Background: an optimization exercise with open tools, aiming at small area and a short achievable clock period. Do not read the settings as production practice.
In this exercise RTL edits were held to simulation tests only and were not proved equivalent to the original.
Not every run is shown, and edits may drop behaviour that the tests do not exercise.

run_1/pinout.png
Bar = 100 µm. Pins as bars across the die edge, other pins in gray.
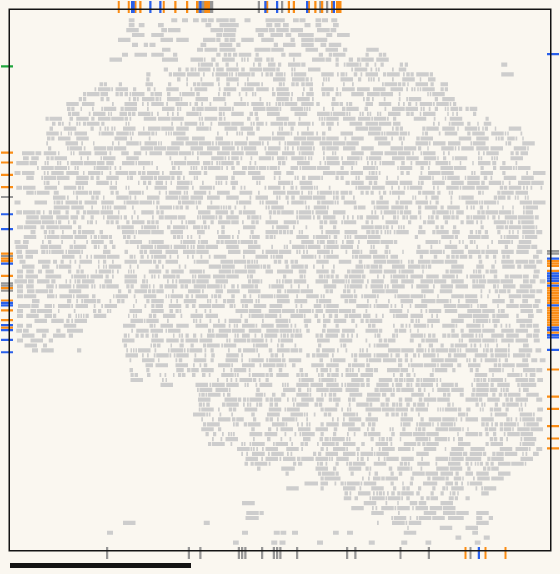
run_1/class_map.png
Bar = 100 µm.
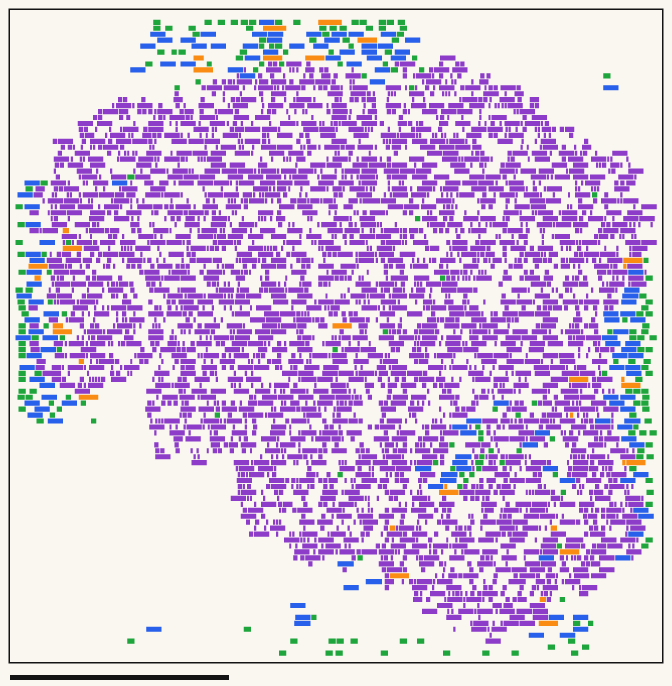
run_1/critical_path.png
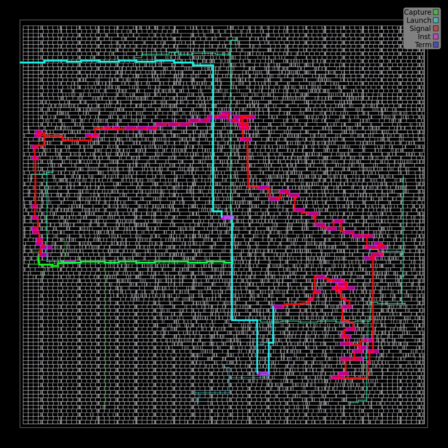
<file path="flow/design.v">
module dadda_32_reg(clk, A, B, Y);
    input clk;
    input [31:0] A;
    input [31:0] B;
    output reg [63:0] Y;
    reg [31:0] a_r, b_r;
    wire [63:0] p;
    dadda_32 mult(.A(a_r), .B(b_r), .Y(p));
    always @(posedge clk) begin
        a_r <= A;
        b_r <= B;
        Y   <= p;
    end
endmodule

module HA(a, b, Sum, Cout);
input a, b;  
output Sum, Cout;  
assign Sum = a ^ b; 
assign Cout = a & b; 
endmodule
module csa_dadda(A,B,Cin,Y,Cout);
input A,B,Cin;
output Y,Cout;
assign Y = A^B^Cin;
assign Cout = (A&B)|(A&Cin)|(B&Cin);
endmodule
module dadda_8(A,B,y);
    input [7:0] A;
    input [7:0] B;
    output wire [15:0] y;
    wire  gen_pp [0:7][7:0];
    wire [0:5]s1,c1;
    wire [0:13]s2,c2;   
    wire [0:9]s3,c3;
    wire [0:11]s4,c4;
    wire [0:13]s5,c5;
genvar i;
genvar j;
for(i = 0; i<8; i=i+1)begin
   for(j = 0; j<8;j = j+1)begin
      assign gen_pp[i][j] = A[j]*B[i];
end
end
    HA h1(.a(gen_pp[6][0]),.b(gen_pp[5][1]),.Sum(s1[0]),.Cout(c1[0]));
    HA h2(.a(gen_pp[4][3]),.b(gen_pp[3][4]),.Sum(s1[2]),.Cout(c1[2]));
    HA h3(.a(gen_pp[4][4]),.b(gen_pp[3][5]),.Sum(s1[4]),.Cout(c1[4]));
    csa_dadda c11(.A(gen_pp[7][0]),.B(gen_pp[6][1]),.Cin(gen_pp[5][2]),.Y(s1[1]),.Cout(c1[1]));
    csa_dadda c12(.A(gen_pp[7][1]),.B(gen_pp[6][2]),.Cin(gen_pp[5][3]),.Y(s1[3]),.Cout(c1[3]));     
    csa_dadda c13(.A(gen_pp[7][2]),.B(gen_pp[6][3]),.Cin(gen_pp[5][4]),.Y(s1[5]),.Cout(c1[5]));
    HA h4(.a(gen_pp[4][0]),.b(gen_pp[3][1]),.Sum(s2[0]),.Cout(c2[0]));
    HA h5(.a(gen_pp[2][3]),.b(gen_pp[1][4]),.Sum(s2[2]),.Cout(c2[2]));
    csa_dadda c21(.A(gen_pp[5][0]),.B(gen_pp[4][1]),.Cin(gen_pp[3][2]),.Y(s2[1]),.Cout(c2[1]));
    csa_dadda c22(.A(s1[0]),.B(gen_pp[4][2]),.Cin(gen_pp[3][3]),.Y(s2[3]),.Cout(c2[3]));
    csa_dadda c23(.A(gen_pp[2][4]),.B(gen_pp[1][5]),.Cin(gen_pp[0][6]),.Y(s2[4]),.Cout(c2[4]));
    csa_dadda c24(.A(s1[1]),.B(s1[2]),.Cin(c1[0]),.Y(s2[5]),.Cout(c2[5]));
    csa_dadda c25(.A(gen_pp[2][5]),.B(gen_pp[1][6]),.Cin(gen_pp[0][7]),.Y(s2[6]),.Cout(c2[6]));
    csa_dadda c26(.A(s1[3]),.B(s1[4]),.Cin(c1[1]),.Y(s2[7]),.Cout(c2[7]));
    csa_dadda c27(.A(c1[2]),.B(gen_pp[2][6]),.Cin(gen_pp[1][7]),.Y(s2[8]),.Cout(c2[8]));
    csa_dadda c28(.A(s1[5]),.B(c1[3]),.Cin(c1[4]),.Y(s2[9]),.Cout(c2[9]));
    csa_dadda c29(.A(gen_pp[4][5]),.B(gen_pp[3][6]),.Cin(gen_pp[2][7]),.Y(s2[10]),.Cout(c2[10]));
    csa_dadda c210(.A(gen_pp[7][3]),.B(c1[5]),.Cin(gen_pp[6][4]),.Y(s2[11]),.Cout(c2[11]));
    csa_dadda c211(.A(gen_pp[5][5]),.B(gen_pp[4][6]),.Cin(gen_pp[3][7]),.Y(s2[12]),.Cout(c2[12]));
    csa_dadda c212(.A(gen_pp[7][4]),.B(gen_pp[6][5]),.Cin(gen_pp[5][6]),.Y(s2[13]),.Cout(c2[13]));
    HA h6(.a(gen_pp[3][0]),.b(gen_pp[2][1]),.Sum(s3[0]),.Cout(c3[0]));
    csa_dadda c31(.A(s2[0]),.B(gen_pp[2][2]),.Cin(gen_pp[1][3]),.Y(s3[1]),.Cout(c3[1]));
    csa_dadda c32(.A(s2[1]),.B(s2[2]),.Cin(c2[0]),.Y(s3[2]),.Cout(c3[2]));
    csa_dadda c33(.A(c2[1]),.B(c2[2]),.Cin(s2[3]),.Y(s3[3]),.Cout(c3[3]));
    csa_dadda c34(.A(c2[3]),.B(c2[4]),.Cin(s2[5]),.Y(s3[4]),.Cout(c3[4]));
    csa_dadda c35(.A(c2[5]),.B(c2[6]),.Cin(s2[7]),.Y(s3[5]),.Cout(c3[5]));
    csa_dadda c36(.A(c2[7]),.B(c2[8]),.Cin(s2[9]),.Y(s3[6]),.Cout(c3[6]));
    csa_dadda c37(.A(c2[9]),.B(c2[10]),.Cin(s2[11]),.Y(s3[7]),.Cout(c3[7]));
    csa_dadda c38(.A(c2[11]),.B(c2[12]),.Cin(s2[13]),.Y(s3[8]),.Cout(c3[8]));
    csa_dadda c39(.A(gen_pp[7][5]),.B(gen_pp[6][6]),.Cin(gen_pp[5][7]),.Y(s3[9]),.Cout(c3[9]));
    HA h7(.a(gen_pp[2][0]),.b(gen_pp[1][1]),.Sum(s4[0]),.Cout(c4[0]));
    csa_dadda c41(.A(s3[0]),.B(gen_pp[1][2]),.Cin(gen_pp[0][3]),.Y(s4[1]),.Cout(c4[1]));
    csa_dadda c42(.A(c3[0]),.B(s3[1]),.Cin(gen_pp[0][4]),.Y(s4[2]),.Cout(c4[2]));
    csa_dadda c43(.A(c3[1]),.B(s3[2]),.Cin(gen_pp[0][5]),.Y(s4[3]),.Cout(c4[3]));
    csa_dadda c44(.A(c3[2]),.B(s3[3]),.Cin(s2[4]),.Y(s4[4]),.Cout(c4[4]));
    csa_dadda c45(.A(c3[3]),.B(s3[4]),.Cin(s2[6]),.Y(s4[5]),.Cout(c4[5]));
    csa_dadda c46(.A(c3[4]),.B(s3[5]),.Cin(s2[8]),.Y(s4[6]),.Cout(c4[6]));
    csa_dadda c47(.A(c3[5]),.B(s3[6]),.Cin(s2[10]),.Y(s4[7]),.Cout(c4[7]));
    csa_dadda c48(.A(c3[6]),.B(s3[7]),.Cin(s2[12]),.Y(s4[8]),.Cout(c4[8]));
    csa_dadda c49(.A(c3[7]),.B(s3[8]),.Cin(gen_pp[4][7]),.Y(s4[9]),.Cout(c4[9]));
    csa_dadda c410(.A(c3[8]),.B(s3[9]),.Cin(c2[13]),.Y(s4[10]),.Cout(c4[10]));
    csa_dadda c411(.A(c3[9]),.B(gen_pp[7][6]),.Cin(gen_pp[6][7]),.Y(s4[11]),.Cout(c4[11]));
    HA h8(.a(gen_pp[1][0]),.b(gen_pp[0][1]),.Sum(y[1]),.Cout(c5[0]));
    csa_dadda c51(.A(s4[0]),.B(gen_pp[0][2]),.Cin(c5[0]),.Y(y[2]),.Cout(c5[1]));
    csa_dadda c52(.A(c4[0]),.B(s4[1]),.Cin(c5[1]),.Y(y[3]),.Cout(c5[2]));
    csa_dadda c54(.A(c4[1]),.B(s4[2]),.Cin(c5[2]),.Y(y[4]),.Cout(c5[3]));
    csa_dadda c55(.A(c4[2]),.B(s4[3]),.Cin(c5[3]),.Y(y[5]),.Cout(c5[4]));
    csa_dadda c56(.A(c4[3]),.B(s4[4]),.Cin(c5[4]),.Y(y[6]),.Cout(c5[5]));
    csa_dadda c57(.A(c4[4]),.B(s4[5]),.Cin(c5[5]),.Y(y[7]),.Cout(c5[6]));
    csa_dadda c58(.A(c4[5]),.B(s4[6]),.Cin(c5[6]),.Y(y[8]),.Cout(c5[7]));
    csa_dadda c59(.A(c4[6]),.B(s4[7]),.Cin(c5[7]),.Y(y[9]),.Cout(c5[8]));
    csa_dadda c510(.A(c4[7]),.B(s4[8]),.Cin(c5[8]),.Y(y[10]),.Cout(c5[9]));
    csa_dadda c511(.A(c4[8]),.B(s4[9]),.Cin(c5[9]),.Y(y[11]),.Cout(c5[10]));
    csa_dadda c512(.A(c4[9]),.B(s4[10]),.Cin(c5[10]),.Y(y[12]),.Cout(c5[11]));
    csa_dadda c513(.A(c4[10]),.B(s4[11]),.Cin(c5[11]),.Y(y[13]),.Cout(c5[12]));
    csa_dadda c514(.A(c4[11]),.B(gen_pp[7][7]),.Cin(c5[12]),.Y(y[14]),.Cout(c5[13]));
    assign y[0] =  gen_pp[0][0];
    assign y[15] = c5[13];
endmodule 
module dadda_16(A,B,Y);
    input [15:0]A;
    input [15:0]B;
    output wire [31:0] Y;
    wire [15:0]y11,y12,y21,y22;
    wire [15:0]s_1,c_1;    
    wire [22:0] c_2;
    dadda_8 d1(.A(A[7:0]),.B(B[7:0]),.y(y11));
    dadda_8 d2(.A(A[7:0]),.B(B[15:8]),.y(y12));
    dadda_8 d3(.A(A[15:8]),.B(B[7:0]),.y(y21));
    dadda_8 d4(.A(A[15:8]),.B(B[15:8]),.y(y22));
    assign Y[7:0] = y11[7:0];
    csa_dadda c_11(.A(y11[8]),.B(y12[0]),.Cin(y21[0]),.Y(s_1[0]),.Cout(c_1[0]));
    assign Y[8] = s_1[0];
    csa_dadda c_12(.A(y11[9]),.B(y12[1]),.Cin(y21[1]),.Y(s_1[1]),.Cout(c_1[1]));
    csa_dadda c_13(.A(y11[10]),.B(y12[2]),.Cin(y21[2]),.Y(s_1[2]),.Cout(c_1[2]));
    csa_dadda c_14(.A(y11[11]),.B(y12[3]),.Cin(y21[3]),.Y(s_1[3]),.Cout(c_1[3]));
    csa_dadda c_15(.A(y11[12]),.B(y12[4]),.Cin(y21[4]),.Y(s_1[4]),.Cout(c_1[4]));
    csa_dadda c_16(.A(y11[13]),.B(y12[5]),.Cin(y21[5]),.Y(s_1[5]),.Cout(c_1[5]));
    csa_dadda c_17(.A(y11[14]),.B(y12[6]),.Cin(y21[6]),.Y(s_1[6]),.Cout(c_1[6]));
    csa_dadda c_18(.A(y11[15]),.B(y12[7]),.Cin(y21[7]),.Y(s_1[7]),.Cout(c_1[7]));
    csa_dadda c_19(.A(y22[0]),.B(y12[8]),.Cin(y21[8]),.Y(s_1[8]),.Cout(c_1[8]));
    csa_dadda c_110(.A(y22[1]),.B(y12[9]),.Cin(y21[9]),.Y(s_1[9]),.Cout(c_1[9]));
    csa_dadda c_111(.A(y22[2]),.B(y12[10]),.Cin(y21[10]),.Y(s_1[10]),.Cout(c_1[10]));
    csa_dadda c_112(.A(y22[3]),.B(y12[11]),.Cin(y21[11]),.Y(s_1[11]),.Cout(c_1[11]));
    csa_dadda c_113(.A(y22[4]),.B(y12[12]),.Cin(y21[12]),.Y(s_1[12]),.Cout(c_1[12]));
    csa_dadda c_114(.A(y22[5]),.B(y12[13]),.Cin(y21[13]),.Y(s_1[13]),.Cout(c_1[13]));
    csa_dadda c_115(.A(y22[6]),.B(y12[14]),.Cin(y21[14]),.Y(s_1[14]),.Cout(c_1[14]));
    csa_dadda c_116(.A(y22[7]),.B(y12[15]),.Cin(y21[15]),.Y(s_1[15]),.Cout(c_1[15]));
    HA h1(.a(s_1[1]),.b(c_1[0]),.Sum(Y[9]),.Cout(c_2[0]));
    csa_dadda c_22(.A(s_1[2]),.B(c_1[1]),.Cin(c_2[0]),.Y(Y[10]),.Cout(c_2[1]));
    csa_dadda c_23(.A(s_1[3]),.B(c_1[2]),.Cin(c_2[1]),.Y(Y[11]),.Cout(c_2[2]));
    csa_dadda c_24(.A(s_1[4]),.B(c_1[3]),.Cin(c_2[2]),.Y(Y[12]),.Cout(c_2[3]));
    csa_dadda c_25(.A(s_1[5]),.B(c_1[4]),.Cin(c_2[3]),.Y(Y[13]),.Cout(c_2[4]));
    csa_dadda c_26(.A(s_1[6]),.B(c_1[5]),.Cin(c_2[4]),.Y(Y[14]),.Cout(c_2[5]));
    csa_dadda c_27(.A(s_1[7]),.B(c_1[6]),.Cin(c_2[5]),.Y(Y[15]),.Cout(c_2[6]));
    csa_dadda c_28(.A(s_1[8]),.B(c_1[7]),.Cin(c_2[6]),.Y(Y[16]),.Cout(c_2[7]));
    csa_dadda c_29(.A(s_1[9]),.B(c_1[8]),.Cin(c_2[7]),.Y(Y[17]),.Cout(c_2[8]));
    csa_dadda c_210(.A(s_1[10]),.B(c_1[9]),.Cin(c_2[8]),.Y(Y[18]),.Cout(c_2[9]));
    csa_dadda c_211(.A(s_1[11]),.B(c_1[10]),.Cin(c_2[9]),.Y(Y[19]),.Cout(c_2[10]));
    csa_dadda c_212(.A(s_1[12]),.B(c_1[11]),.Cin(c_2[10]),.Y(Y[20]),.Cout(c_2[11]));
    csa_dadda c_213(.A(s_1[13]),.B(c_1[12]),.Cin(c_2[11]),.Y(Y[21]),.Cout(c_2[12]));
    csa_dadda c_214(.A(s_1[14]),.B(c_1[13]),.Cin(c_2[12]),.Y(Y[22]),.Cout(c_2[13]));
    csa_dadda c_215(.A(s_1[15]),.B(c_1[14]),.Cin(c_2[13]),.Y(Y[23]),.Cout(c_2[14]));
    csa_dadda c_216(.A(y22[8]),.B(c_1[15]),.Cin(c_2[14]),.Y(Y[24]),.Cout(c_2[15]));
    HA h2(.a(y22[9]),.b(c_2[15]),.Sum(Y[25]),.Cout(c_2[16]));
    HA h3(.a(y22[10]),.b(c_2[16]),.Sum(Y[26]),.Cout(c_2[17]));
    HA h4(.a(y22[11]),.b(c_2[17]),.Sum(Y[27]),.Cout(c_2[18]));
    HA h5(.a(y22[12]),.b(c_2[18]),.Sum(Y[28]),.Cout(c_2[19]));
    HA h6(.a(y22[13]),.b(c_2[19]),.Sum(Y[29]),.Cout(c_2[20]));
    HA h7(.a(y22[14]),.b(c_2[20]),.Sum(Y[30]),.Cout(c_2[21]));
    HA h8(.a(y22[15]),.b(c_2[21]),.Sum(Y[31]),.Cout(c_2[22]));
endmodule
module dadda_32(A,B,Y);
    input [31:0]A;
    input [31:0]B;  
    output wire [63:0] Y;
    wire [31:0]y11,y12,y21,y22;
    wire [31:0]s_1,c_1; 
    wire [46:0]c_2;
    dadda_16 d1(.A(A[15:0]),.B(B[15:0]),.Y(y11));
    assign Y[15:0] = y11[15:0];
    dadda_16 d2(.A(A[15:0]),.B(B[31:16]),.Y(y12));
    dadda_16 d3(.A(A[31:16]),.B(B[15:0]),.Y(y21));
    dadda_16 d4(.A(A[31:16]),.B(B[31:16]),.Y(y22));
    csa_dadda c_11(.A(y11[16]),.B(y12[0]),.Cin(y21[0]),.Y(s_1[0]),.Cout(c_1[0]));
    assign Y[16] = s_1[0];
    csa_dadda c_12(.A(y11[17]),.B(y12[1]),.Cin(y21[1]),.Y(s_1[1]),.Cout(c_1[1]));
    csa_dadda c_13(.A(y11[18]),.B(y12[2]),.Cin(y21[2]),.Y(s_1[2]),.Cout(c_1[2]));
    csa_dadda c_14(.A(y11[19]),.B(y12[3]),.Cin(y21[3]),.Y(s_1[3]),.Cout(c_1[3]));
    csa_dadda c_15(.A(y11[20]),.B(y12[4]),.Cin(y21[4]),.Y(s_1[4]),.Cout(c_1[4]));
    csa_dadda c_16(.A(y11[21]),.B(y12[5]),.Cin(y21[5]),.Y(s_1[5]),.Cout(c_1[5]));
    csa_dadda c_17(.A(y11[22]),.B(y12[6]),.Cin(y21[6]),.Y(s_1[6]),.Cout(c_1[6]));
    csa_dadda c_18(.A(y11[23]),.B(y12[7]),.Cin(y21[7]),.Y(s_1[7]),.Cout(c_1[7]));
    csa_dadda c_19(.A(y11[24]),.B(y12[8]),.Cin(y21[8]),.Y(s_1[8]),.Cout(c_1[8]));
    csa_dadda c_110(.A(y11[25]),.B(y12[9]),.Cin(y21[9]),.Y(s_1[9]),.Cout(c_1[9]));
    csa_dadda c_111(.A(y11[26]),.B(y12[10]),.Cin(y21[10]),.Y(s_1[10]),.Cout(c_1[10]));
    csa_dadda c_112(.A(y11[27]),.B(y12[11]),.Cin(y21[11]),.Y(s_1[11]),.Cout(c_1[11]));
    csa_dadda c_113(.A(y11[28]),.B(y12[12]),.Cin(y21[12]),.Y(s_1[12]),.Cout(c_1[12]));
    csa_dadda c_114(.A(y11[29]),.B(y12[13]),.Cin(y21[13]),.Y(s_1[13]),.Cout(c_1[13]));
    csa_dadda c_115(.A(y11[30]),.B(y12[14]),.Cin(y21[14]),.Y(s_1[14]),.Cout(c_1[14]));
    csa_dadda c_116(.A(y11[31]),.B(y12[15]),.Cin(y21[15]),.Y(s_1[15]),.Cout(c_1[15]));
    csa_dadda c_117(.A(y22[0]),.B(y12[16]),.Cin(y21[16]),.Y(s_1[16]),.Cout(c_1[16]));
    csa_dadda c_118(.A(y22[1]),.B(y12[17]),.Cin(y21[17]),.Y(s_1[17]),.Cout(c_1[17]));
    csa_dadda c_119(.A(y22[2]),.B(y12[18]),.Cin(y21[18]),.Y(s_1[18]),.Cout(c_1[18]));
    csa_dadda c_120(.A(y22[3]),.B(y12[19]),.Cin(y21[19]),.Y(s_1[19]),.Cout(c_1[19]));
    csa_dadda c_121(.A(y22[4]),.B(y12[20]),.Cin(y21[20]),.Y(s_1[20]),.Cout(c_1[20]));
    csa_dadda c_122(.A(y22[5]),.B(y12[21]),.Cin(y21[21]),.Y(s_1[21]),.Cout(c_1[21]));
    csa_dadda c_123(.A(y22[6]),.B(y12[22]),.Cin(y21[22]),.Y(s_1[22]),.Cout(c_1[22]));
    csa_dadda c_124(.A(y22[7]),.B(y12[23]),.Cin(y21[23]),.Y(s_1[23]),.Cout(c_1[23]));
    csa_dadda c_125(.A(y22[8]),.B(y12[24]),.Cin(y21[24]),.Y(s_1[24]),.Cout(c_1[24]));
    csa_dadda c_126(.A(y22[9]),.B(y12[25]),.Cin(y21[25]),.Y(s_1[25]),.Cout(c_1[25]));
    csa_dadda c_127(.A(y22[10]),.B(y12[26]),.Cin(y21[26]),.Y(s_1[26]),.Cout(c_1[26]));
    csa_dadda c_128(.A(y22[11]),.B(y12[27]),.Cin(y21[27]),.Y(s_1[27]),.Cout(c_1[27]));
    csa_dadda c_129(.A(y22[12]),.B(y12[28]),.Cin(y21[28]),.Y(s_1[28]),.Cout(c_1[28]));
    csa_dadda c_130(.A(y22[13]),.B(y12[29]),.Cin(y21[29]),.Y(s_1[29]),.Cout(c_1[29]));
    csa_dadda c_131(.A(y22[14]),.B(y12[30]),.Cin(y21[30]),.Y(s_1[30]),.Cout(c_1[30]));
    csa_dadda c_132(.A(y22[15]),.B(y12[31]),.Cin(y21[31]),.Y(s_1[31]),.Cout(c_1[31]));
    HA h1(.a(s_1[1]),.b(c_1[0]),.Sum(Y[17]),.Cout(c_2[0]));
    csa_dadda c_22(.A(s_1[2]),.B(c_1[1]),.Cin(c_2[0]),.Y(Y[18]),.Cout(c_2[1]));
    csa_dadda c_23(.A(s_1[3]),.B(c_1[2]),.Cin(c_2[1]),.Y(Y[19]),.Cout(c_2[2]));
    csa_dadda c_24(.A(s_1[4]),.B(c_1[3]),.Cin(c_2[2]),.Y(Y[20]),.Cout(c_2[3]));
    csa_dadda c_25(.A(s_1[5]),.B(c_1[4]),.Cin(c_2[3]),.Y(Y[21]),.Cout(c_2[4]));
    csa_dadda c_26(.A(s_1[6]),.B(c_1[5]),.Cin(c_2[4]),.Y(Y[22]),.Cout(c_2[5]));
    csa_dadda c_27(.A(s_1[7]),.B(c_1[6]),.Cin(c_2[5]),.Y(Y[23]),.Cout(c_2[6]));
    csa_dadda c_28(.A(s_1[8]),.B(c_1[7]),.Cin(c_2[6]),.Y(Y[24]),.Cout(c_2[7]));
    csa_dadda c_29(.A(s_1[9]),.B(c_1[8]),.Cin(c_2[7]),.Y(Y[25]),.Cout(c_2[8]));
    csa_dadda c_210(.A(s_1[10]),.B(c_1[9]),.Cin(c_2[8]),.Y(Y[26]),.Cout(c_2[9]));
    csa_dadda c_211(.A(s_1[11]),.B(c_1[10]),.Cin(c_2[9]),.Y(Y[27]),.Cout(c_2[10]));
    csa_dadda c_212(.A(s_1[12]),.B(c_1[11]),.Cin(c_2[10]),.Y(Y[28]),.Cout(c_2[11]));
    csa_dadda c_213(.A(s_1[13]),.B(c_1[12]),.Cin(c_2[11]),.Y(Y[29]),.Cout(c_2[12]));
    csa_dadda c_214(.A(s_1[14]),.B(c_1[13]),.Cin(c_2[12]),.Y(Y[30]),.Cout(c_2[13]));
    csa_dadda c_215(.A(s_1[15]),.B(c_1[14]),.Cin(c_2[13]),.Y(Y[31]),.Cout(c_2[14]));
    csa_dadda c_216(.A(s_1[16]),.B(c_1[15]),.Cin(c_2[14]),.Y(Y[32]),.Cout(c_2[15]));
    csa_dadda c_217(.A(s_1[17]),.B(c_1[16]),.Cin(c_2[15]),.Y(Y[33]),.Cout(c_2[16]));
    csa_dadda c_218(.A(s_1[18]),.B(c_1[17]),.Cin(c_2[16]),.Y(Y[34]),.Cout(c_2[17]));
    csa_dadda c_219(.A(s_1[19]),.B(c_1[18]),.Cin(c_2[17]),.Y(Y[35]),.Cout(c_2[18]));
    csa_dadda c_220(.A(s_1[20]),.B(c_1[19]),.Cin(c_2[18]),.Y(Y[36]),.Cout(c_2[19]));
    csa_dadda c_221(.A(s_1[21]),.B(c_1[20]),.Cin(c_2[19]),.Y(Y[37]),.Cout(c_2[20]));
    csa_dadda c_222(.A(s_1[22]),.B(c_1[21]),.Cin(c_2[20]),.Y(Y[38]),.Cout(c_2[21]));
    csa_dadda c_223(.A(s_1[23]),.B(c_1[22]),.Cin(c_2[21]),.Y(Y[39]),.Cout(c_2[22]));
    csa_dadda c_224(.A(s_1[24]),.B(c_1[23]),.Cin(c_2[22]),.Y(Y[40]),.Cout(c_2[23]));
    csa_dadda c_225(.A(s_1[25]),.B(c_1[24]),.Cin(c_2[23]),.Y(Y[41]),.Cout(c_2[24]));
    csa_dadda c_226(.A(s_1[26]),.B(c_1[25]),.Cin(c_2[24]),.Y(Y[42]),.Cout(c_2[25]));
    csa_dadda c_227(.A(s_1[27]),.B(c_1[26]),.Cin(c_2[25]),.Y(Y[43]),.Cout(c_2[26]));
    csa_dadda c_228(.A(s_1[28]),.B(c_1[27]),.Cin(c_2[26]),.Y(Y[44]),.Cout(c_2[27]));
    csa_dadda c_229(.A(s_1[29]),.B(c_1[28]),.Cin(c_2[27]),.Y(Y[45]),.Cout(c_2[28]));
    csa_dadda c_230(.A(s_1[30]),.B(c_1[29]),.Cin(c_2[28]),.Y(Y[46]),.Cout(c_2[29]));
    csa_dadda c_231(.A(s_1[31]),.B(c_1[30]),.Cin(c_2[29]),.Y(Y[47]),.Cout(c_2[30])); 
    csa_dadda c_232(.A(y22[16]),.B(c_1[31]),.Cin(c_2[30]),.Y(Y[48]),.Cout(c_2[31]));
    HA h2(.a(y22[17]),.b(c_2[31]),.Sum(Y[49]),.Cout(c_2[32]));
    HA h3(.a(y22[18]),.b(c_2[32]),.Sum(Y[50]),.Cout(c_2[33]));
    HA h4(.a(y22[19]),.b(c_2[33]),.Sum(Y[51]),.Cout(c_2[34]));
    HA h5(.a(y22[20]),.b(c_2[34]),.Sum(Y[52]),.Cout(c_2[35]));
    HA h6(.a(y22[21]),.b(c_2[35]),.Sum(Y[53]),.Cout(c_2[36]));
    HA h7(.a(y22[22]),.b(c_2[36]),.Sum(Y[54]),.Cout(c_2[37]));
    HA h8(.a(y22[23]),.b(c_2[37]),.Sum(Y[55]),.Cout(c_2[38]));
    HA h9(.a(y22[24]),.b(c_2[38]),.Sum(Y[56]),.Cout(c_2[39]));
    HA h10(.a(y22[25]),.b(c_2[39]),.Sum(Y[57]),.Cout(c_2[40]));
    HA h11(.a(y22[26]),.b(c_2[40]),.Sum(Y[58]),.Cout(c_2[41]));
    HA h12(.a(y22[27]),.b(c_2[41]),.Sum(Y[59]),.Cout(c_2[42]));
    HA h13(.a(y22[28]),.b(c_2[42]),.Sum(Y[60]),.Cout(c_2[43]));
    HA h14(.a(y22[29]),.b(c_2[43]),.Sum(Y[61]),.Cout(c_2[44]));
    HA h15(.a(y22[30]),.b(c_2[44]),.Sum(Y[62]),.Cout(c_2[45]));
    HA h16(.a(y22[31]),.b(c_2[45]),.Sum(Y[63]),.Cout(c_2[46]));
endmodule
</file>
<file path="flow/run.sh">
#!/bin/bash
# synth_recipe.tcl (not shown) runs the flow's synth.tcl, then flattens the netlist and writes it again
# the make line also repeats each setting of config.mk as NAME=value (left out here)
make -C /OpenROAD-flow-scripts/flow DESIGN_CONFIG=/design/flow/config.mk WORK_HOME=/design/flow/orfs CLKGATE_MAP_FILE= SYNTH_SCRIPT=/design/flow/synth_recipe.tcl finish
</file>
<file path="flow/config.mk">
export PLATFORM = sky130hd
export DESIGN_NAME = dadda_32_reg
export DESIGN_NICKNAME = dadda_32_reg
export VERILOG_FILES = /design/flow/design.v
export SDC_FILE = /design/flow/constraint.sdc
export NUM_CORES = 4
export LEC_CHECK = 0
export CAP_MARGIN = 20
export CORE_MARGIN = 2
export CORE_UTILIZATION = 40
export SLEW_MARGIN = 20
</file>
<file path="flow/constraint.sdc">
create_clock -name core_clock -period 24.0 [get_ports {clk}]
set_input_delay 4.8000 -clock core_clock [delete_from_list [all_inputs] [get_ports {clk}]]
set_output_delay 4.8000 -clock core_clock [all_outputs]
set_load 0.01 [all_outputs]
</file>
==> metrics.cfg, run 1 <==
[outcome]
status = no timing/DRC/antenna violations

[cells_and_area]
fin_nets = 4748
area_growth_pct = 8.361

[routing]
ant_nets = 0
drc = 0
vias_per_cell = 4.611
drt-wirelength-per-cell_um = 17.82
wirelength_mm = 84.05

[setup_path]
cp_common_cell = fa_1
path_max_fanout = 4
rr_endpoint = Y[63]
reg2reg_slack_ns = 0.77
endpoint_kind = flop

[global_routing]
antenna_found_initial = 7
grt_pass1_wl_mm = 138.8

[yosys]
async_flop_share_pct = 0
syn-mean-instance-area_um2 = 9.797
seq_area_frac_synth_pct = 7.410
synth_edf_count = 0
syn_inst = 3530
ys_top_cells_by_count = 1056 x inv_1, 955 x fa_1, 763 x and2_1
syn_area_um2 = 34580
synthDistinctLibCells = 12
synthTopCellsByArea = fa_1 55%, and2_1 14%, inv_1 11%
yosys_warnings = 2

[sta]
slew_headroom_pct = 41.72
worstMarginPinSlew_ns = 0.8743
setup_violations = 0
timing.final.crit_share_pct = 96.79
skew_ns = 0.02011
fmax_mhz = 43.05

[clock_tree]
path_clk_slew_ns = 0.07
cts_inserted_buffers = 17
insertion_delay_ns = 0.52
clock-sinks = 128

[flow_run]
drv_cap = 0

[min_path]
min_path_cells = 2
hp-class = reg2reg
hold_end = Y[0]

[floorplan]
die_w_um = 298.0

[place]
gp_congestion = 0.8318

About pinout.png:
color	port	pins	direction	edge
blue	`A`	32	input	13 right, 9 top, 9 left, 1 bottom
orange	`Y`	64	output	27 right, 21 top, 13 left, 3 bottom
green	`clk`	1	input	left
port bufs: 128
Die Y: 298.0 µm

About class_map.png:
color	class	cells	share of their area
purple	remaining logic cells	3210	86%
orange	clock drivers and dummy loads	32	1.6%
blue	registers	128	7.1%
green	remaining buffers and delay cells	200	5.1%
sequential cell area share: 6.871%
Final Util: 43.87%
core footprint: 85410 µm²

About critical_path.png:
final non-filler cell total: 4717
Fin Setup TNS: 0 ns

-- run 1: area by class of cell --
type                       instances  area, µm²
antenna                            3      7.507
clock buffer                      19      452.9
clock inverter                    13      135.1
fill                            8443      47940
inverter                        1056       3964
multi-input combinational       2154      27080
sequential                       128       2575
tap                             1144       1431
timing repair buffer             200       1826
-- run 1: worst max-delay path: cells and delay by family (launching register included) --
kind,cells,cell delay (ns)
xor gates and xnor gates,1,0.17
adders and majority gates,66,21.73
buffers and inverters,12,0.74
DFF,1,0.34
and+or+nand+nor,1,0.16
-- run 1: how the worst max path moves through the flow --
stage / startpoint / to / slack (ns) / depth (start not counted)
6_report: b_r[4] / Y[63] / 0.77 / 80
5_1_grt: b_r[4] / Y[63] / 0.01 / 80
4_1_cts: a_r[1] / Y[63] / 0.24 / 79
3_5_place_dp: a_r[1] / Y[63] / 0.26 / 79
3_3_place_gp: a_r[1] / Y[63] / 0.46 / 79
2_1_floorplan: b_r[5] / Y[63] / 1.34 / 79
-- run 1: through the flow --
stage,instance area (µm²),setup slack [ns],utilization (%),hold slack (ns),cells
after detailed placement,36850,0.2616,43.14,0.7546,4682
after floorplan,34580,1.338,-,0.6354,3530
after global placement,36850,0.4561,43.14,0.7641,4682
final,37470,0.7715,43.87,0.7406,4717
after global routing,37470,0.01426,43.87,0.7617,4714
after CTS,37430,0.2431,43.83,0.7501,4714
-- run 1: registers in the layout, summed over array words and instances (netlist names) --
signal,cells
a_r,32
Y,64
b_r,32
-- run 1: logic make-up (layout without fill, tap and decap cells) --
| kind of cell | count (synthesis) | in the layout | share of synthesized area (%) |
|---|---|---|---|
| xor gates and xnor gates | 4 | 4 | 0.1447 |
| buffers and inverters | 1248 | 1288 | 14.34 |
| and+or+nand+nor | 1024 | 1024 | 16.64 |
| DFF | 128 | 128 | 7.410 |
| other | 0 | 3 | 0 |
| adders and majority gates | 1126 | 1126 | 61.47 |
-- run 1: routing by layer --
| metal | GRT usage (%) | vias up | share of wire [%] |
|---|---|---|---|
| met3 | 3.566 | 91 | 5.2 |
| met2 | 35.09 | 438 | 50 |
| li1 | - | 9599 | - |
| met4 | 6.748 | 0 | 2.9 |
| met1 | 26.57 | 11620 | 41 |
| met5 | 0 | - | 0 |
-- run 1: layout by cell type, fill, tap and decap left out --
master / count
and2_1: 763
inv_6: 2
xor3_1: 1
fa_1: 946
fa_2: 9
clkdlybuf4s50_1: 128
nand2_1: 261
clkbuf_16: 17
dfxtp_1: 118
diode_2: 3
dfxtp_2: 10
clkinvlp_4: 2
inv_2: 1
xnor2_1: 1
buf_6: 1
clkinv_2: 5
ha_1: 171
clkbuf_8: 2
xor2_1: 2
clkinv_4: 2
bufinv_16: 2
buf_4: 71
inv_1: 1055
-- run 1: repair_timing --
item / 4_1_cts / 5_1_grt
hold buffers: 0 / 0
setup endpoints to repair: 0 / 3
gates resized for setup: 0 / 16
run_1/layers.png
Only two layers are drawn.
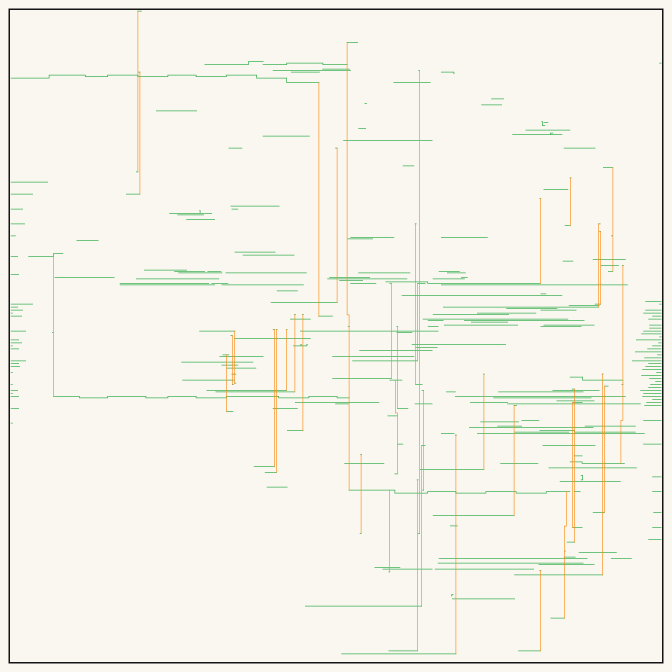

--- run 2: outline of the changes from run 1 ---
flow/design.v: 249 -> 3371 lines; modules unchanged: 2
  HA: edited, 6 -> 5 lines
  dadda_32: edited, 93 -> 3345 lines
  removed: dadda_8, dadda_16
==> module HA as of run 2 <==
module HA(a, b, Sum, Cout);
input a, b;
output Sum, Cout;
csa_dadda fa(.A(a), .B(b), .Cin(1'b1), .Y(Sum), .Cout(Cout));
endmodule
==> flow/flow/run.sh (new file) <==
#!/bin/bash
# The standard layout, with timing repair aiming for a setup slack of
# 16.5 ns at the design's 24 ns clock, so that the achieved period shrinks.
bash standard.sh SETUP_SLACK_MARGIN=16.5 finish > standard.log 2>&1
==> flow/standard.sh (new file) <==
#!/bin/bash
# synth_recipe.tcl (not shown) runs the flow's synth.tcl, then flattens the netlist and writes it again
# the make line also repeats each setting of config.mk as NAME=value (left out here)
make -C /OpenROAD-flow-scripts/flow DESIGN_CONFIG=/design/flow/config.mk WORK_HOME=/design/flow/orfs CLKGATE_MAP_FILE= SYNTH_SCRIPT=/design/flow/synth_recipe.tcl "${@:-finish}"
--- a/flow/config.mk
+++ b/flow/config.mk
@@ -10,2 +10,4 @@
 export CORE_UTILIZATION = 40
 export SLEW_MARGIN = 20
+export SYNTH_HIERARCHICAL = 1
+export SYNTH_MINIMUM_KEEP_SIZE = 0
removed: flow/run.sh
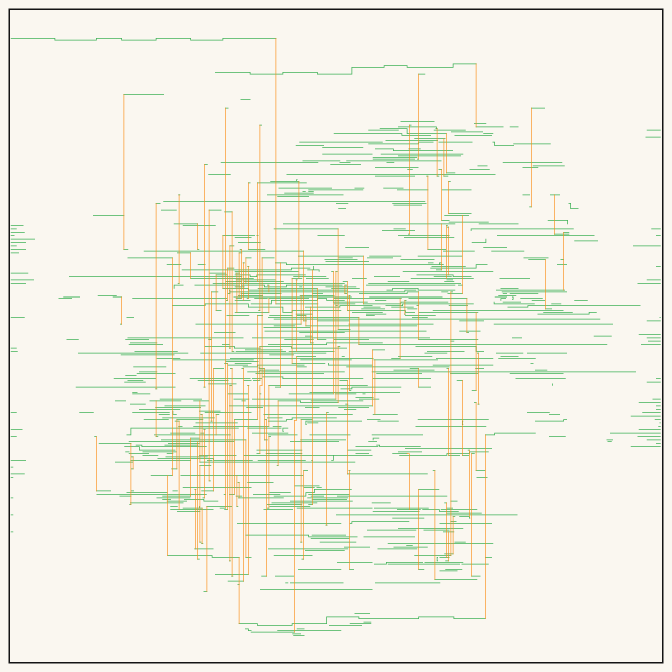
run_2/layers.png
Only two layers are drawn.
color	layer	wire length
orange	M4	4380 µm
green	M3	9770 µm
WL final: 92.49 mm
GR Util All Layers: 27.91%
Via Count: 20.85k
drt wl/cell: 27.51 µm

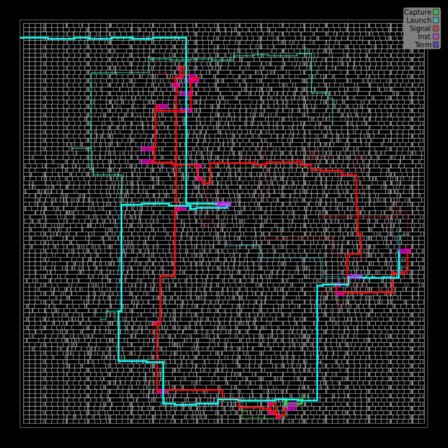
run_2/critical_path.png
Final Util: 44.27%
Tmin final: 7.318 ns

==> run 2 against run 1 <==
Via count decreased by 4.1%. First-iteration DRC count grew to 2.8 times the previous value. Non-clock buffer count decreased by 2. Worst hold slack got worse by 0.12 ns. Die area is 24% lower. Clock skew rose by 0.0018 ns. Critical path type unchanged. Largest cell class unchanged.
==> metrics.cfg, run 2 <==
[setup_path]
r2r_start = b_r[1]
reg2reg_slack_ns = 16.68  ; +15.91 ns
path_buf_inv = 1  ; -11
path_delay_family = adder cells
endpoint_kind = flop
path_max_fanout = 32  ; +28
rr_endpoint = Y[39]

[clock_tree]
cts_resized = 20  ; +20
path_clk_slew_ns = 0.08  ; about the same
cts_hold_buf = 0  ; unchanged
insertion_delay_ns = 0.51  ; about the same
cts_inserted_buffers = 17  ; unchanged

[cells_and_area]
area_growth_pct = 10.17
fillers = 6185  ; -27%
fin_nets = 3157  ; -34%
final_cell_mix = 528 x fa_1, 509 x xnor2_1, 466 x a22oi_1
diodes = 0  ; -3
top_register = Y
largest_register_ffs = 64  ; unchanged
layout_commonest_cell = fa_1

[yosys]
ys_top_cells_by_count = 528 x fa_1, 510 x xnor2_1, 466 x a22oi_1
syn_area_um2 = 26330  ; -24%
syn_inst = 2541  ; -28%
synthDistinctLibCells = 63  ; +51
async_flop_share_pct = 0  ; unchanged
synth_edf_count = 0  ; unchanged
synthTopCellsByArea = fa_1 40%, xnor2_1 17%, a22oi_1 13%
yosys_warnings = 7  ; +5
syn-mean-instance-area_um2 = 10.36  ; +5.8%
seq_area_frac_synth_pct = 9.733  ; +2.3 points

[routing]
vias_per_cell = 6.201  ; +34%
drc = 0  ; unchanged
ant_nets = 0  ; unchanged

[place]
portBuffers = 128  ; unchanged
gp_congestion = 0.8899  ; +7.0%

[floorplan]
coreArea_um2 = 65510  ; -23%

[sta]
setup_violations = 0  ; unchanged
slew_headroom_pct = 28.44  ; -13 points
worstMarginPinSlew_ns = 1.073  ; +0.1992 ns
timing.final.crit_share_pct = 30.49  ; -66 points
slew_violations = 0
tns_ns = 0  ; unchanged

[min_path]
min_path_cells = 1  ; -1
hp-class = reg2reg
hold_end = Y[0]

[flow_run]
drv_cap = 0  ; unchanged

[outcome]
status = no timing/DRC/antenna violations

[global_routing]
antenna_found_initial = 0  ; -7

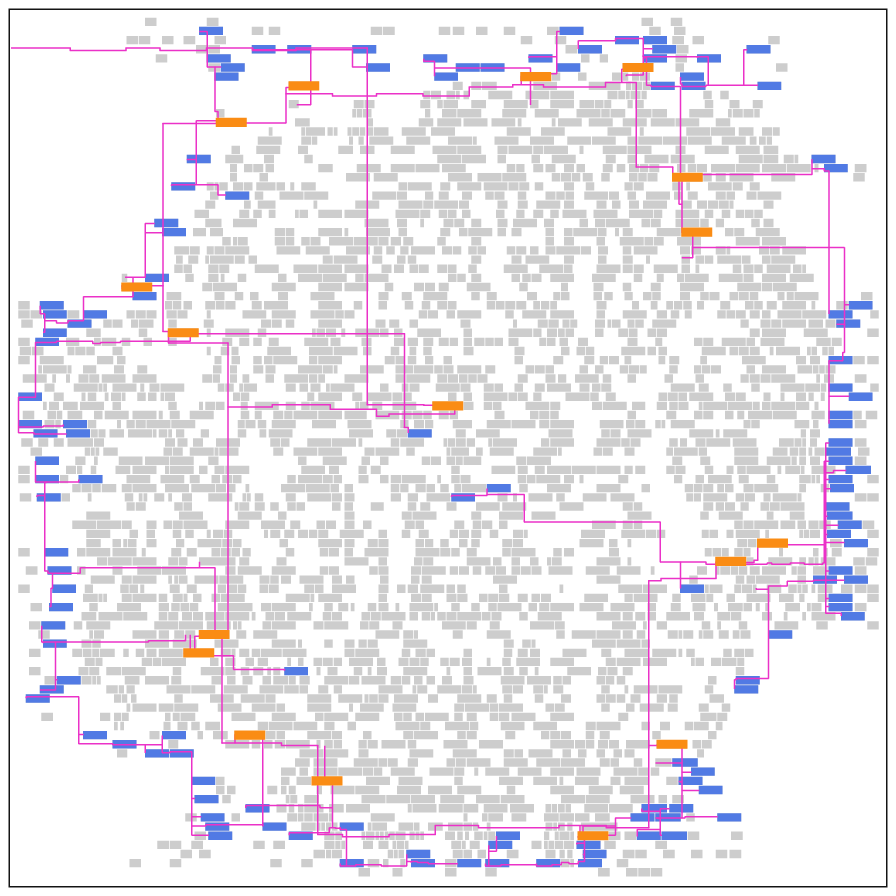
run_2/clock_wires.png
[blue] flip-flops | count: 128
[magenta] clock wires | length: 2980 µm
[orange] clock-net drivers | count: 17
flops lie	spread over the die
routed clock nets	18

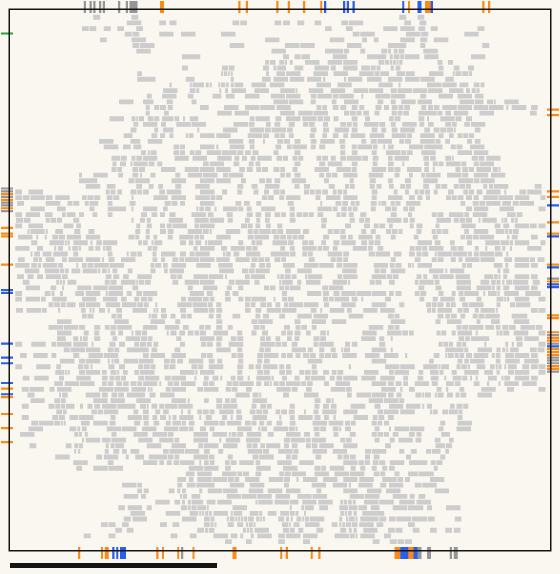
run_2/pinout.png
Bar = 100 µm. Pins as bars across the die edge, other pins in gray.
Die Y: 260.6 µm
Die Wd: 260.6 µm

run 2: Yosys stat by module, one instance, submodules excluded:
| module | times used | cells | flip-flops and latches | cell area [µm²] |
|---|---|---|---|---|
| dadda_32_reg | 1 | 128 | 128 | 2562 |
| csa_dadda | 524 | 1 | 0 | 20.02 |
| dadda_32 | 1 | 1846 | 0 | 13110 |
| HA | 43 | 1 | 0 | 3.754 |
run 2: final cells by class:
cell class              instances  area (µm²)  share of cell area (%)
flip-flops and latches        128        2572                   8.869
well taps                     864        1081                   3.727
multi-input cells            2104       22760                   78.47
inverters                      37       151.4                  0.5220
clock inverters                12       133.9                  0.4616
repair buffers                198        1864                   6.428
clock buffers                  19       442.9                   1.527
run 2: worst max-delay path by stage:
| stage | to | depth (start not counted) | startpoint | slack (ns) |
|---|---|---|---|---|
| final | Y[39] | 20 | b_r[1] | 16.68 |
| after global routing | Y[39] | 20 | b_r[1] | 16.49 |
| after CTS | Y[39] | 20 | b_r[9] | 16.50 |
| after detailed placement | Y[39] | 19 | b_r[11] | 15.93 |
| after global placement | Y[39] | 20 | b_r[19] | 15.90 |
| after floorplan | Y[59] | 21 | b_r[21] | 17.62 |
run 2: through the flow:
stage | cells | hold WS (ns) | instance area [µm²] | setup WS, ns
2_1_floorplan | 2554 | 0.6318 | 26380 | 17.62
3_3_place_gp | 3330 | 0.7296 | 28280 | 15.90
3_5_place_dp | 3331 | 0.7551 | 28300 | 15.93
4_1_cts | 3362 | 0.6319 | 28930 | 16.50
5_1_grt | 3362 | 0.6589 | 29000 | 16.49
6_report | 3362 | 0.6238 | 29000 | 16.68
run 2: cells by family after synthesis:
group	synth area share [%]
AOI/OAI and AO/OA	18.20
adders and majority gates	43.86
xor gates and xnor gates	18.20
buffers and inverters	4.591
and+or+nand+nor	4.795
DFF	9.733
other	0.6273
run 2: metal layers:
metal	global-route usage (%)	wire, µm	share of wire, %	vias up
met2	44.64	43410	47	1329
met5	0.7835	69	0.075	-
li1	-	-	-	8509
met4	13.03	4375	4.7	2
met1	35.13	34870	38	10720
met3	7.508	9771	11	285
run_2/class_map.png
Bar = 100 µm.
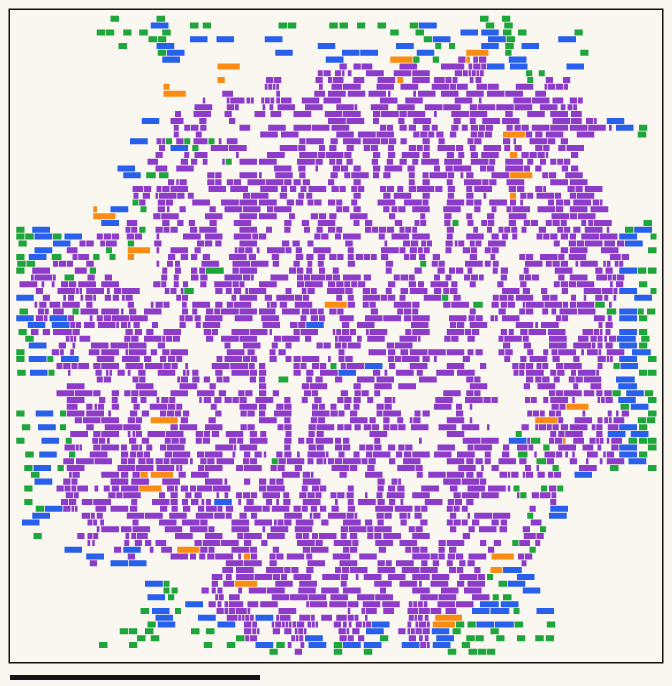

==> run 3, diff against run 2 <==
==> flow/flow/run.sh (replaced) <==
#!/bin/bash
# The standard layout, with timing repair aiming for a setup slack of
# 17.5 ns at the design's 24 ns clock, so that the achieved period shrinks.
bash standard.sh SETUP_SLACK_MARGIN=17.5 finish > standard.log 2>&1
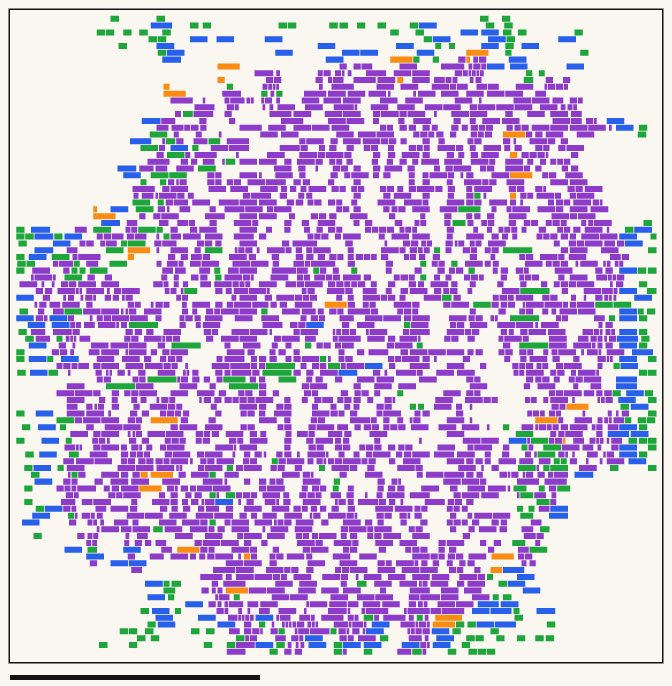
run_3/class_map.png
Bar = 100 µm.
color	class	cells	share of their area
green	remaining buffers and delay cells	275	11%
purple	remaining logic cells	2141	79%
orange	clock drivers and dummy loads	31	1.9%
blue	registers	128	8.6%

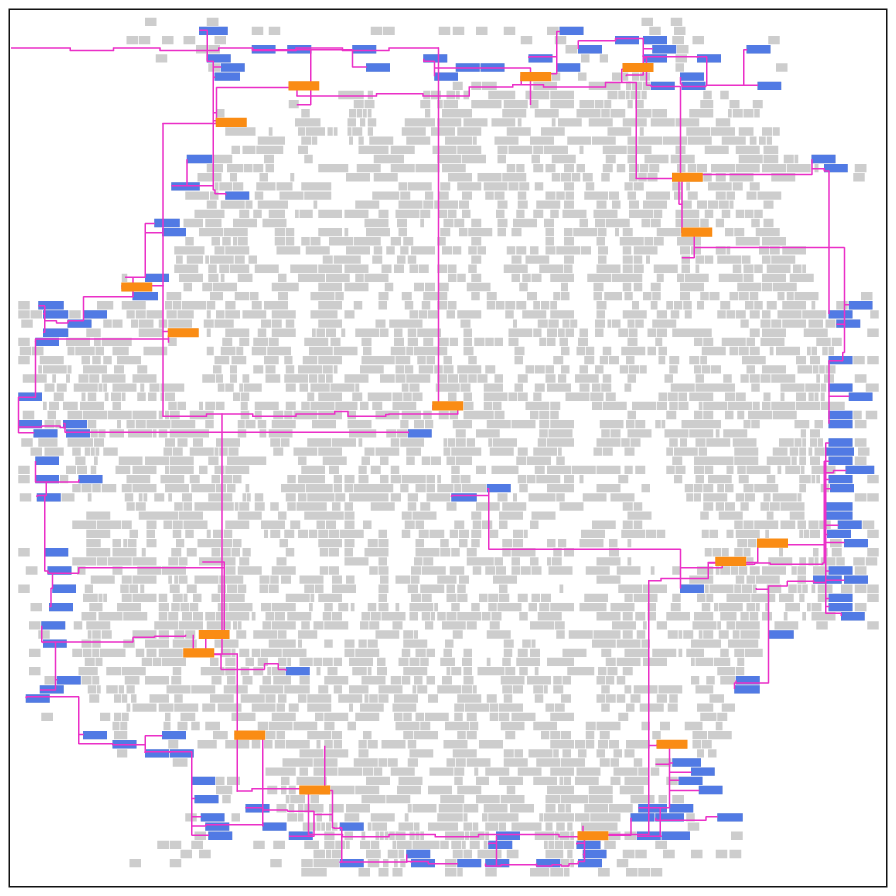
run_3/clock_wires.png
[orange] clock-net drivers | count: 17
[magenta] clock wires | length: 2990 µm
[blue] flip-flops | count: 128
flops lie	spread over the die
routed clock nets	18

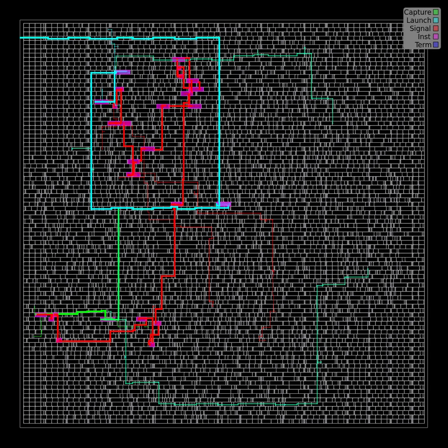
run_3/critical_path.png
Final WS setup: 17.38 ns
Final Util: 47.85%
Tmin final: 6.616 ns
final non-filler cell total: 3440

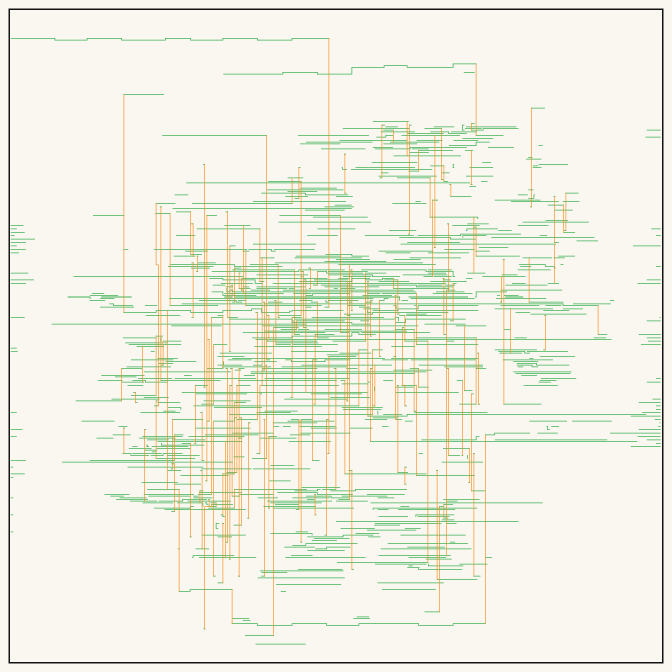
run_3/layers.png
Only two layers are drawn.
color	layer	wire length
green	M3	11000 µm
orange	M4	5020 µm

==> run 3 against run 2 <==
Still clean. Fmax rose by 11%. Worst hold slack improved by 0.096 ns. Via count rose by 4.0%. Global-route usage rose by 1.1 points. Clock skew rose by 0.0022 ns. Critical endpoint is now Y[55]. Highest routed layer is now met4.
==> metrics.cfg, run 3 <==
[routing]
vias = 21690  ; +4.0%
drc = 0  ; unchanged
vias_per_cell = 6.304  ; +1.7%
ant_nets = 0  ; unchanged
drt-wirelength-per-cell_um = 28.32  ; +3.0%

[setup_path]
r2r_start = b_r[21]
reg2reg_slack_ns = 17.38  ; +0.70 ns
endpoint_kind = flop
path_max_fanout = 8  ; -75%

[sta]
slew_violations = 0  ; unchanged
setup_violations = 0  ; unchanged
worstMarginPinSlew_ns = 0.8689  ; -0.2046 ns
tns_ns = 0  ; unchanged
slew_headroom_pct = 42.07  ; +14 points
timing.final.crit_share_pct = 27.57  ; -2.9 points
hold_slack_ns = 0.7201  ; +0.09627 ns

[outcome]
status = no timing/DRC/antenna violations

[clock_tree]
path_clk_slew_ns = 0.08  ; about the same
cts_hold_buf = 0  ; unchanged
cts_inserted_buffers = 17  ; unchanged
insertion_delay_ns = 0.51  ; about the same

[yosys]
async_flop_share_pct = 0  ; unchanged
synthDistinctLibCells = 63  ; unchanged
synthTopCellsByArea = fa_1 40%, xnor2_1 17%, a22oi_1 13%
yosys_warnings = 7  ; unchanged
ys.flop_type = dfxtp_1
seq_area_frac_synth_pct = 9.733  ; unchanged
ys_top_cells_by_count = 528 x fa_1, 510 x xnor2_1, 466 x a22oi_1
synth_edf_count = 0  ; unchanged
syn_inst = 2541  ; unchanged
yosysTopAreaCellShare_pct = 40.15
syn_area_um2 = 26330  ; unchanged

[cells_and_area]
area_growth_pct = 19.05
fin_nets = 3234  ; +2.4%
top_register = Y
largest_register_ffs = 64  ; unchanged

[min_path]
min_path_cells = 2  ; +1
hp-class = reg2reg

[place]
gp_congestion = 0.8899  ; unchanged
portBuffers = 128  ; unchanged

[global_routing]
antenna_found_initial = 0  ; unchanged
grt_usage_pct = 29.04  ; +1.1 points

[flow_run]
drv_cap = 0  ; unchanged

[floorplan]
die_h_um = 260.6  ; unchanged
coreArea_um2 = 65510  ; unchanged

==> run 3: cell counts after synthesis <==
Identical to the previous run, type by type.
==> run 3: final cells by class <==
type	instances	area, µm²
inverter	37	168.9
antenna	1	2.502
clock buffer	19	442.9
multi-input combinational	2104	23690
fill	5967	34170
clock inverter	12	133.9
sequential	128	2618
tap	864	1081
timing repair buffer	275	3209
==> run 3: how the worst max path moves through the flow <==
stage          cells after the start    start     to  slack, ns
6_report                          23  b_r[21]  Y[55]      17.38
5_1_grt                           22  b_r[22]  Y[55]      17.26
4_1_cts                           21  b_r[21]  Y[45]      17.49
3_5_place_dp                      19  b_r[11]  Y[39]      15.93
3_3_place_gp                      20  b_r[19]  Y[39]      15.90
2_1_floorplan                     21  b_r[21]  Y[59]      17.62
==> run 3: logic make-up after synthesis <==
group | synth area share, %
flip-flops | 9.733
AND/OR/NAND/NOR | 4.795
adder cells (fa/ha/maj) | 43.86
XOR/XNOR | 18.20
buffers and inverters | 4.591
other | 0.6273
AO/OA/AOI/OAI | 18.20
==> run 3: Yosys stat by module (local to each module, per instance) <==
module	times used	cell area, µm²	cells	flip-flops and latches
HA	43	3.754	1	0
dadda_32	1	13110	1846	0
csa_dadda	524	20.02	1	0
dadda_32_reg	1	2562	128	128
==> run 3: through the flow <==
stage | instance area (µm²) | utilization, % | setup WS [ns] | instances
after floorplan | 26380 | - | 17.62 | 2554
after global placement | 28280 | 43.16 | 15.90 | 3330
after detailed placement | 28300 | 43.19 | 15.93 | 3331
after CTS | 30790 | 47.01 | 17.49 | 3419
after global routing | 31340 | 47.84 | 17.26 | 3439
final | 31340 | 47.85 | 17.38 | 3440
==> run 3: repair_timing <==
action / in CTS / in global routing
gates cloned: 11 / 2
setup endpoints to repair: 38 / 34
hold endpoints to repair: 0 / 0
buffers inserted: 46 / 18
resized for setup: 258 / 77
pin swaps: 51 / 53
==> run 3: layer usage <==
| layer | GRT usage [%] | wire [µm] |
|---|---|---|
| met5 | 0 | 0 |
| met4 | 14.86 | 5016 |
| met3 | 8.712 | 10990 |
| met2 | 46.29 | 45840 |
| met1 | 35.66 | 35590 |
==> run 3: critical path: stages (launching register included) <==
cell      delay [ns]
dfxtp_4         0.38
nand3b_1        0.21
o21ai_4         0.13
buf_12          0.18
buf_12          0.15
a22oi_2         0.07
xnor2_1         0.23
fa_1            0.48
fa_2            0.58
fa_2            0.46
fa_2            0.37
fa_1            0.46
fa_1            0.52
ha_4            0.31
nand2_2         0.05
or2_4           0.25
nor4_4          0.39
a21boi_4        0.37
buf_6           0.16
or2_4           0.12
a31o_4          0.19
a31o_1          0.23
a21oi_2         0.08
xor2_1          0.14
run_3/pinout.png
Bar = 100 µm. Pins as bars across the die edge, other pins in gray.
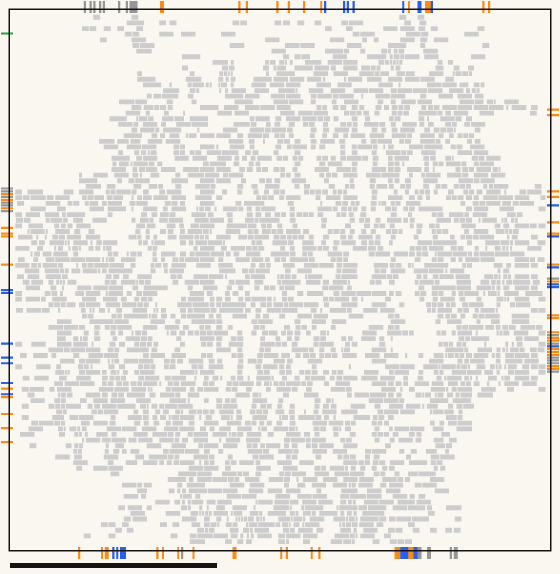

==> run 4, diff against run 3 <==
==> flow/flow/run.sh (replaced) <==
#!/bin/bash
# The standard layout, with timing repair aiming for a setup slack of
# 18.5 ns at the design's 24 ns clock, so that the achieved period shrinks.
bash standard.sh SETUP_SLACK_MARGIN=18.5 finish > standard.log 2>&1
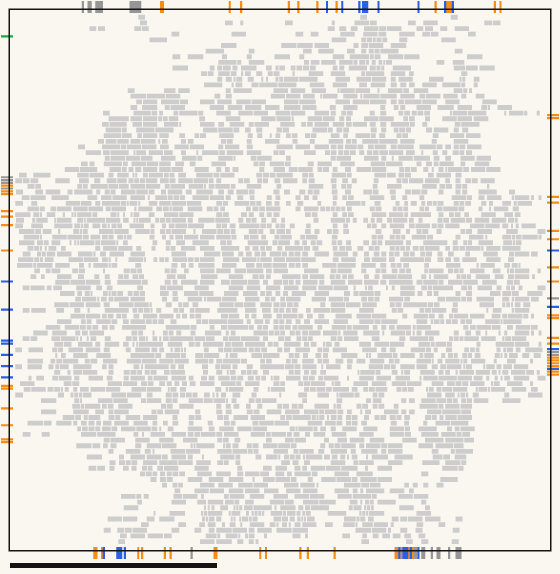
run_4/pinout.png
Bar = 100 µm. Pins as bars across the die edge, other pins in gray.
color	port	pins	direction	edge
orange	`Y`	64	output	19 bottom, 18 right, 14 top, 13 left
green	`clk`	1	input	left
blue	`A`	32	input	11 bottom, 10 top, 7 left, 4 right
all pins by edge	42 bottom, 37 top, 25 right, 25 left

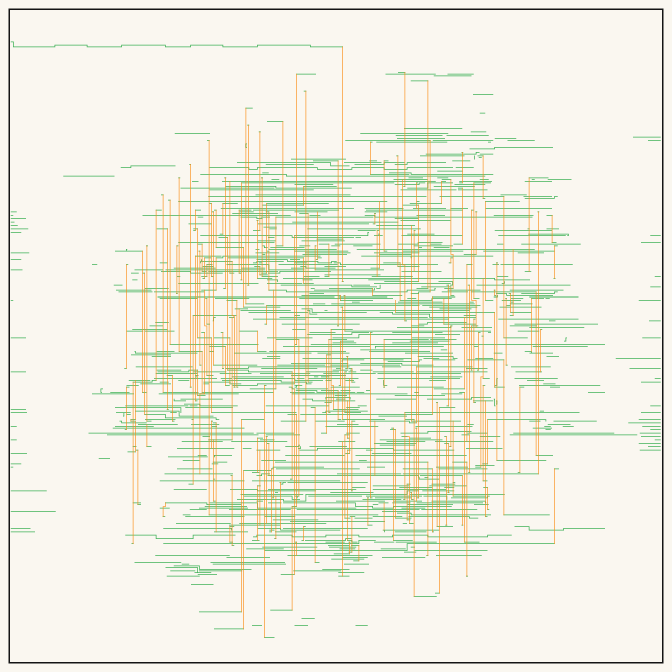
run_4/layers.png
Only two layers are drawn.
color	layer	wire length
orange	M4	7270 µm
green	M3	12900 µm
WL final: 104.4 mm
drt wl/cell: 29.23 µm

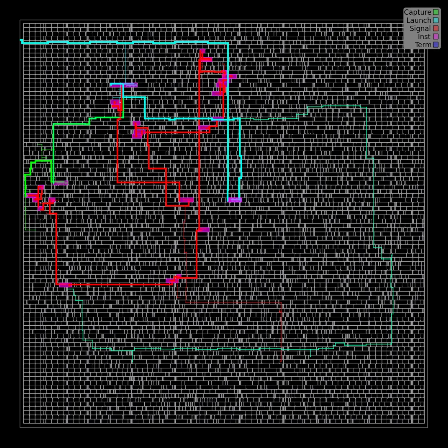
run_4/critical_path.png
final non-filler cell total: 3572
Tmin final: 6.595 ns
Final WS setup: 17.41 ns

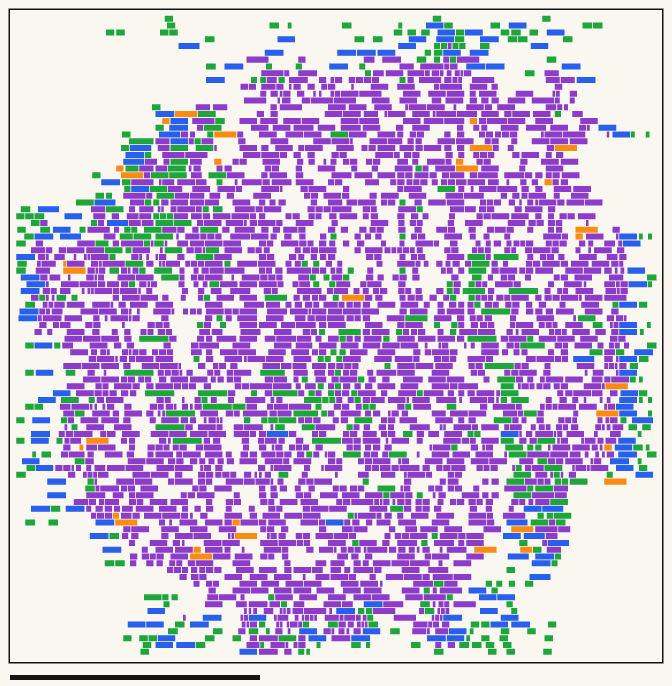
run_4/class_map.png
Bar = 100 µm.
Final Util: 51.64%
Design Area, Final: 33830 µm²
core footprint: 65510 µm²
row count: 94
sequential cell area share: 7.933%

==> run 4 against run 3 <==
First-iteration DRC count is 9.5% higher. Setup slack better by 0.021 ns. Final cell count is 3.8% higher. Largest cell class unchanged. Die area stayed put. Register-to-register slack better by 0.02 ns. Core utilization is 3.8 points higher. Sequential share of layout area is 0.42 points lower. Clock skew is 0.034 ns higher.
==> metrics.cfg, run 4 <==
[routing]
vias = 22550  ; +4.0%
drc = 0  ; unchanged
ant_nets = 0  ; unchanged

[clock_tree]
path_clk_slew_ns = 0.06  ; -0.02 ns
cts_hold_buf = 0  ; unchanged
insertion_delay_ns = 0.52  ; about the same
cts_inserted_buffers = 17  ; unchanged

[floorplan]
die_h_um = 260.6  ; unchanged

[setup_path]
path_delay_family = adder cells
path_max_fanout = 6  ; -2
cp_common_cell = fa_1
slowest_stage = fa_1
cpPeakStageDelay_ns = 0.57  ; about the same

[sta]
slew_headroom_pct = 56.93  ; +15 points
tns_ns = 0  ; unchanged
slew_violations = 0  ; unchanged
timing.final.crit_share_pct = 27.48  ; -0.090 points
worstMarginPinSlew_ns = 0.6439  ; -0.2250 ns

[yosys]
synthDistinctLibCells = 63  ; unchanged
seq_area_frac_synth_pct = 9.733  ; unchanged
yosys_warnings = 7  ; unchanged
synthTopCellsByArea = fa_1 40%, xnor2_1 17%, a22oi_1 13%
async_flop_share_pct = 0  ; unchanged
ys.flop_type = dfxtp_1
synth_edf_count = 0  ; unchanged

[place]
portBuffers = 128  ; unchanged
gp_congestion = 0.8937  ; +0.43%
placed_cell_area_um2 = 28890  ; +2.1%

[global_routing]
grt_usage_pct = 30.57  ; +1.5 points
antenna_found_initial = 3  ; +3

[cells_and_area]
seqCellArea_um2 = 2684  ; +2.5%
largest_register_ffs = 64  ; unchanged
top_register = Y

[flow_run]
drv_cap = 0  ; unchanged

[min_path]
hp-class = reg2reg

[outcome]
status = no timing/DRC/antenna violations

==> run 4: cell types whose count changed in the layout (fill, tap and decap cells not counted), sizes merged <==
cell / delta
bufinv: -2
clkinvlp: -4
diode: -1
buf: +195
bufbuf: +2
clkinv: +5
inv: +1
clkdlybuf4s50: -64
==> run 4: path summary, 6_finish.rpt <==
path                              start    end  slack [ns]  cells after the start
worst max-delay path            b_r[20]  Y[59]       17.41                     23
worst max register to register  b_r[20]  Y[59]       17.41                     23
worst min-delay path             b_r[1]   Y[0]        0.68                      2
worst min register to register   b_r[1]   Y[0]        0.68                      2
==> run 4: through the flow <==
step / utilization, % / setup WS (ns) / cells / hold slack (ns)
detailed placement: 44.10 / 16.15 / 3330 / 0.5827
finish: 51.64 / 17.41 / 3572 / 0.6756
CTS: 49.55 / 17.49 / 3522 / 0.6782
global placement: 44.10 / 16.40 / 3330 / 0.5773
global route: 51.64 / 17.23 / 3572 / 0.6993
floorplan: - / 18.09 / 2554 / 0.6036
==> run 4: area by class of cell <==
type	count	share of cell area, %
Clock buffer	20	1.383
Clock inverter	12	0.2959
Inverter	37	0.4660
Multi-Input combinational cell	2104	72.73
Sequential cell	128	7.933
Tap cell	864	3.196
Timing Repair Buffer	407	14.00
==> run 4: modules after synthesis, one instance, submodules excluded <==
module / flops+latches / area [µm²] / times used
dadda_32_reg: 128 / 2562 / 1
dadda_32: 0 / 13110 / 1
csa_dadda: 0 / 20.02 / 524
HA: 0 / 3.754 / 43
==> run 4: cells by family (layout without fill, tap and decap cells) <==
family	after synthesis	count (layout)	share of synthesized area, %
AO/OA/AOI/OAI	653	653	18.20
XOR/XNOR	547	547	18.20
adder cells (fa/ha/maj)	606	606	43.86
buffers and inverters	322	476	4.591
flip-flops	128	128	9.733
other	44	57	0.6273
AND/OR/NAND/NOR	241	241	4.795
==> run 4: repair_timing <==
item | CTS | global route
gates cloned | 18 | 4
pin swaps | 104 | 159
setup endpoints to repair | 112 | 112
buffers inserted | 142 | 46
gates resized for setup | 573 | 190
endpoints found under the hold margin | 0 | 0
==> run 4: worst min-delay path, cell delays in order, from the launching register on <==
cell     delay (ns)
dfxtp_4        0.42
buf_4          0.15
xnor2_1        0.06
==> run 4: layer usage <==
| metal | vias to the layer above | part of all wire (%) | track usage (%) | routed length, µm |
|---|---|---|---|---|
| met5 | - | 0.022 | 0 | 23 |
| met1 | 11450 | 34 | 35.97 | 35920 |
| met4 | 4 | 7.0 | 18.78 | 7269 |
| met2 | 1694 | 46 | 48.83 | 48290 |
| met3 | 463 | 12 | 9.547 | 12910 |
| li1 | 8936 | - | - | - |
run_4/clock_wires.png
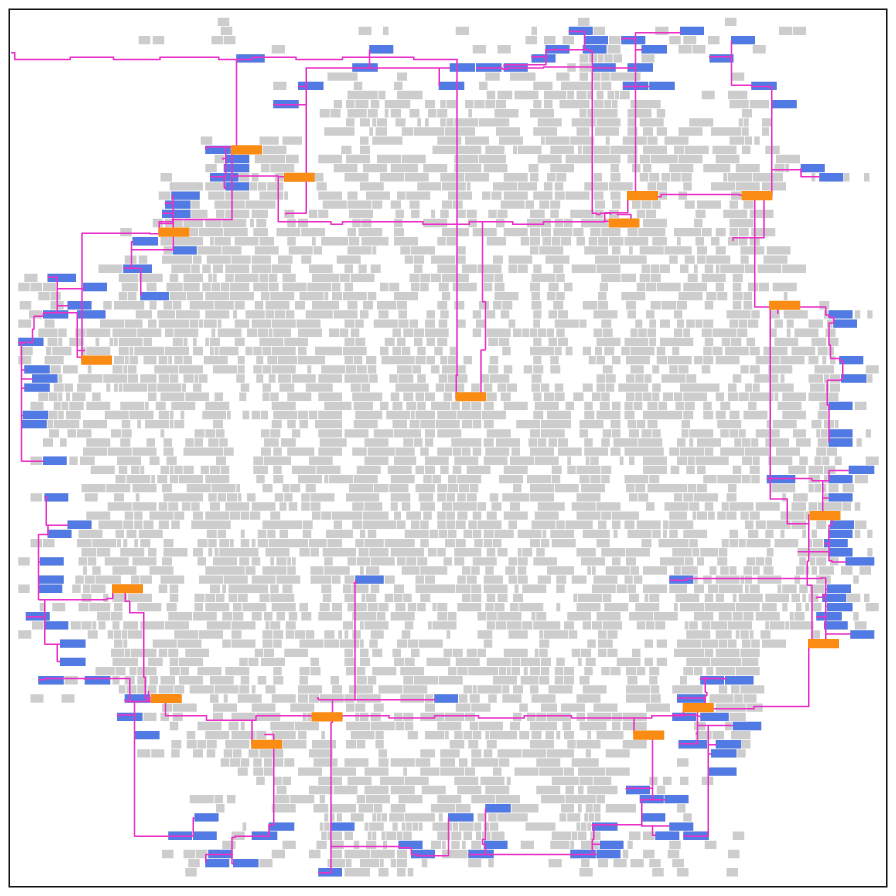

==> run 5, diff against run 4 <==
==> flow/flow/run.sh (replaced) <==
#!/bin/bash
# The standard layout, with timing repair aiming for a setup slack of
# 19.5 ns at the design's 24 ns clock, so that the achieved period shrinks.
bash standard.sh SETUP_SLACK_MARGIN=19.5 finish > standard.log 2>&1
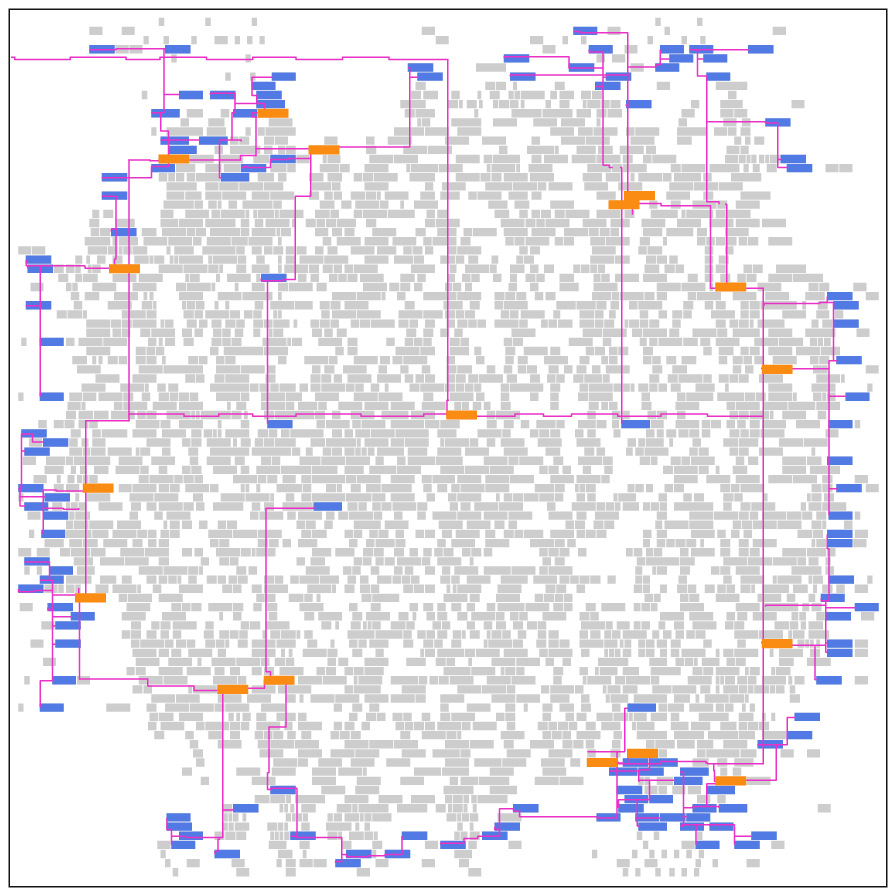
run_5/clock_wires.png
[blue] flip-flops | count: 128
[orange] clock-net drivers | count: 17
[magenta] clock wires | length: 2850 µm
flops lie	spread over the die
routed clock nets	18

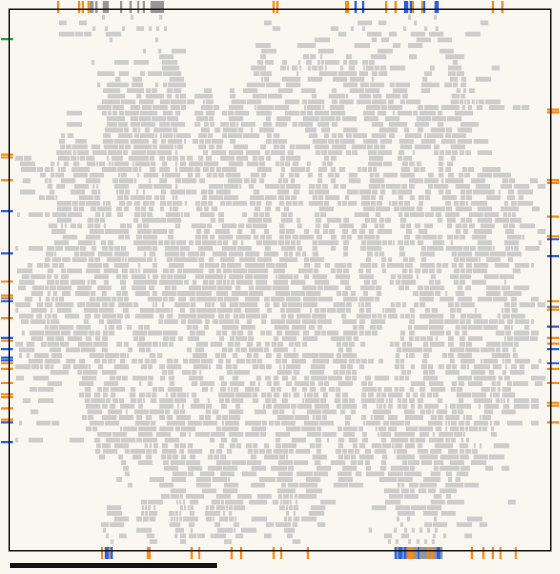
run_5/pinout.png
Bar = 100 µm. Pins as bars across the die edge, other pins in gray.
color	port	pins	direction	edge
orange	`Y`	64	output	21 bottom, 15 right, 14 top, 14 left
blue	`A`	32	input	10 bottom, 9 left, 8 top, 5 right
green	`clk`	1	input	left

==> run 5 against run 4 <==
Highest routed layer is now met4. Core utilization is 1.5 points lower. Clock skew fell by 0.042 ns. Sequential share of layout area is 0.33 points higher.
==> metrics.cfg, run 5 <==
[outcome]
status = no timing/DRC/antenna violations

[global_routing]
grt_usage_pct = 30.49  ; -0.079 points
antenna_found_initial = 2  ; -1

[setup_path]
r2r_start = a_r[11]
path_max_fanout = 34  ; +28
r2r.worst_path.cells = 17  ; -26%
rr_endpoint = Y[63]
reg2reg_slack_ns = 17.43  ; +0.03 ns

[routing]
vias = 21980  ; -2.5%
drc = 0  ; unchanged
wirelength_mm = 102.5  ; -1.9%
drt-wirelength-per-cell_um = 29.16  ; -0.25%

[place]
portBuffers = 128  ; unchanged
gp_congestion = 0.9158  ; +2.5%
dp.cells = 3325  ; -0.15%

[min_path]
hold_start = b_r[1]
min_path_cells = 1  ; -1
hold_end = Y[0]
hp-class = reg2reg

[sta]
hold_viol = 0
tns_ns = 0  ; unchanged
slew_headroom_pct = 52.23  ; -4.7 points
timing.final.crit_share_pct = 27.36  ; -0.11 points
fmax_mhz = 152.3
slew_violations = 0  ; unchanged
worstMarginPinSlew_ns = 0.7166  ; +0.07266 ns

[yosys]
seq_area_frac_synth_pct = 9.733  ; unchanged
yosys_warnings = 7  ; unchanged
async_flop_share_pct = 0  ; unchanged
ys.flop_type = dfxtp_1
synth_edf_count = 0  ; unchanged
synthDistinctLibCells = 63  ; unchanged
synthTopCellsByArea = fa_1 40%, xnor2_1 17%, a22oi_1 13%

[flow_run]
drv_cap = 0  ; unchanged

[floorplan]
coreArea_um2 = 65510  ; unchanged
rows = 94  ; unchanged

[clock_tree]
insertion_delay_ns = 0.50  ; -0.02 ns
path_clk_slew_ns = 0.06  ; about the same
cts_hold_buf = 0  ; unchanged

[cells_and_area]
largest_register_ffs = 64  ; unchanged
top_register = Y
fin_cells = 3514  ; -1.6%

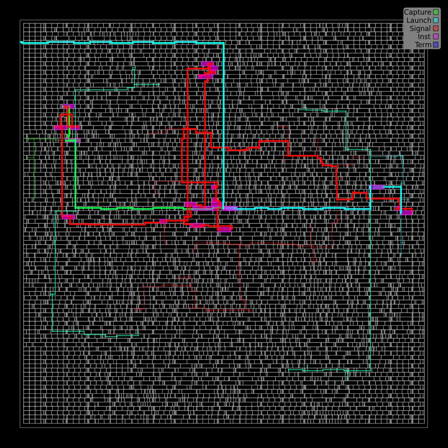
run_5/critical_path.png
Tmin final: 6.567 ns
Final Util: 50.15%

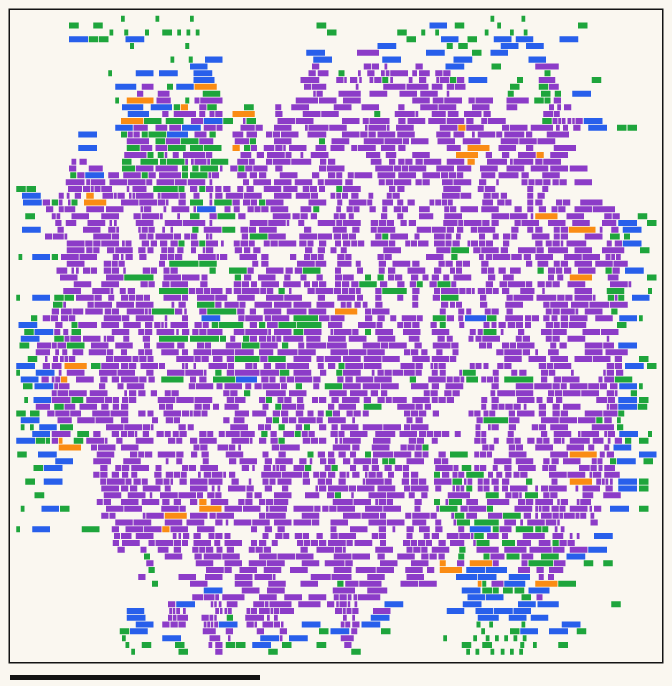
run_5/class_map.png
Bar = 100 µm.
color	class	cells	share of their area
blue	registers	128	8.5%
green	remaining buffers and delay cells	345	12%
orange	clock drivers and dummy loads	32	1.9%
purple	remaining logic cells	2142	77%
Design Area, Final: 32860 µm²
sequential cell area share: 8.260%

[run 5: cell counts after synthesis]
Identical to the previous run, type by type.
[run 5: how the worst max path moves through the flow]
stage,end,start
2_1_floorplan,Y[62],b_r[21]
3_3_place_gp,Y[47],b_r[19]
3_5_place_dp,Y[45],b_r[19]
4_1_cts,Y[63],b_r[20]
5_1_grt,Y[63],b_r[25]
6_report,Y[63],a_r[11]
[run 5: timing repair]
| item | in CTS | in global routing |
|---|---|---|
| endpoints found under the hold margin | 0 | 0 |
| cloned | 12 | 3 |
| setup endpoints to repair | 184 | 120 |
| setup buffers | 83 | 56 |
| pin swaps | 51 | 65 |
| resized for setup | 689 | 101 |
[run 5: layout make-up]
type / count / area [µm²]
antenna: 3 / 7.507
clock inverter: 15 / 185.2
clock buffer: 17 / 425.4
inverter: 37 / 152.6
sequential: 128 / 2714
multi-input combinational: 2105 / 24450
timing repair buffer: 345 / 3839
tap: 864 / 1081
fill: 5750 / 32650
[run 5: layer usage]
metal / part of all wire (%) / wire length, µm / GRT usage, % / up-vias
li1: - / - / - / 8826
met1: 35 / 35870 / 36.90 / 11110
met2: 46 / 47200 / 48.06 / 1611
met3: 12 / 12600 / 9.984 / 431
met4: 6.6 / 6789 / 16.75 / 0
met5: 0 / 0 / 0 / -
[run 5: cells by family (layout without fill, tap and decap cells)]
| logic type | Yosys count | count (layout) | share of synthesized area [%] |
|---|---|---|---|
| fa+ha+maj | 606 | 606 | 43.86 |
| flops | 128 | 128 | 9.733 |
| other cells | 44 | 60 | 0.6273 |
| xor+xnor | 547 | 547 | 18.20 |
| compound gates | 653 | 654 | 18.20 |
| simple gates | 241 | 241 | 4.795 |
| buf+inv | 322 | 414 | 4.591 |
[run 5: per-stage QoR]
step	worst slack, ns	hold WS (ns)	cell area, µm²	util, %
CTS	17.49	0.5368	31800	48.54
global route	17.28	0.5412	32850	50.15
floorplan	18.09	0.5961	28220	-
global placement	16.64	0.5808	29450	44.96
detailed placement	16.50	0.5859	29450	44.96
finish	17.43	0.5348	32860	50.15
[run 5: per-module statistics from Yosys (local to each module, per instance)]
module	flip-flops and latches	cells	area [µm²]	times used
dadda_32_reg	128	128	2562	1
csa_dadda	0	1	20.02	524
HA	0	1	3.754	43
dadda_32	0	1846	13110	1
[run 5: critical path: stages (launching register included)]
cell and delay, ns:
dfxtp_1 0.31, buf_4 0.50, a22oi_1 0.22, xnor2_1 0.22
fa_1 0.46, fa_1 0.52, fa_2 0.62, fa_2 0.47
fa_1 0.49, fa_2 0.61, ha_4 0.23, a21o_1 0.16
a41oi_2 0.20, o31ai_4 0.17, o211ai_2 0.30, o211ai_4 0.16
o41a_4 0.41, o41ai_2 0.35
run_5/layers.png
Only two layers are drawn.
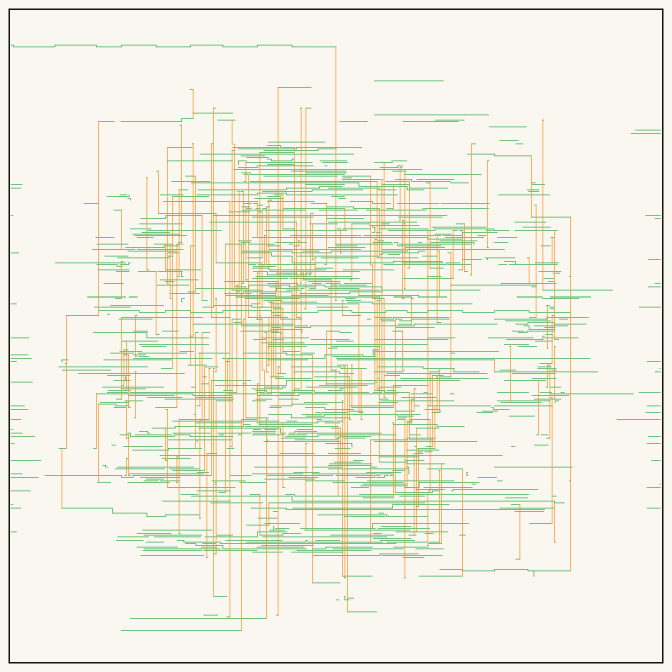

==> run 6, diff against run 5 <==
==> flow/run.sh (new file) <==
#!/bin/bash
# synth_recipe.tcl (not shown) runs the flow's synth.tcl, then flattens the netlist and writes it again
# the make line also repeats each setting of config.mk as NAME=value (left out here)
make -C /OpenROAD-flow-scripts/flow DESIGN_CONFIG=/design/flow/config.mk WORK_HOME=/design/flow/orfs CLKGATE_MAP_FILE= SYNTH_SCRIPT=/design/flow/synth_recipe.tcl finish
removed: flow/flow/run.sh
removed: flow/standard.sh
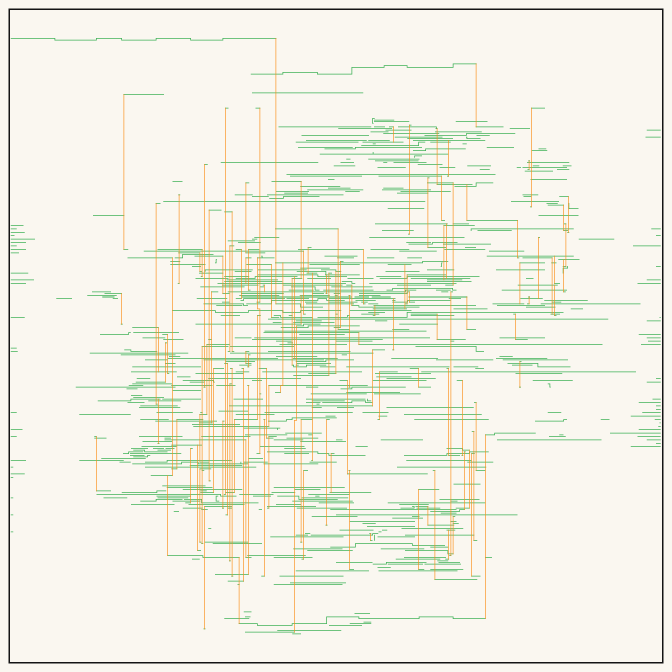
run_6/layers.png
Only two layers are drawn.
drt wl/cell: 27.43 µm
GR Util All Layers: 27.89%
Via Count: 20.90k
WL final: 92.23 mm

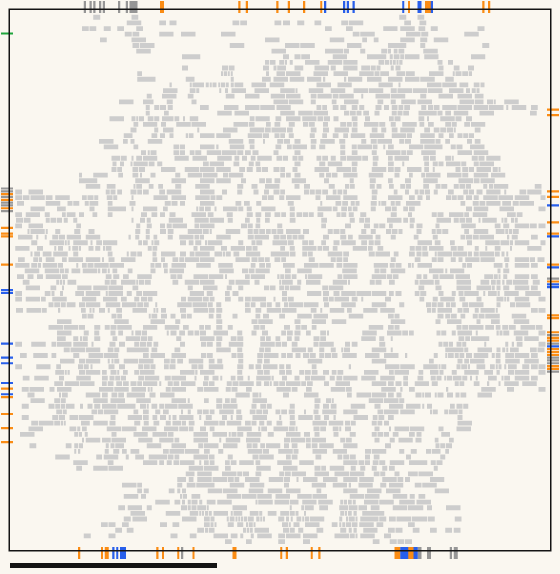
run_6/pinout.png
Bar = 100 µm. Pins as bars across the die edge, other pins in gray.
color	port	pins	direction	edge
blue	`A`	32	input	11 bottom, 8 top, 7 left, 6 right
green	`clk`	1	input	left
orange	`Y`	64	output	20 bottom, 18 right, 14 top, 12 left
all pins by edge	39 bottom, 33 top, 31 right, 26 left

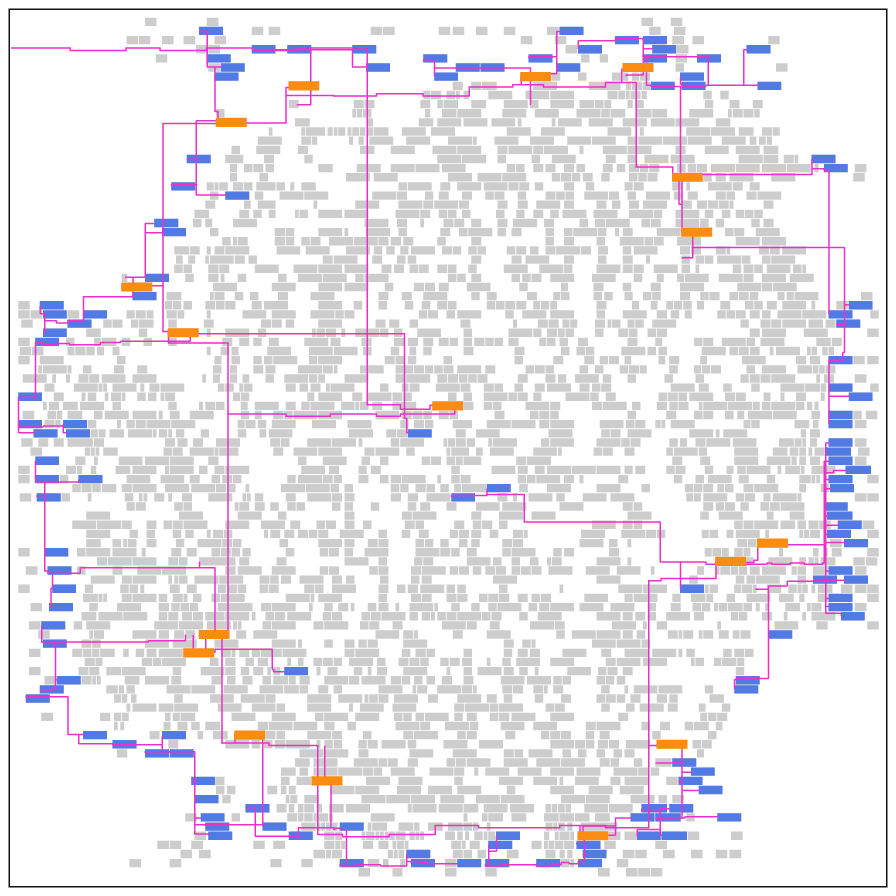
run_6/clock_wires.png
[magenta] clock wires | length: 2970 µm
[orange] clock-net drivers | count: 17
[blue] flip-flops | count: 128
flops lie	spread over the die
routed clock nets	18

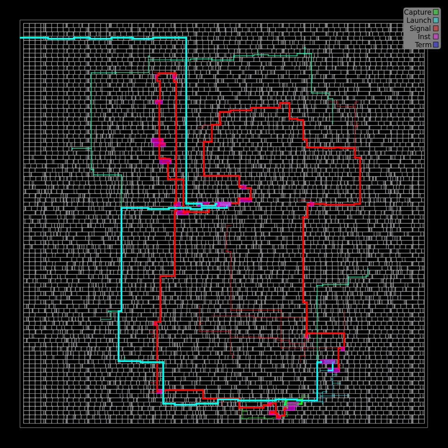
run_6/critical_path.png
Final WS setup: 15.75 ns
final non-filler cell total: 3362

==> run 6 against run 5 <==
Sequential cell count unchanged. First-iteration DRC count fell by 6.9%. Routed wire length decreased by 10%. Global-route usage shrank 2.6 points. Final cell count fell by 4.3%. Still clean on timing, DRC and antenna. Critical path type unchanged. Design area decreased by 12%. Clock skew is 0.0062 ns higher. Setup slack got worse by 1.7 ns.
==> metrics.cfg, run 6 <==
[place]
portBuffers = 128  ; unchanged
dp.cells = 3331  ; +0.18%
gp_congestion = 0.8899  ; -2.8%

[clock_tree]
postCtsSetupBuffers = 0  ; -100%
insertion_delay_ns = 0.51  ; about the same
path_clk_slew_ns = 0.08  ; +0.02 ns
cts_hold_buf = 0  ; unchanged
cts_resized = 0  ; -100%

[min_path]
hp-class = reg2reg
hold_start = b_r[1]
hold_end = Y[0]

[setup_path]
path_max_fanout = 23  ; -32%
rr_endpoint = Y[39]
reg2reg_slack_ns = 15.75  ; -1.68 ns
r2r_start = b_r[11]

[yosys]
async_flop_share_pct = 0  ; unchanged
synthDistinctLibCells = 63  ; unchanged
synth_edf_count = 0  ; unchanged
yosys_warnings = 7  ; unchanged
ys.flop_type = dfxtp_1

[sta]
timing.final.crit_share_pct = 34.36  ; +7.0 points
rsz0062_at_grt = false
fmax_mhz = 121.3  ; -20%
tns_ns = 0  ; unchanged
post-route-min-period_ns = 8.245  ; +1.678 ns
slew_violations = 0  ; unchanged
hold_slack_ns = 0.7611  ; +0.2263 ns
hold_viol = 0  ; unchanged
slew_headroom_pct = 25.03  ; -27 points

[cells_and_area]
final_core_util_pct = 44.07  ; -6.1 points
diodes = 0  ; -3
top_register = Y
largest_register_ffs = 64  ; unchanged

[global_routing]
antenna_found_initial = 0  ; -2

[routing]
drc = 0  ; unchanged

[floorplan]
rows = 94  ; unchanged

[outcome]
status = no timing/DRC/antenna violations

[flow_run]
drv_cap = 0  ; unchanged

## run 6: cell types whose count changed in the layout (fill, tap and decap cells not counted), moves of 37 or more
cell	previous run	this run
buf_6	99	0
xnor2_2	44	0
buf_4	108	69
dfxtp_2	73	6
a22oi_2	40	0
a22oi_1	426	466
buf_2	61	0
xnor2_1	465	510
clkdlybuf4s50_1	0	128
ha_4	37	0
buf_12	38	1
dfxtp_1	39	122
## run 6: stage by stage
| stage | worst slack, ns | cell area (µm²) |
|---|---|---|
| final | 15.75 | 28870 |
| after global routing | 15.57 | 28870 |
| after CTS | 15.86 | 28870 |
| after global placement | 15.90 | 28280 |
| after detailed placement | 15.93 | 28300 |
| after floorplan | 17.62 | 26380 |
## run 6: cells by family (layout without fill, tap and decap cells)
| family | after synthesis | in the layout | synth area share [%] |
|---|---|---|---|
| fa+ha+maj | 606 | 606 | 43.86 |
| simple gates | 241 | 241 | 4.795 |
| buf+inv | 322 | 266 | 4.591 |
| other cells | 44 | 57 | 0.6273 |
| compound gates | 653 | 653 | 18.20 |
| flops | 128 | 128 | 9.733 |
| xor+xnor | 547 | 547 | 18.20 |
## run 6: routing by layer
metal  global-route usage (%)  wire length (µm)  up-vias  share of wire (%)
li1                         -                 -     8513                  -
met1                    35.30             34570    10700                 37
met3                    7.314              9892      285                 11
met2                    44.52             43390     1401                 47
met4                    13.00              4307        2                4.7
met5                   0.7835                70        -              0.076
## run 6: cell type report
| type | count | area [µm²] |
|---|---|---|
| inverter | 37 | 138.9 |
| clock inverter | 12 | 133.9 |
| timing repair buffer | 198 | 1819 |
| multi-input combinational | 2104 | 22690 |
| clock buffer | 19 | 442.9 |
| tap | 864 | 1081 |
| fill | 6190 | 36640 |
| sequential | 128 | 2570 |
## run 6: critical path, stage by stage (launching register included)
cell and delay (ns):
dfxtp_1 0.57, nor2b_1 0.62, inv_2 0.36, buf_4 0.38
xnor2_1 0.27, fa_1 0.50, fa_1 0.51, fa_1 0.59
fa_1 0.47, fa_1 0.54, fa_1 0.43, ha_1 0.38
nand2_1 0.12, nor4_1 0.66, a21boi_2 0.46, o21ai_1 0.21
o21ai_2 0.40, a21oi_1 0.22, nor4b_1 0.31, a211oi_1 0.08
## run 6: Yosys stat by module, one instance, submodules excluded
module	flops+latches	area [µm²]	copies in the design
dadda_32	0	13110	1
dadda_32_reg	128	2562	1
csa_dadda	0	20.02	524
HA	0	3.754	43
## run 6: worst max-delay path by stage
stage / startpoint / to / slack [ns] / cells past startpoint
2_1_floorplan: b_r[21] / Y[59] / 17.62 / 21
3_3_place_gp: b_r[19] / Y[39] / 15.90 / 20
6_report: b_r[11] / Y[39] / 15.75 / 19
5_1_grt: b_r[11] / Y[39] / 15.57 / 19
4_1_cts: b_r[11] / Y[39] / 15.86 / 19
3_5_place_dp: b_r[11] / Y[39] / 15.93 / 19
run_6/class_map.png
Bar = 100 µm.
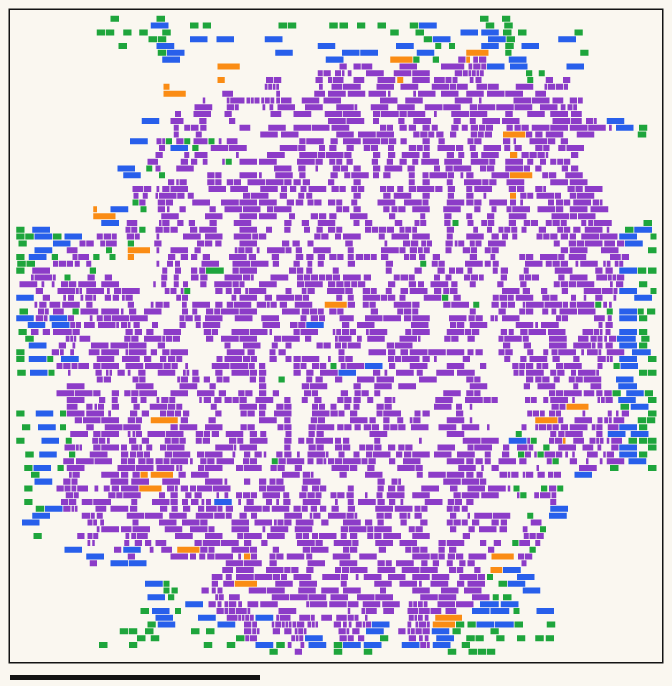

==> run 7, diff against run 6 <==
--- a/flow/design.v
+++ b/flow/design.v
@@ -17,5 +17,16 @@
 input a, b;
 output Sum, Cout;
-csa_dadda fa(.A(a), .B(b), .Cin(1'b1), .Y(Sum), .Cout(Cout));
+HA_sum s(.a(a), .b(b), .y(Sum));
+HA_carry c(.a(a), .b(b), .y(Cout));
+endmodule
+module HA_sum(a, b, y);
+input a, b;
+output y;
+assign y = ~(a ^ b);
+endmodule
+module HA_carry(a, b, y);
+input a, b;
+output y;
+assign y = a | b;
 endmodule
 module csa_dadda(A,B,Cin,Y,Cout);
==> flow/flow/run.sh (new file) <==
#!/bin/bash
# The standard layout, with timing repair aiming for a setup slack of
# 17.5 ns at the design's 24 ns clock, so that the achieved period shrinks.
bash standard.sh SETUP_SLACK_MARGIN=17.5 finish > standard.log 2>&1
==> flow/standard.sh (new file) <==
#!/bin/bash
# synth_recipe.tcl (not shown) runs the flow's synth.tcl, then flattens the netlist and writes it again
# the make line also repeats each setting of config.mk as NAME=value (left out here)
make -C /OpenROAD-flow-scripts/flow DESIGN_CONFIG=/design/flow/config.mk WORK_HOME=/design/flow/orfs CLKGATE_MAP_FILE= SYNTH_SCRIPT=/design/flow/synth_recipe.tcl "${@:-finish}"
--- a/flow/config.mk
+++ b/flow/config.mk
@@ -8,5 +8,5 @@
 export CAP_MARGIN = 20
 export CORE_MARGIN = 2
-export CORE_UTILIZATION = 40
+export CORE_UTILIZATION = 55
 export SLEW_MARGIN = 20
 export SYNTH_HIERARCHICAL = 1
removed: flow/run.sh
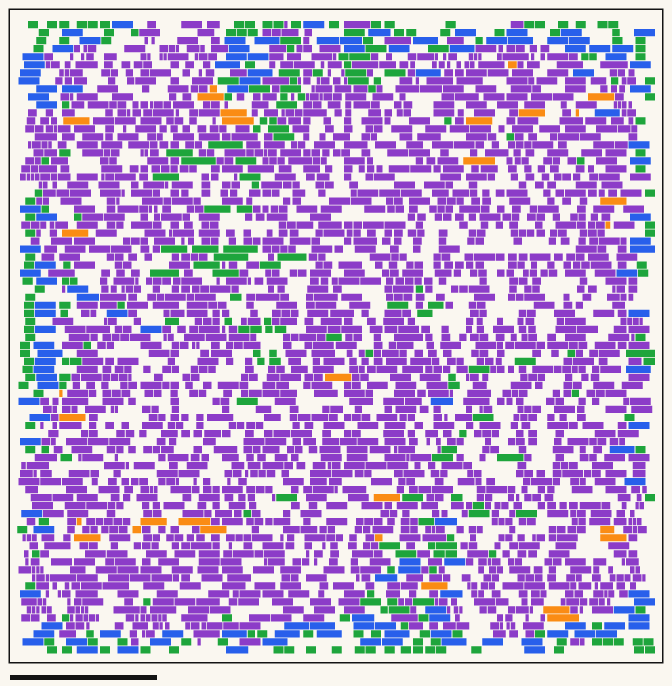
run_7/class_map.png
Bar = 50 µm.
color	class	cells	share of their area
purple	remaining logic cells	2142	79%
blue	registers	128	8.8%
orange	clock drivers and dummy loads	30	2.0%
green	remaining buffers and delay cells	261	10%
core footprint: 46560 µm²
Final Util: 66.23%

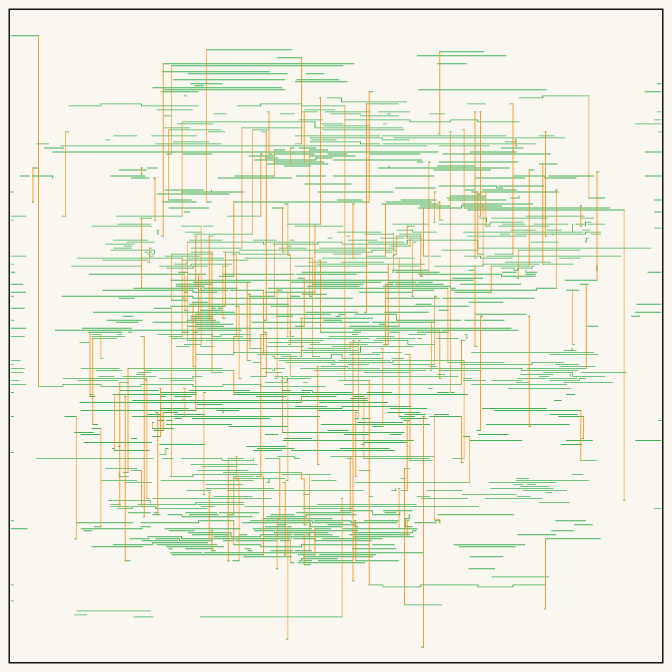
run_7/layers.png
Only two layers are drawn.
color	layer	wire length
green	M3	11800 µm
orange	M4	4530 µm
GR Util All Layers: 38.72%
drt wl/cell: 30.01 µm
WL final: 95.07 mm
Via Count: 21.72k

==> run 7 against run 6 <==
Final cell count fell by 5.8%. Global-route usage rose by 11 points. Largest cell class unchanged. Fmax rose by 28%. Count of clock-buffer cells in the layout rose by 1. Still clean. Critical path depth rose by 3. Design area rose by 6.8%. Synthesized area fell by 1.4%.
==> metrics.cfg, run 7 <==
[outcome]
status = no timing/DRC/antenna violations

[setup_path]
start_kind = flop
path_max_fanout = 9  ; -61%
r2r_start = b_r[22]
reg2reg_slack_ns = 17.57  ; +1.81 ns
endpoint = Y[63]
rr_endpoint = Y[63]
crit_path_start = b_r[22]

[cells_and_area]
layout_commonest_cell = xnor2_1
top_register = Y
diodes = 0  ; unchanged
fin_nets = 3178
largest_register_ffs = 64  ; unchanged
area_growth_pct = 18.81

[global_routing]
grt_pass1_vias = 22800
antenna_found_initial = 0  ; unchanged

[sta]
timing.final.crit_share_pct = 26.79  ; -7.6 points
slew_headroom_pct = 38.78  ; +14 points
setup_ws_ns = 17.57  ; +1.815 ns
hold_viol = 0  ; unchanged
post-route-min-period_ns = 6.430  ; -1.815 ns
slew_violations = 0  ; unchanged
tns_ns = 0  ; unchanged
rsz0062_at_grt = true
fmax_mhz = 155.5  ; +28%

[yosys]
async_flop_share_pct = 0  ; unchanged
synth_most_common_cell = xnor2_1
synth_edf_count = 0  ; unchanged
synthTopCellsByArea = fa_1 37%, xnor2_1 19%, a22oi_1 13%
ys.flop_type = dfxtp_1
synthDistinctLibCells = 63  ; unchanged
syn-mean-instance-area_um2 = 10.21
syn_area_um2 = 25950
yosys_warnings = 7  ; unchanged

[min_path]
hold_start = b_r[1]
hp-class = reg2reg

[flow_run]
drv_cap = 0  ; unchanged

[place]
portBuffers = 128  ; unchanged
place_hpwl_mm = 59.35
post-place-ws_ns = 16.59  ; +0.6549 ns
gp_congestion = 0.9085  ; +2.1%

[clock_tree]
cts_hold_buf = 0  ; unchanged
path_clk_slew_ns = 0.06  ; -0.02 ns

[floorplan]
rows = 79  ; -16%

[routing]
ant_nets = 0
drc = 0  ; unchanged

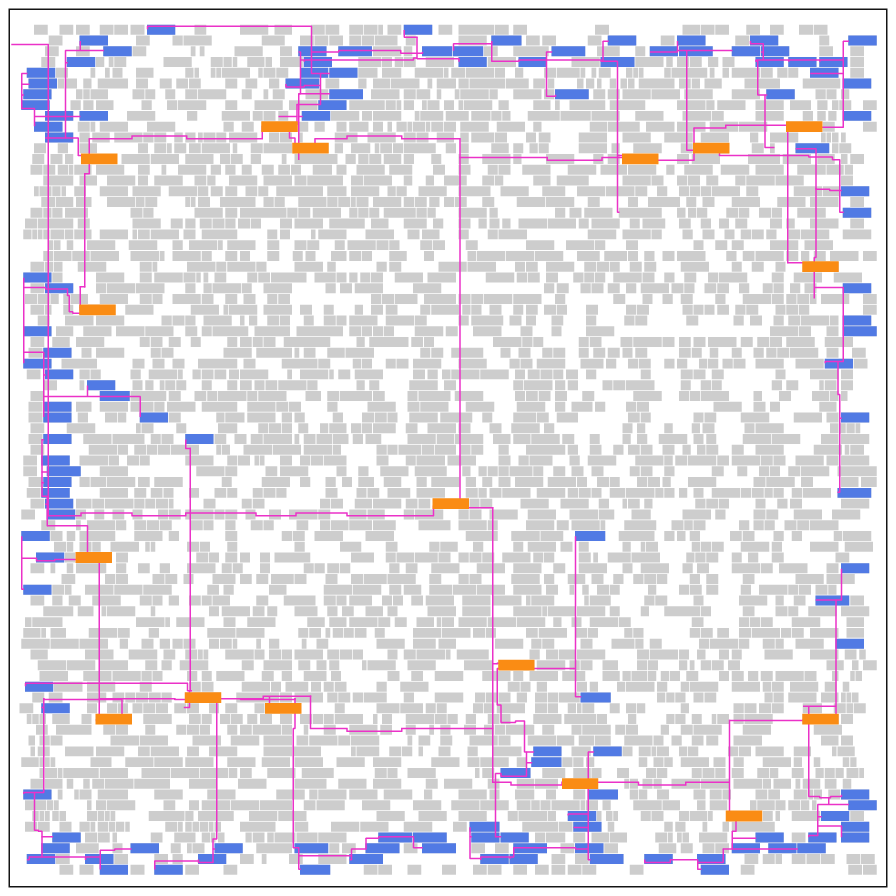
run_7/clock_wires.png
[blue] flip-flops | count: 128
[magenta] clock wires | length: 2670 µm
[orange] clock-net drivers | count: 17
routed clock nets	18
flops lie	spread over the die
later-pin clock latency in the skew report: 0.50 ns
worst-case clock skew: 0.01867 ns

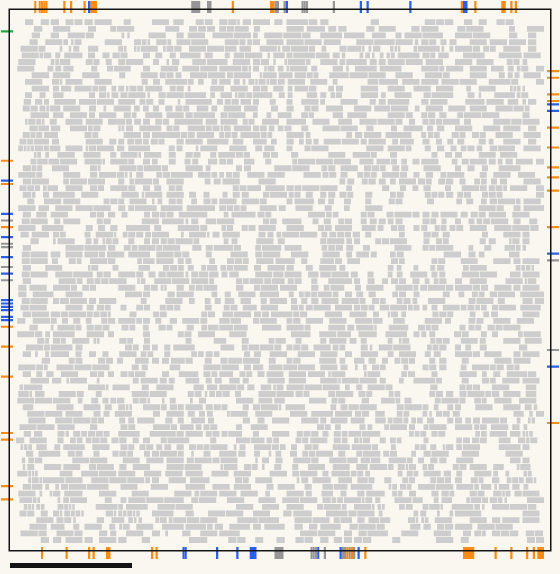
run_7/pinout.png
Bar = 50 µm. Pins as bars across the die edge, other pins in gray.
Die Y: 221.2 µm
Die Wd: 221.2 µm

==> run 7: changes by cell type after synthesis <==
cell | before | now
conb_1 | 44 | 1
fa_1 | 528 | 485
or2_1 | 2 | 45
xnor2_1 | 510 | 553
==> run 7: per-layer routing <==
metal	global-route usage, %	vias to the layer above	share of wire (%)
met1	50.51	11030	37
met5	0	-	0
met4	18.73	0	4.8
li1	-	8734	-
met2	59.75	1596	46
met3	10.62	357	12
==> run 7: per-stage QoR <==
stage	area (µm²)	util, %	hold slack, ns	cells
3_5_place_dp	27570	59.22	0.6941	3070
5_1_grt	30830	66.23	0.6046	3168
6_report	30830	66.23	0.5827	3168
3_3_place_gp	27570	59.22	0.6894	3070
2_1_floorplan	26000	-	0.6318	2554
4_1_cts	29450	63.26	0.5644	3128
==> run 7: worst min-delay path by stage <==
stage,cells past startpoint,slack [ns],end
final,1,0.58,Y[0]
after global routing,1,0.60,Y[0]
after CTS,1,0.56,Y[0]
after detailed placement,1,0.69,Y[0]
after global placement,1,0.69,Y[0]
after floorplan,2,0.63,Y[0]
==> run 7: cell type report <==
type                       count  area (µm²)
inverter                      37       176.4
timing repair buffer         261        3117
clock buffer                  20       446.7
clock inverter                10       162.7
fill                        3693       15720
multi-input combinational   2105       23520
tap                          607       759.5
sequential                   128        2651
==> run 7: cells by family (layout without fill, tap and decap cells) <==
| family | Yosys count | after routing | synth area share [%] |
|---|---|---|---|
| AOI/OAI and AO/OA | 653 | 654 | 18.47 |
| xor gates and xnor gates | 590 | 590 | 19.91 |
| adders and majority gates | 563 | 563 | 41.17 |
| buffers and inverters | 322 | 328 | 4.657 |
| DFF | 128 | 128 | 9.874 |
| other | 1 | 14 | 0.01445 |
| and+or+nand+nor | 284 | 284 | 5.901 |
==> run 7: what timing repair did <==
| item | 4_1_cts | 5_1_grt |
|---|---|---|
| resized for setup | 212 | 166 |
| setup buffers | 22 | 32 |
| setup endpoints to repair | 34 | 28 |
| gates cloned | 6 | 8 |
| pin swaps | 22 | 64 |
==> run 7: critical path, cell delays in order (launching register included) <==
cell      delay, ns
dfxtp_1        0.36
nand2b_4       0.16
o21ai_4        0.20
buf_4          0.15
buf_6          0.14
a22oi_2        0.08
xnor2_2        0.18
fa_1           0.59
fa_1           0.46
fa_1           0.50
fa_1           0.41
fa_1           0.47
fa_2           0.65
ha_4           0.24
a21o_1         0.19
a31oi_4        0.21
or4_4          0.17
o211ai_4       0.09
nand3_2        0.11
o211ai_4       0.10
o41a_4         0.53
a41oi_2        0.21
o41ai_2        0.09
==> run 7: Yosys stat by module, one instance, submodules excluded, excerpt <==
| module | copies in the design | cells | flops+latches |
|---|---|---|---|
| dadda_32 | 1 | 1846 | 0 |
| dadda_32_reg | 1 | 128 | 128 |
| csa_dadda | 481 | 1 | 0 |
| HA_sum | 43 | 1 | 0 |
| HA_carry | 43 | 1 | 0 |
run_7/critical_path.png
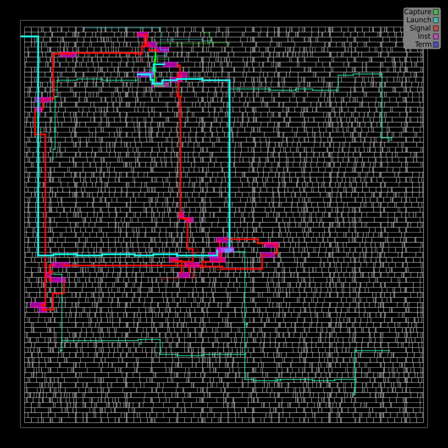

==> run 8, diff against run 7 <==
--- a/flow/config.mk
+++ b/flow/config.mk
@@ -8,5 +8,5 @@
 export CAP_MARGIN = 20
 export CORE_MARGIN = 2
-export CORE_UTILIZATION = 55
+export CORE_UTILIZATION = 40
 export SLEW_MARGIN = 20
 export SYNTH_HIERARCHICAL = 1
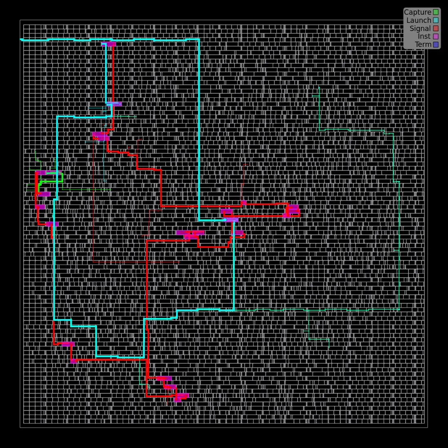
run_8/critical_path.png
final non-filler cell total: 3417
Tmin final: 6.478 ns
Final WS setup: 17.52 ns
Final Util: 48.07%

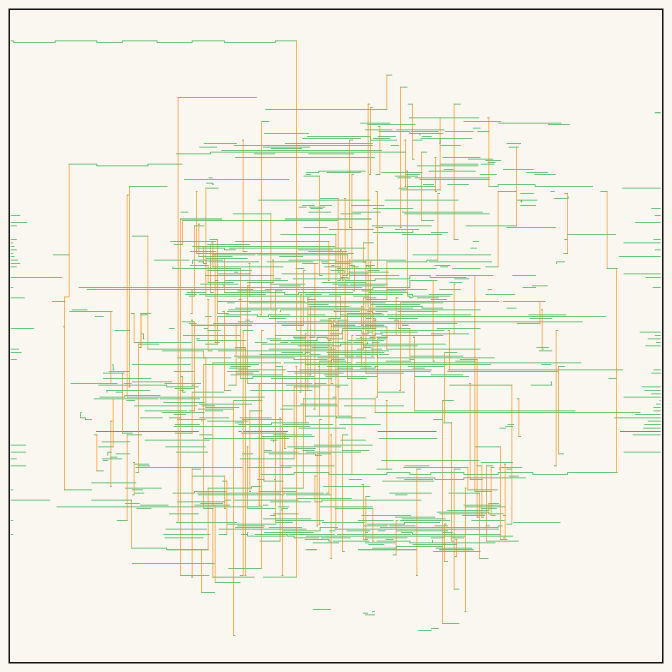
run_8/layers.png
Only two layers are drawn.
color	layer	wire length
orange	M4	5940 µm
green	M3	11300 µm

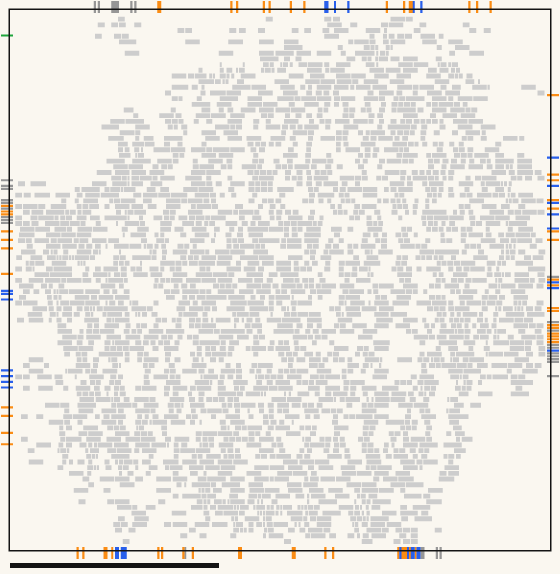
run_8/pinout.png
Bar = 100 µm. Pins as bars across the die edge, other pins in gray.
color	port	pins	direction	edge
blue	`A`	32	input	11 bottom, 8 right, 7 left, 6 top
orange	`Y`	64	output	21 bottom, 17 right, 15 top, 11 left
green	`clk`	1	input	left
all pins by edge	37 bottom, 35 right, 29 top, 28 left

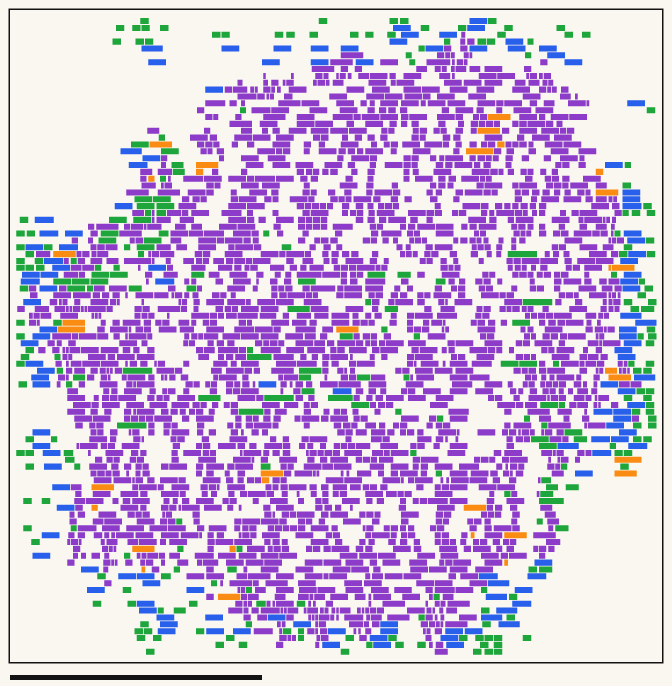
run_8/class_map.png
Bar = 100 µm.
color	class	cells	share of their area
purple	remaining logic cells	2141	79%
blue	registers	128	8.8%
green	remaining buffers and delay cells	261	10%
orange	clock drivers and dummy loads	32	2.0%
Design Area, Final: 30930 µm²
core footprint: 64350 µm²

==> run 8 against run 7 <==
Synthesized cell count unchanged. Non-clock buffer count unchanged. Still clean on timing, DRC and antenna. Design area increased by 0.32%. Synthesized area unchanged.
==> metrics.cfg, run 8 <==
[setup_path]
cpPeakStageDelay_ns = 0.66  ; about the same
path_cells = ha_4 -> buf_12 -> buf_4 -> a22oi_2 -> xnor2_2 -> fa_2 -> fa_1 -> fa_1 -> fa_2 -> fa_1 -> fa_2 -> ha_4 -> a21o_1 -> a31oi_2 -> or4_4 -> o211ai_4 -> nand3_2 -> o211ai_4 -> o41a_4 -> a41oi_2 -> o41ai_2
path_delay_family = adder cells
path_max_fanout = 10  ; +1
r2r_start = b_r[19]
path_buf_inv = 2  ; unchanged
cp_num_cells = 21  ; -4.5%
slowest_stage = fa_2
rr_endpoint = Y[63]
reg2reg_slack_ns = 17.52  ; -0.05 ns

[yosys]
syn_area_um2 = 25950  ; unchanged
synthTopCellsByArea = fa_1 37%, xnor2_1 19%, a22oi_1 13%
ys.flop_type = dfxtp_1
async_flop_share_pct = 0  ; unchanged
synth_most_common_cell = xnor2_1
synth_edf_count = 0  ; unchanged
yosys_warnings = 7  ; unchanged
synthDistinctLibCells = 63  ; unchanged
syn-mean-instance-area_um2 = 10.21  ; unchanged

[routing]
vias = 21530  ; -0.85%
wirelength_mm = 96.00  ; +0.98%
drt-wirelength-per-cell_um = 28.10  ; -6.4%

[clock_tree]
cts_hold_buf = 0  ; unchanged
path_clk_slew_ns = 0.06  ; about the same

[floorplan]
die_w_um = 258.7  ; +17%
die_h_um = 258.7  ; +17%
rows = 93  ; +18%

[sta]
slew_headroom_pct = 45.50  ; +6.7 points
tns_ns = 0  ; unchanged
hold_viol = 0  ; unchanged
fmax_mhz = 154.4  ; -0.73%
setup_violations = 0
skew_ns = 0.02701  ; +0.008339 ns
slew_violations = 0  ; unchanged

[global_routing]
grt_pass1_wl_mm = 143.7
grt_usage_pct = 28.79  ; -9.9 points
grt_pass1_vias = 23080  ; +1.3%
antenna_found_initial = 0  ; unchanged

[cells_and_area]
fin_nets = 3177  ; -0.031%
largest_register_ffs = 64  ; unchanged
top_register = Y
layout_commonest_cell = xnor2_1
area_growth_pct = 19.19

[place]
gp_congestion = 0.9081  ; about the same
dp.cells = 3320  ; +8.1%
placed_cell_area_um2 = 27900  ; +1.2%
place_hpwl_mm = 59.32  ; about the same
portBuffers = 128  ; unchanged

[flow_run]
drv_cap = 0  ; unchanged

[min_path]
hp-class = reg2reg

[outcome]
status = no timing/DRC/antenna violations

-- run 8: logic make-up (layout without fill, tap and decap cells) --
family,Yosys count,count (layout),synth area share [%]
adder cells (fa/ha/maj),563,563,41.17
buffers and inverters,322,330,4.657
AND/OR/NAND/NOR,284,284,5.901
flip-flops,128,128,9.874
XOR/XNOR,590,590,19.91
other,1,14,0.01445
AO/OA/AOI/OAI,653,653,18.47
-- run 8: per-module statistics from Yosys (local to each module, per instance), a selection --
module / cells / area, µm²
dadda_32_reg: 128 / 2562
HA_carry: 1 / 6.256
csa_dadda: 1 / 20.02
dadda_32: 1846 / 13110
HA_sum: 1 / 8.758
-- run 8: worst min path at each step --
stage | startpoint | end | slack [ns] | depth (start not counted)
floorplan | b_r[1] | Y[0] | 0.63 | 2
global placement | b_r[1] | Y[0] | 0.72 | 1
detailed placement | b_r[1] | Y[0] | 0.73 | 1
CTS | b_r[1] | Y[0] | 0.59 | 1
global route | b_r[1] | Y[0] | 0.62 | 1
finish | b_r[1] | Y[0] | 0.58 | 1
-- run 8: routing by layer --
metal  track usage [%]  wire, µm  up-vias
li1                  -         -     8732
met1             35.02     34860    10910
met2             45.10     43940     1510
met3             9.018     11270      379
met4             16.59      5935        0
met5                 0         0        -
-- run 8: what timing repair did --
| action | 4_1_cts | 5_1_grt |
|---|---|---|
| setup endpoints to repair | 35 | 28 |
| gates cloned | 7 | 3 |
| pin swaps | 32 | 80 |
| setup buffers | 28 | 27 |
| gates resized for setup | 229 | 116 |
-- run 8: layout make-up --
cell class | instances | area, µm² | area share, %
clock inverters | 13 | 162.7 | 0.5258
clock buffers | 19 | 442.9 | 1.432
flip-flops and latches | 128 | 2624 | 8.482
well taps | 855 | 1070 | 3.458
repair buffers | 261 | 3068 | 9.918
multi-input cells | 2104 | 23380 | 75.59
inverters | 37 | 182.7 | 0.5906
-- run 8: through the flow --
stage,setup slack [ns],utilization [%],hold WS [ns]
floorplan,17.77,-,0.6318
global placement,16.32,43.36,0.7202
detailed placement,16.22,43.36,0.7320
CTS,17.49,46.71,0.5902
global route,17.43,48.07,0.6168
finish,17.52,48.07,0.5810

-- what the ideal ports hide --
How much do the figures lean on ideal ports? The routed layouts below were timed once more, with nothing changed but the port constraints.
Step 1 sets driving cells, clkbuf_16 on the clock port and buf_2 on the other inputs (assumed; they add their load-dependent delay and slew).
Step 2 moves the port delays by t, midway between the first and last clock arrival at a register: inputs arrive t later, outputs are due t later. That takes back most of the time a late clock gives input paths.
Slacks: no drivers / after step 1 / after step 2; pairs: no drivers / after step 1.
run	t, ns	slack for setup (ns)	slew at the worst register clock pin (ns)
run 1	0.571	0.771 / 0.771 / 0.771	0.07 / 0.07
run 2	0.563	16.682 / 16.682 / 16.682	0.08 / 0.08
run 3	0.564	17.384 / 17.384 / 17.384	0.08 / 0.08
run 4	0.550	17.405 / 17.405 / 17.405	0.08 / 0.08
run 5	0.558	17.432 / 17.432 / 17.432	0.07 / 0.07
run 6	0.562	15.755 / 15.755 / 15.755	0.08 / 0.08
run 7	0.556	17.569 / 17.569 / 17.569	0.07 / 0.07
run 8	0.564	17.522 / 17.522 / 17.522	0.09 / 0.09
After both steps setup and hold are still met in every run listed.
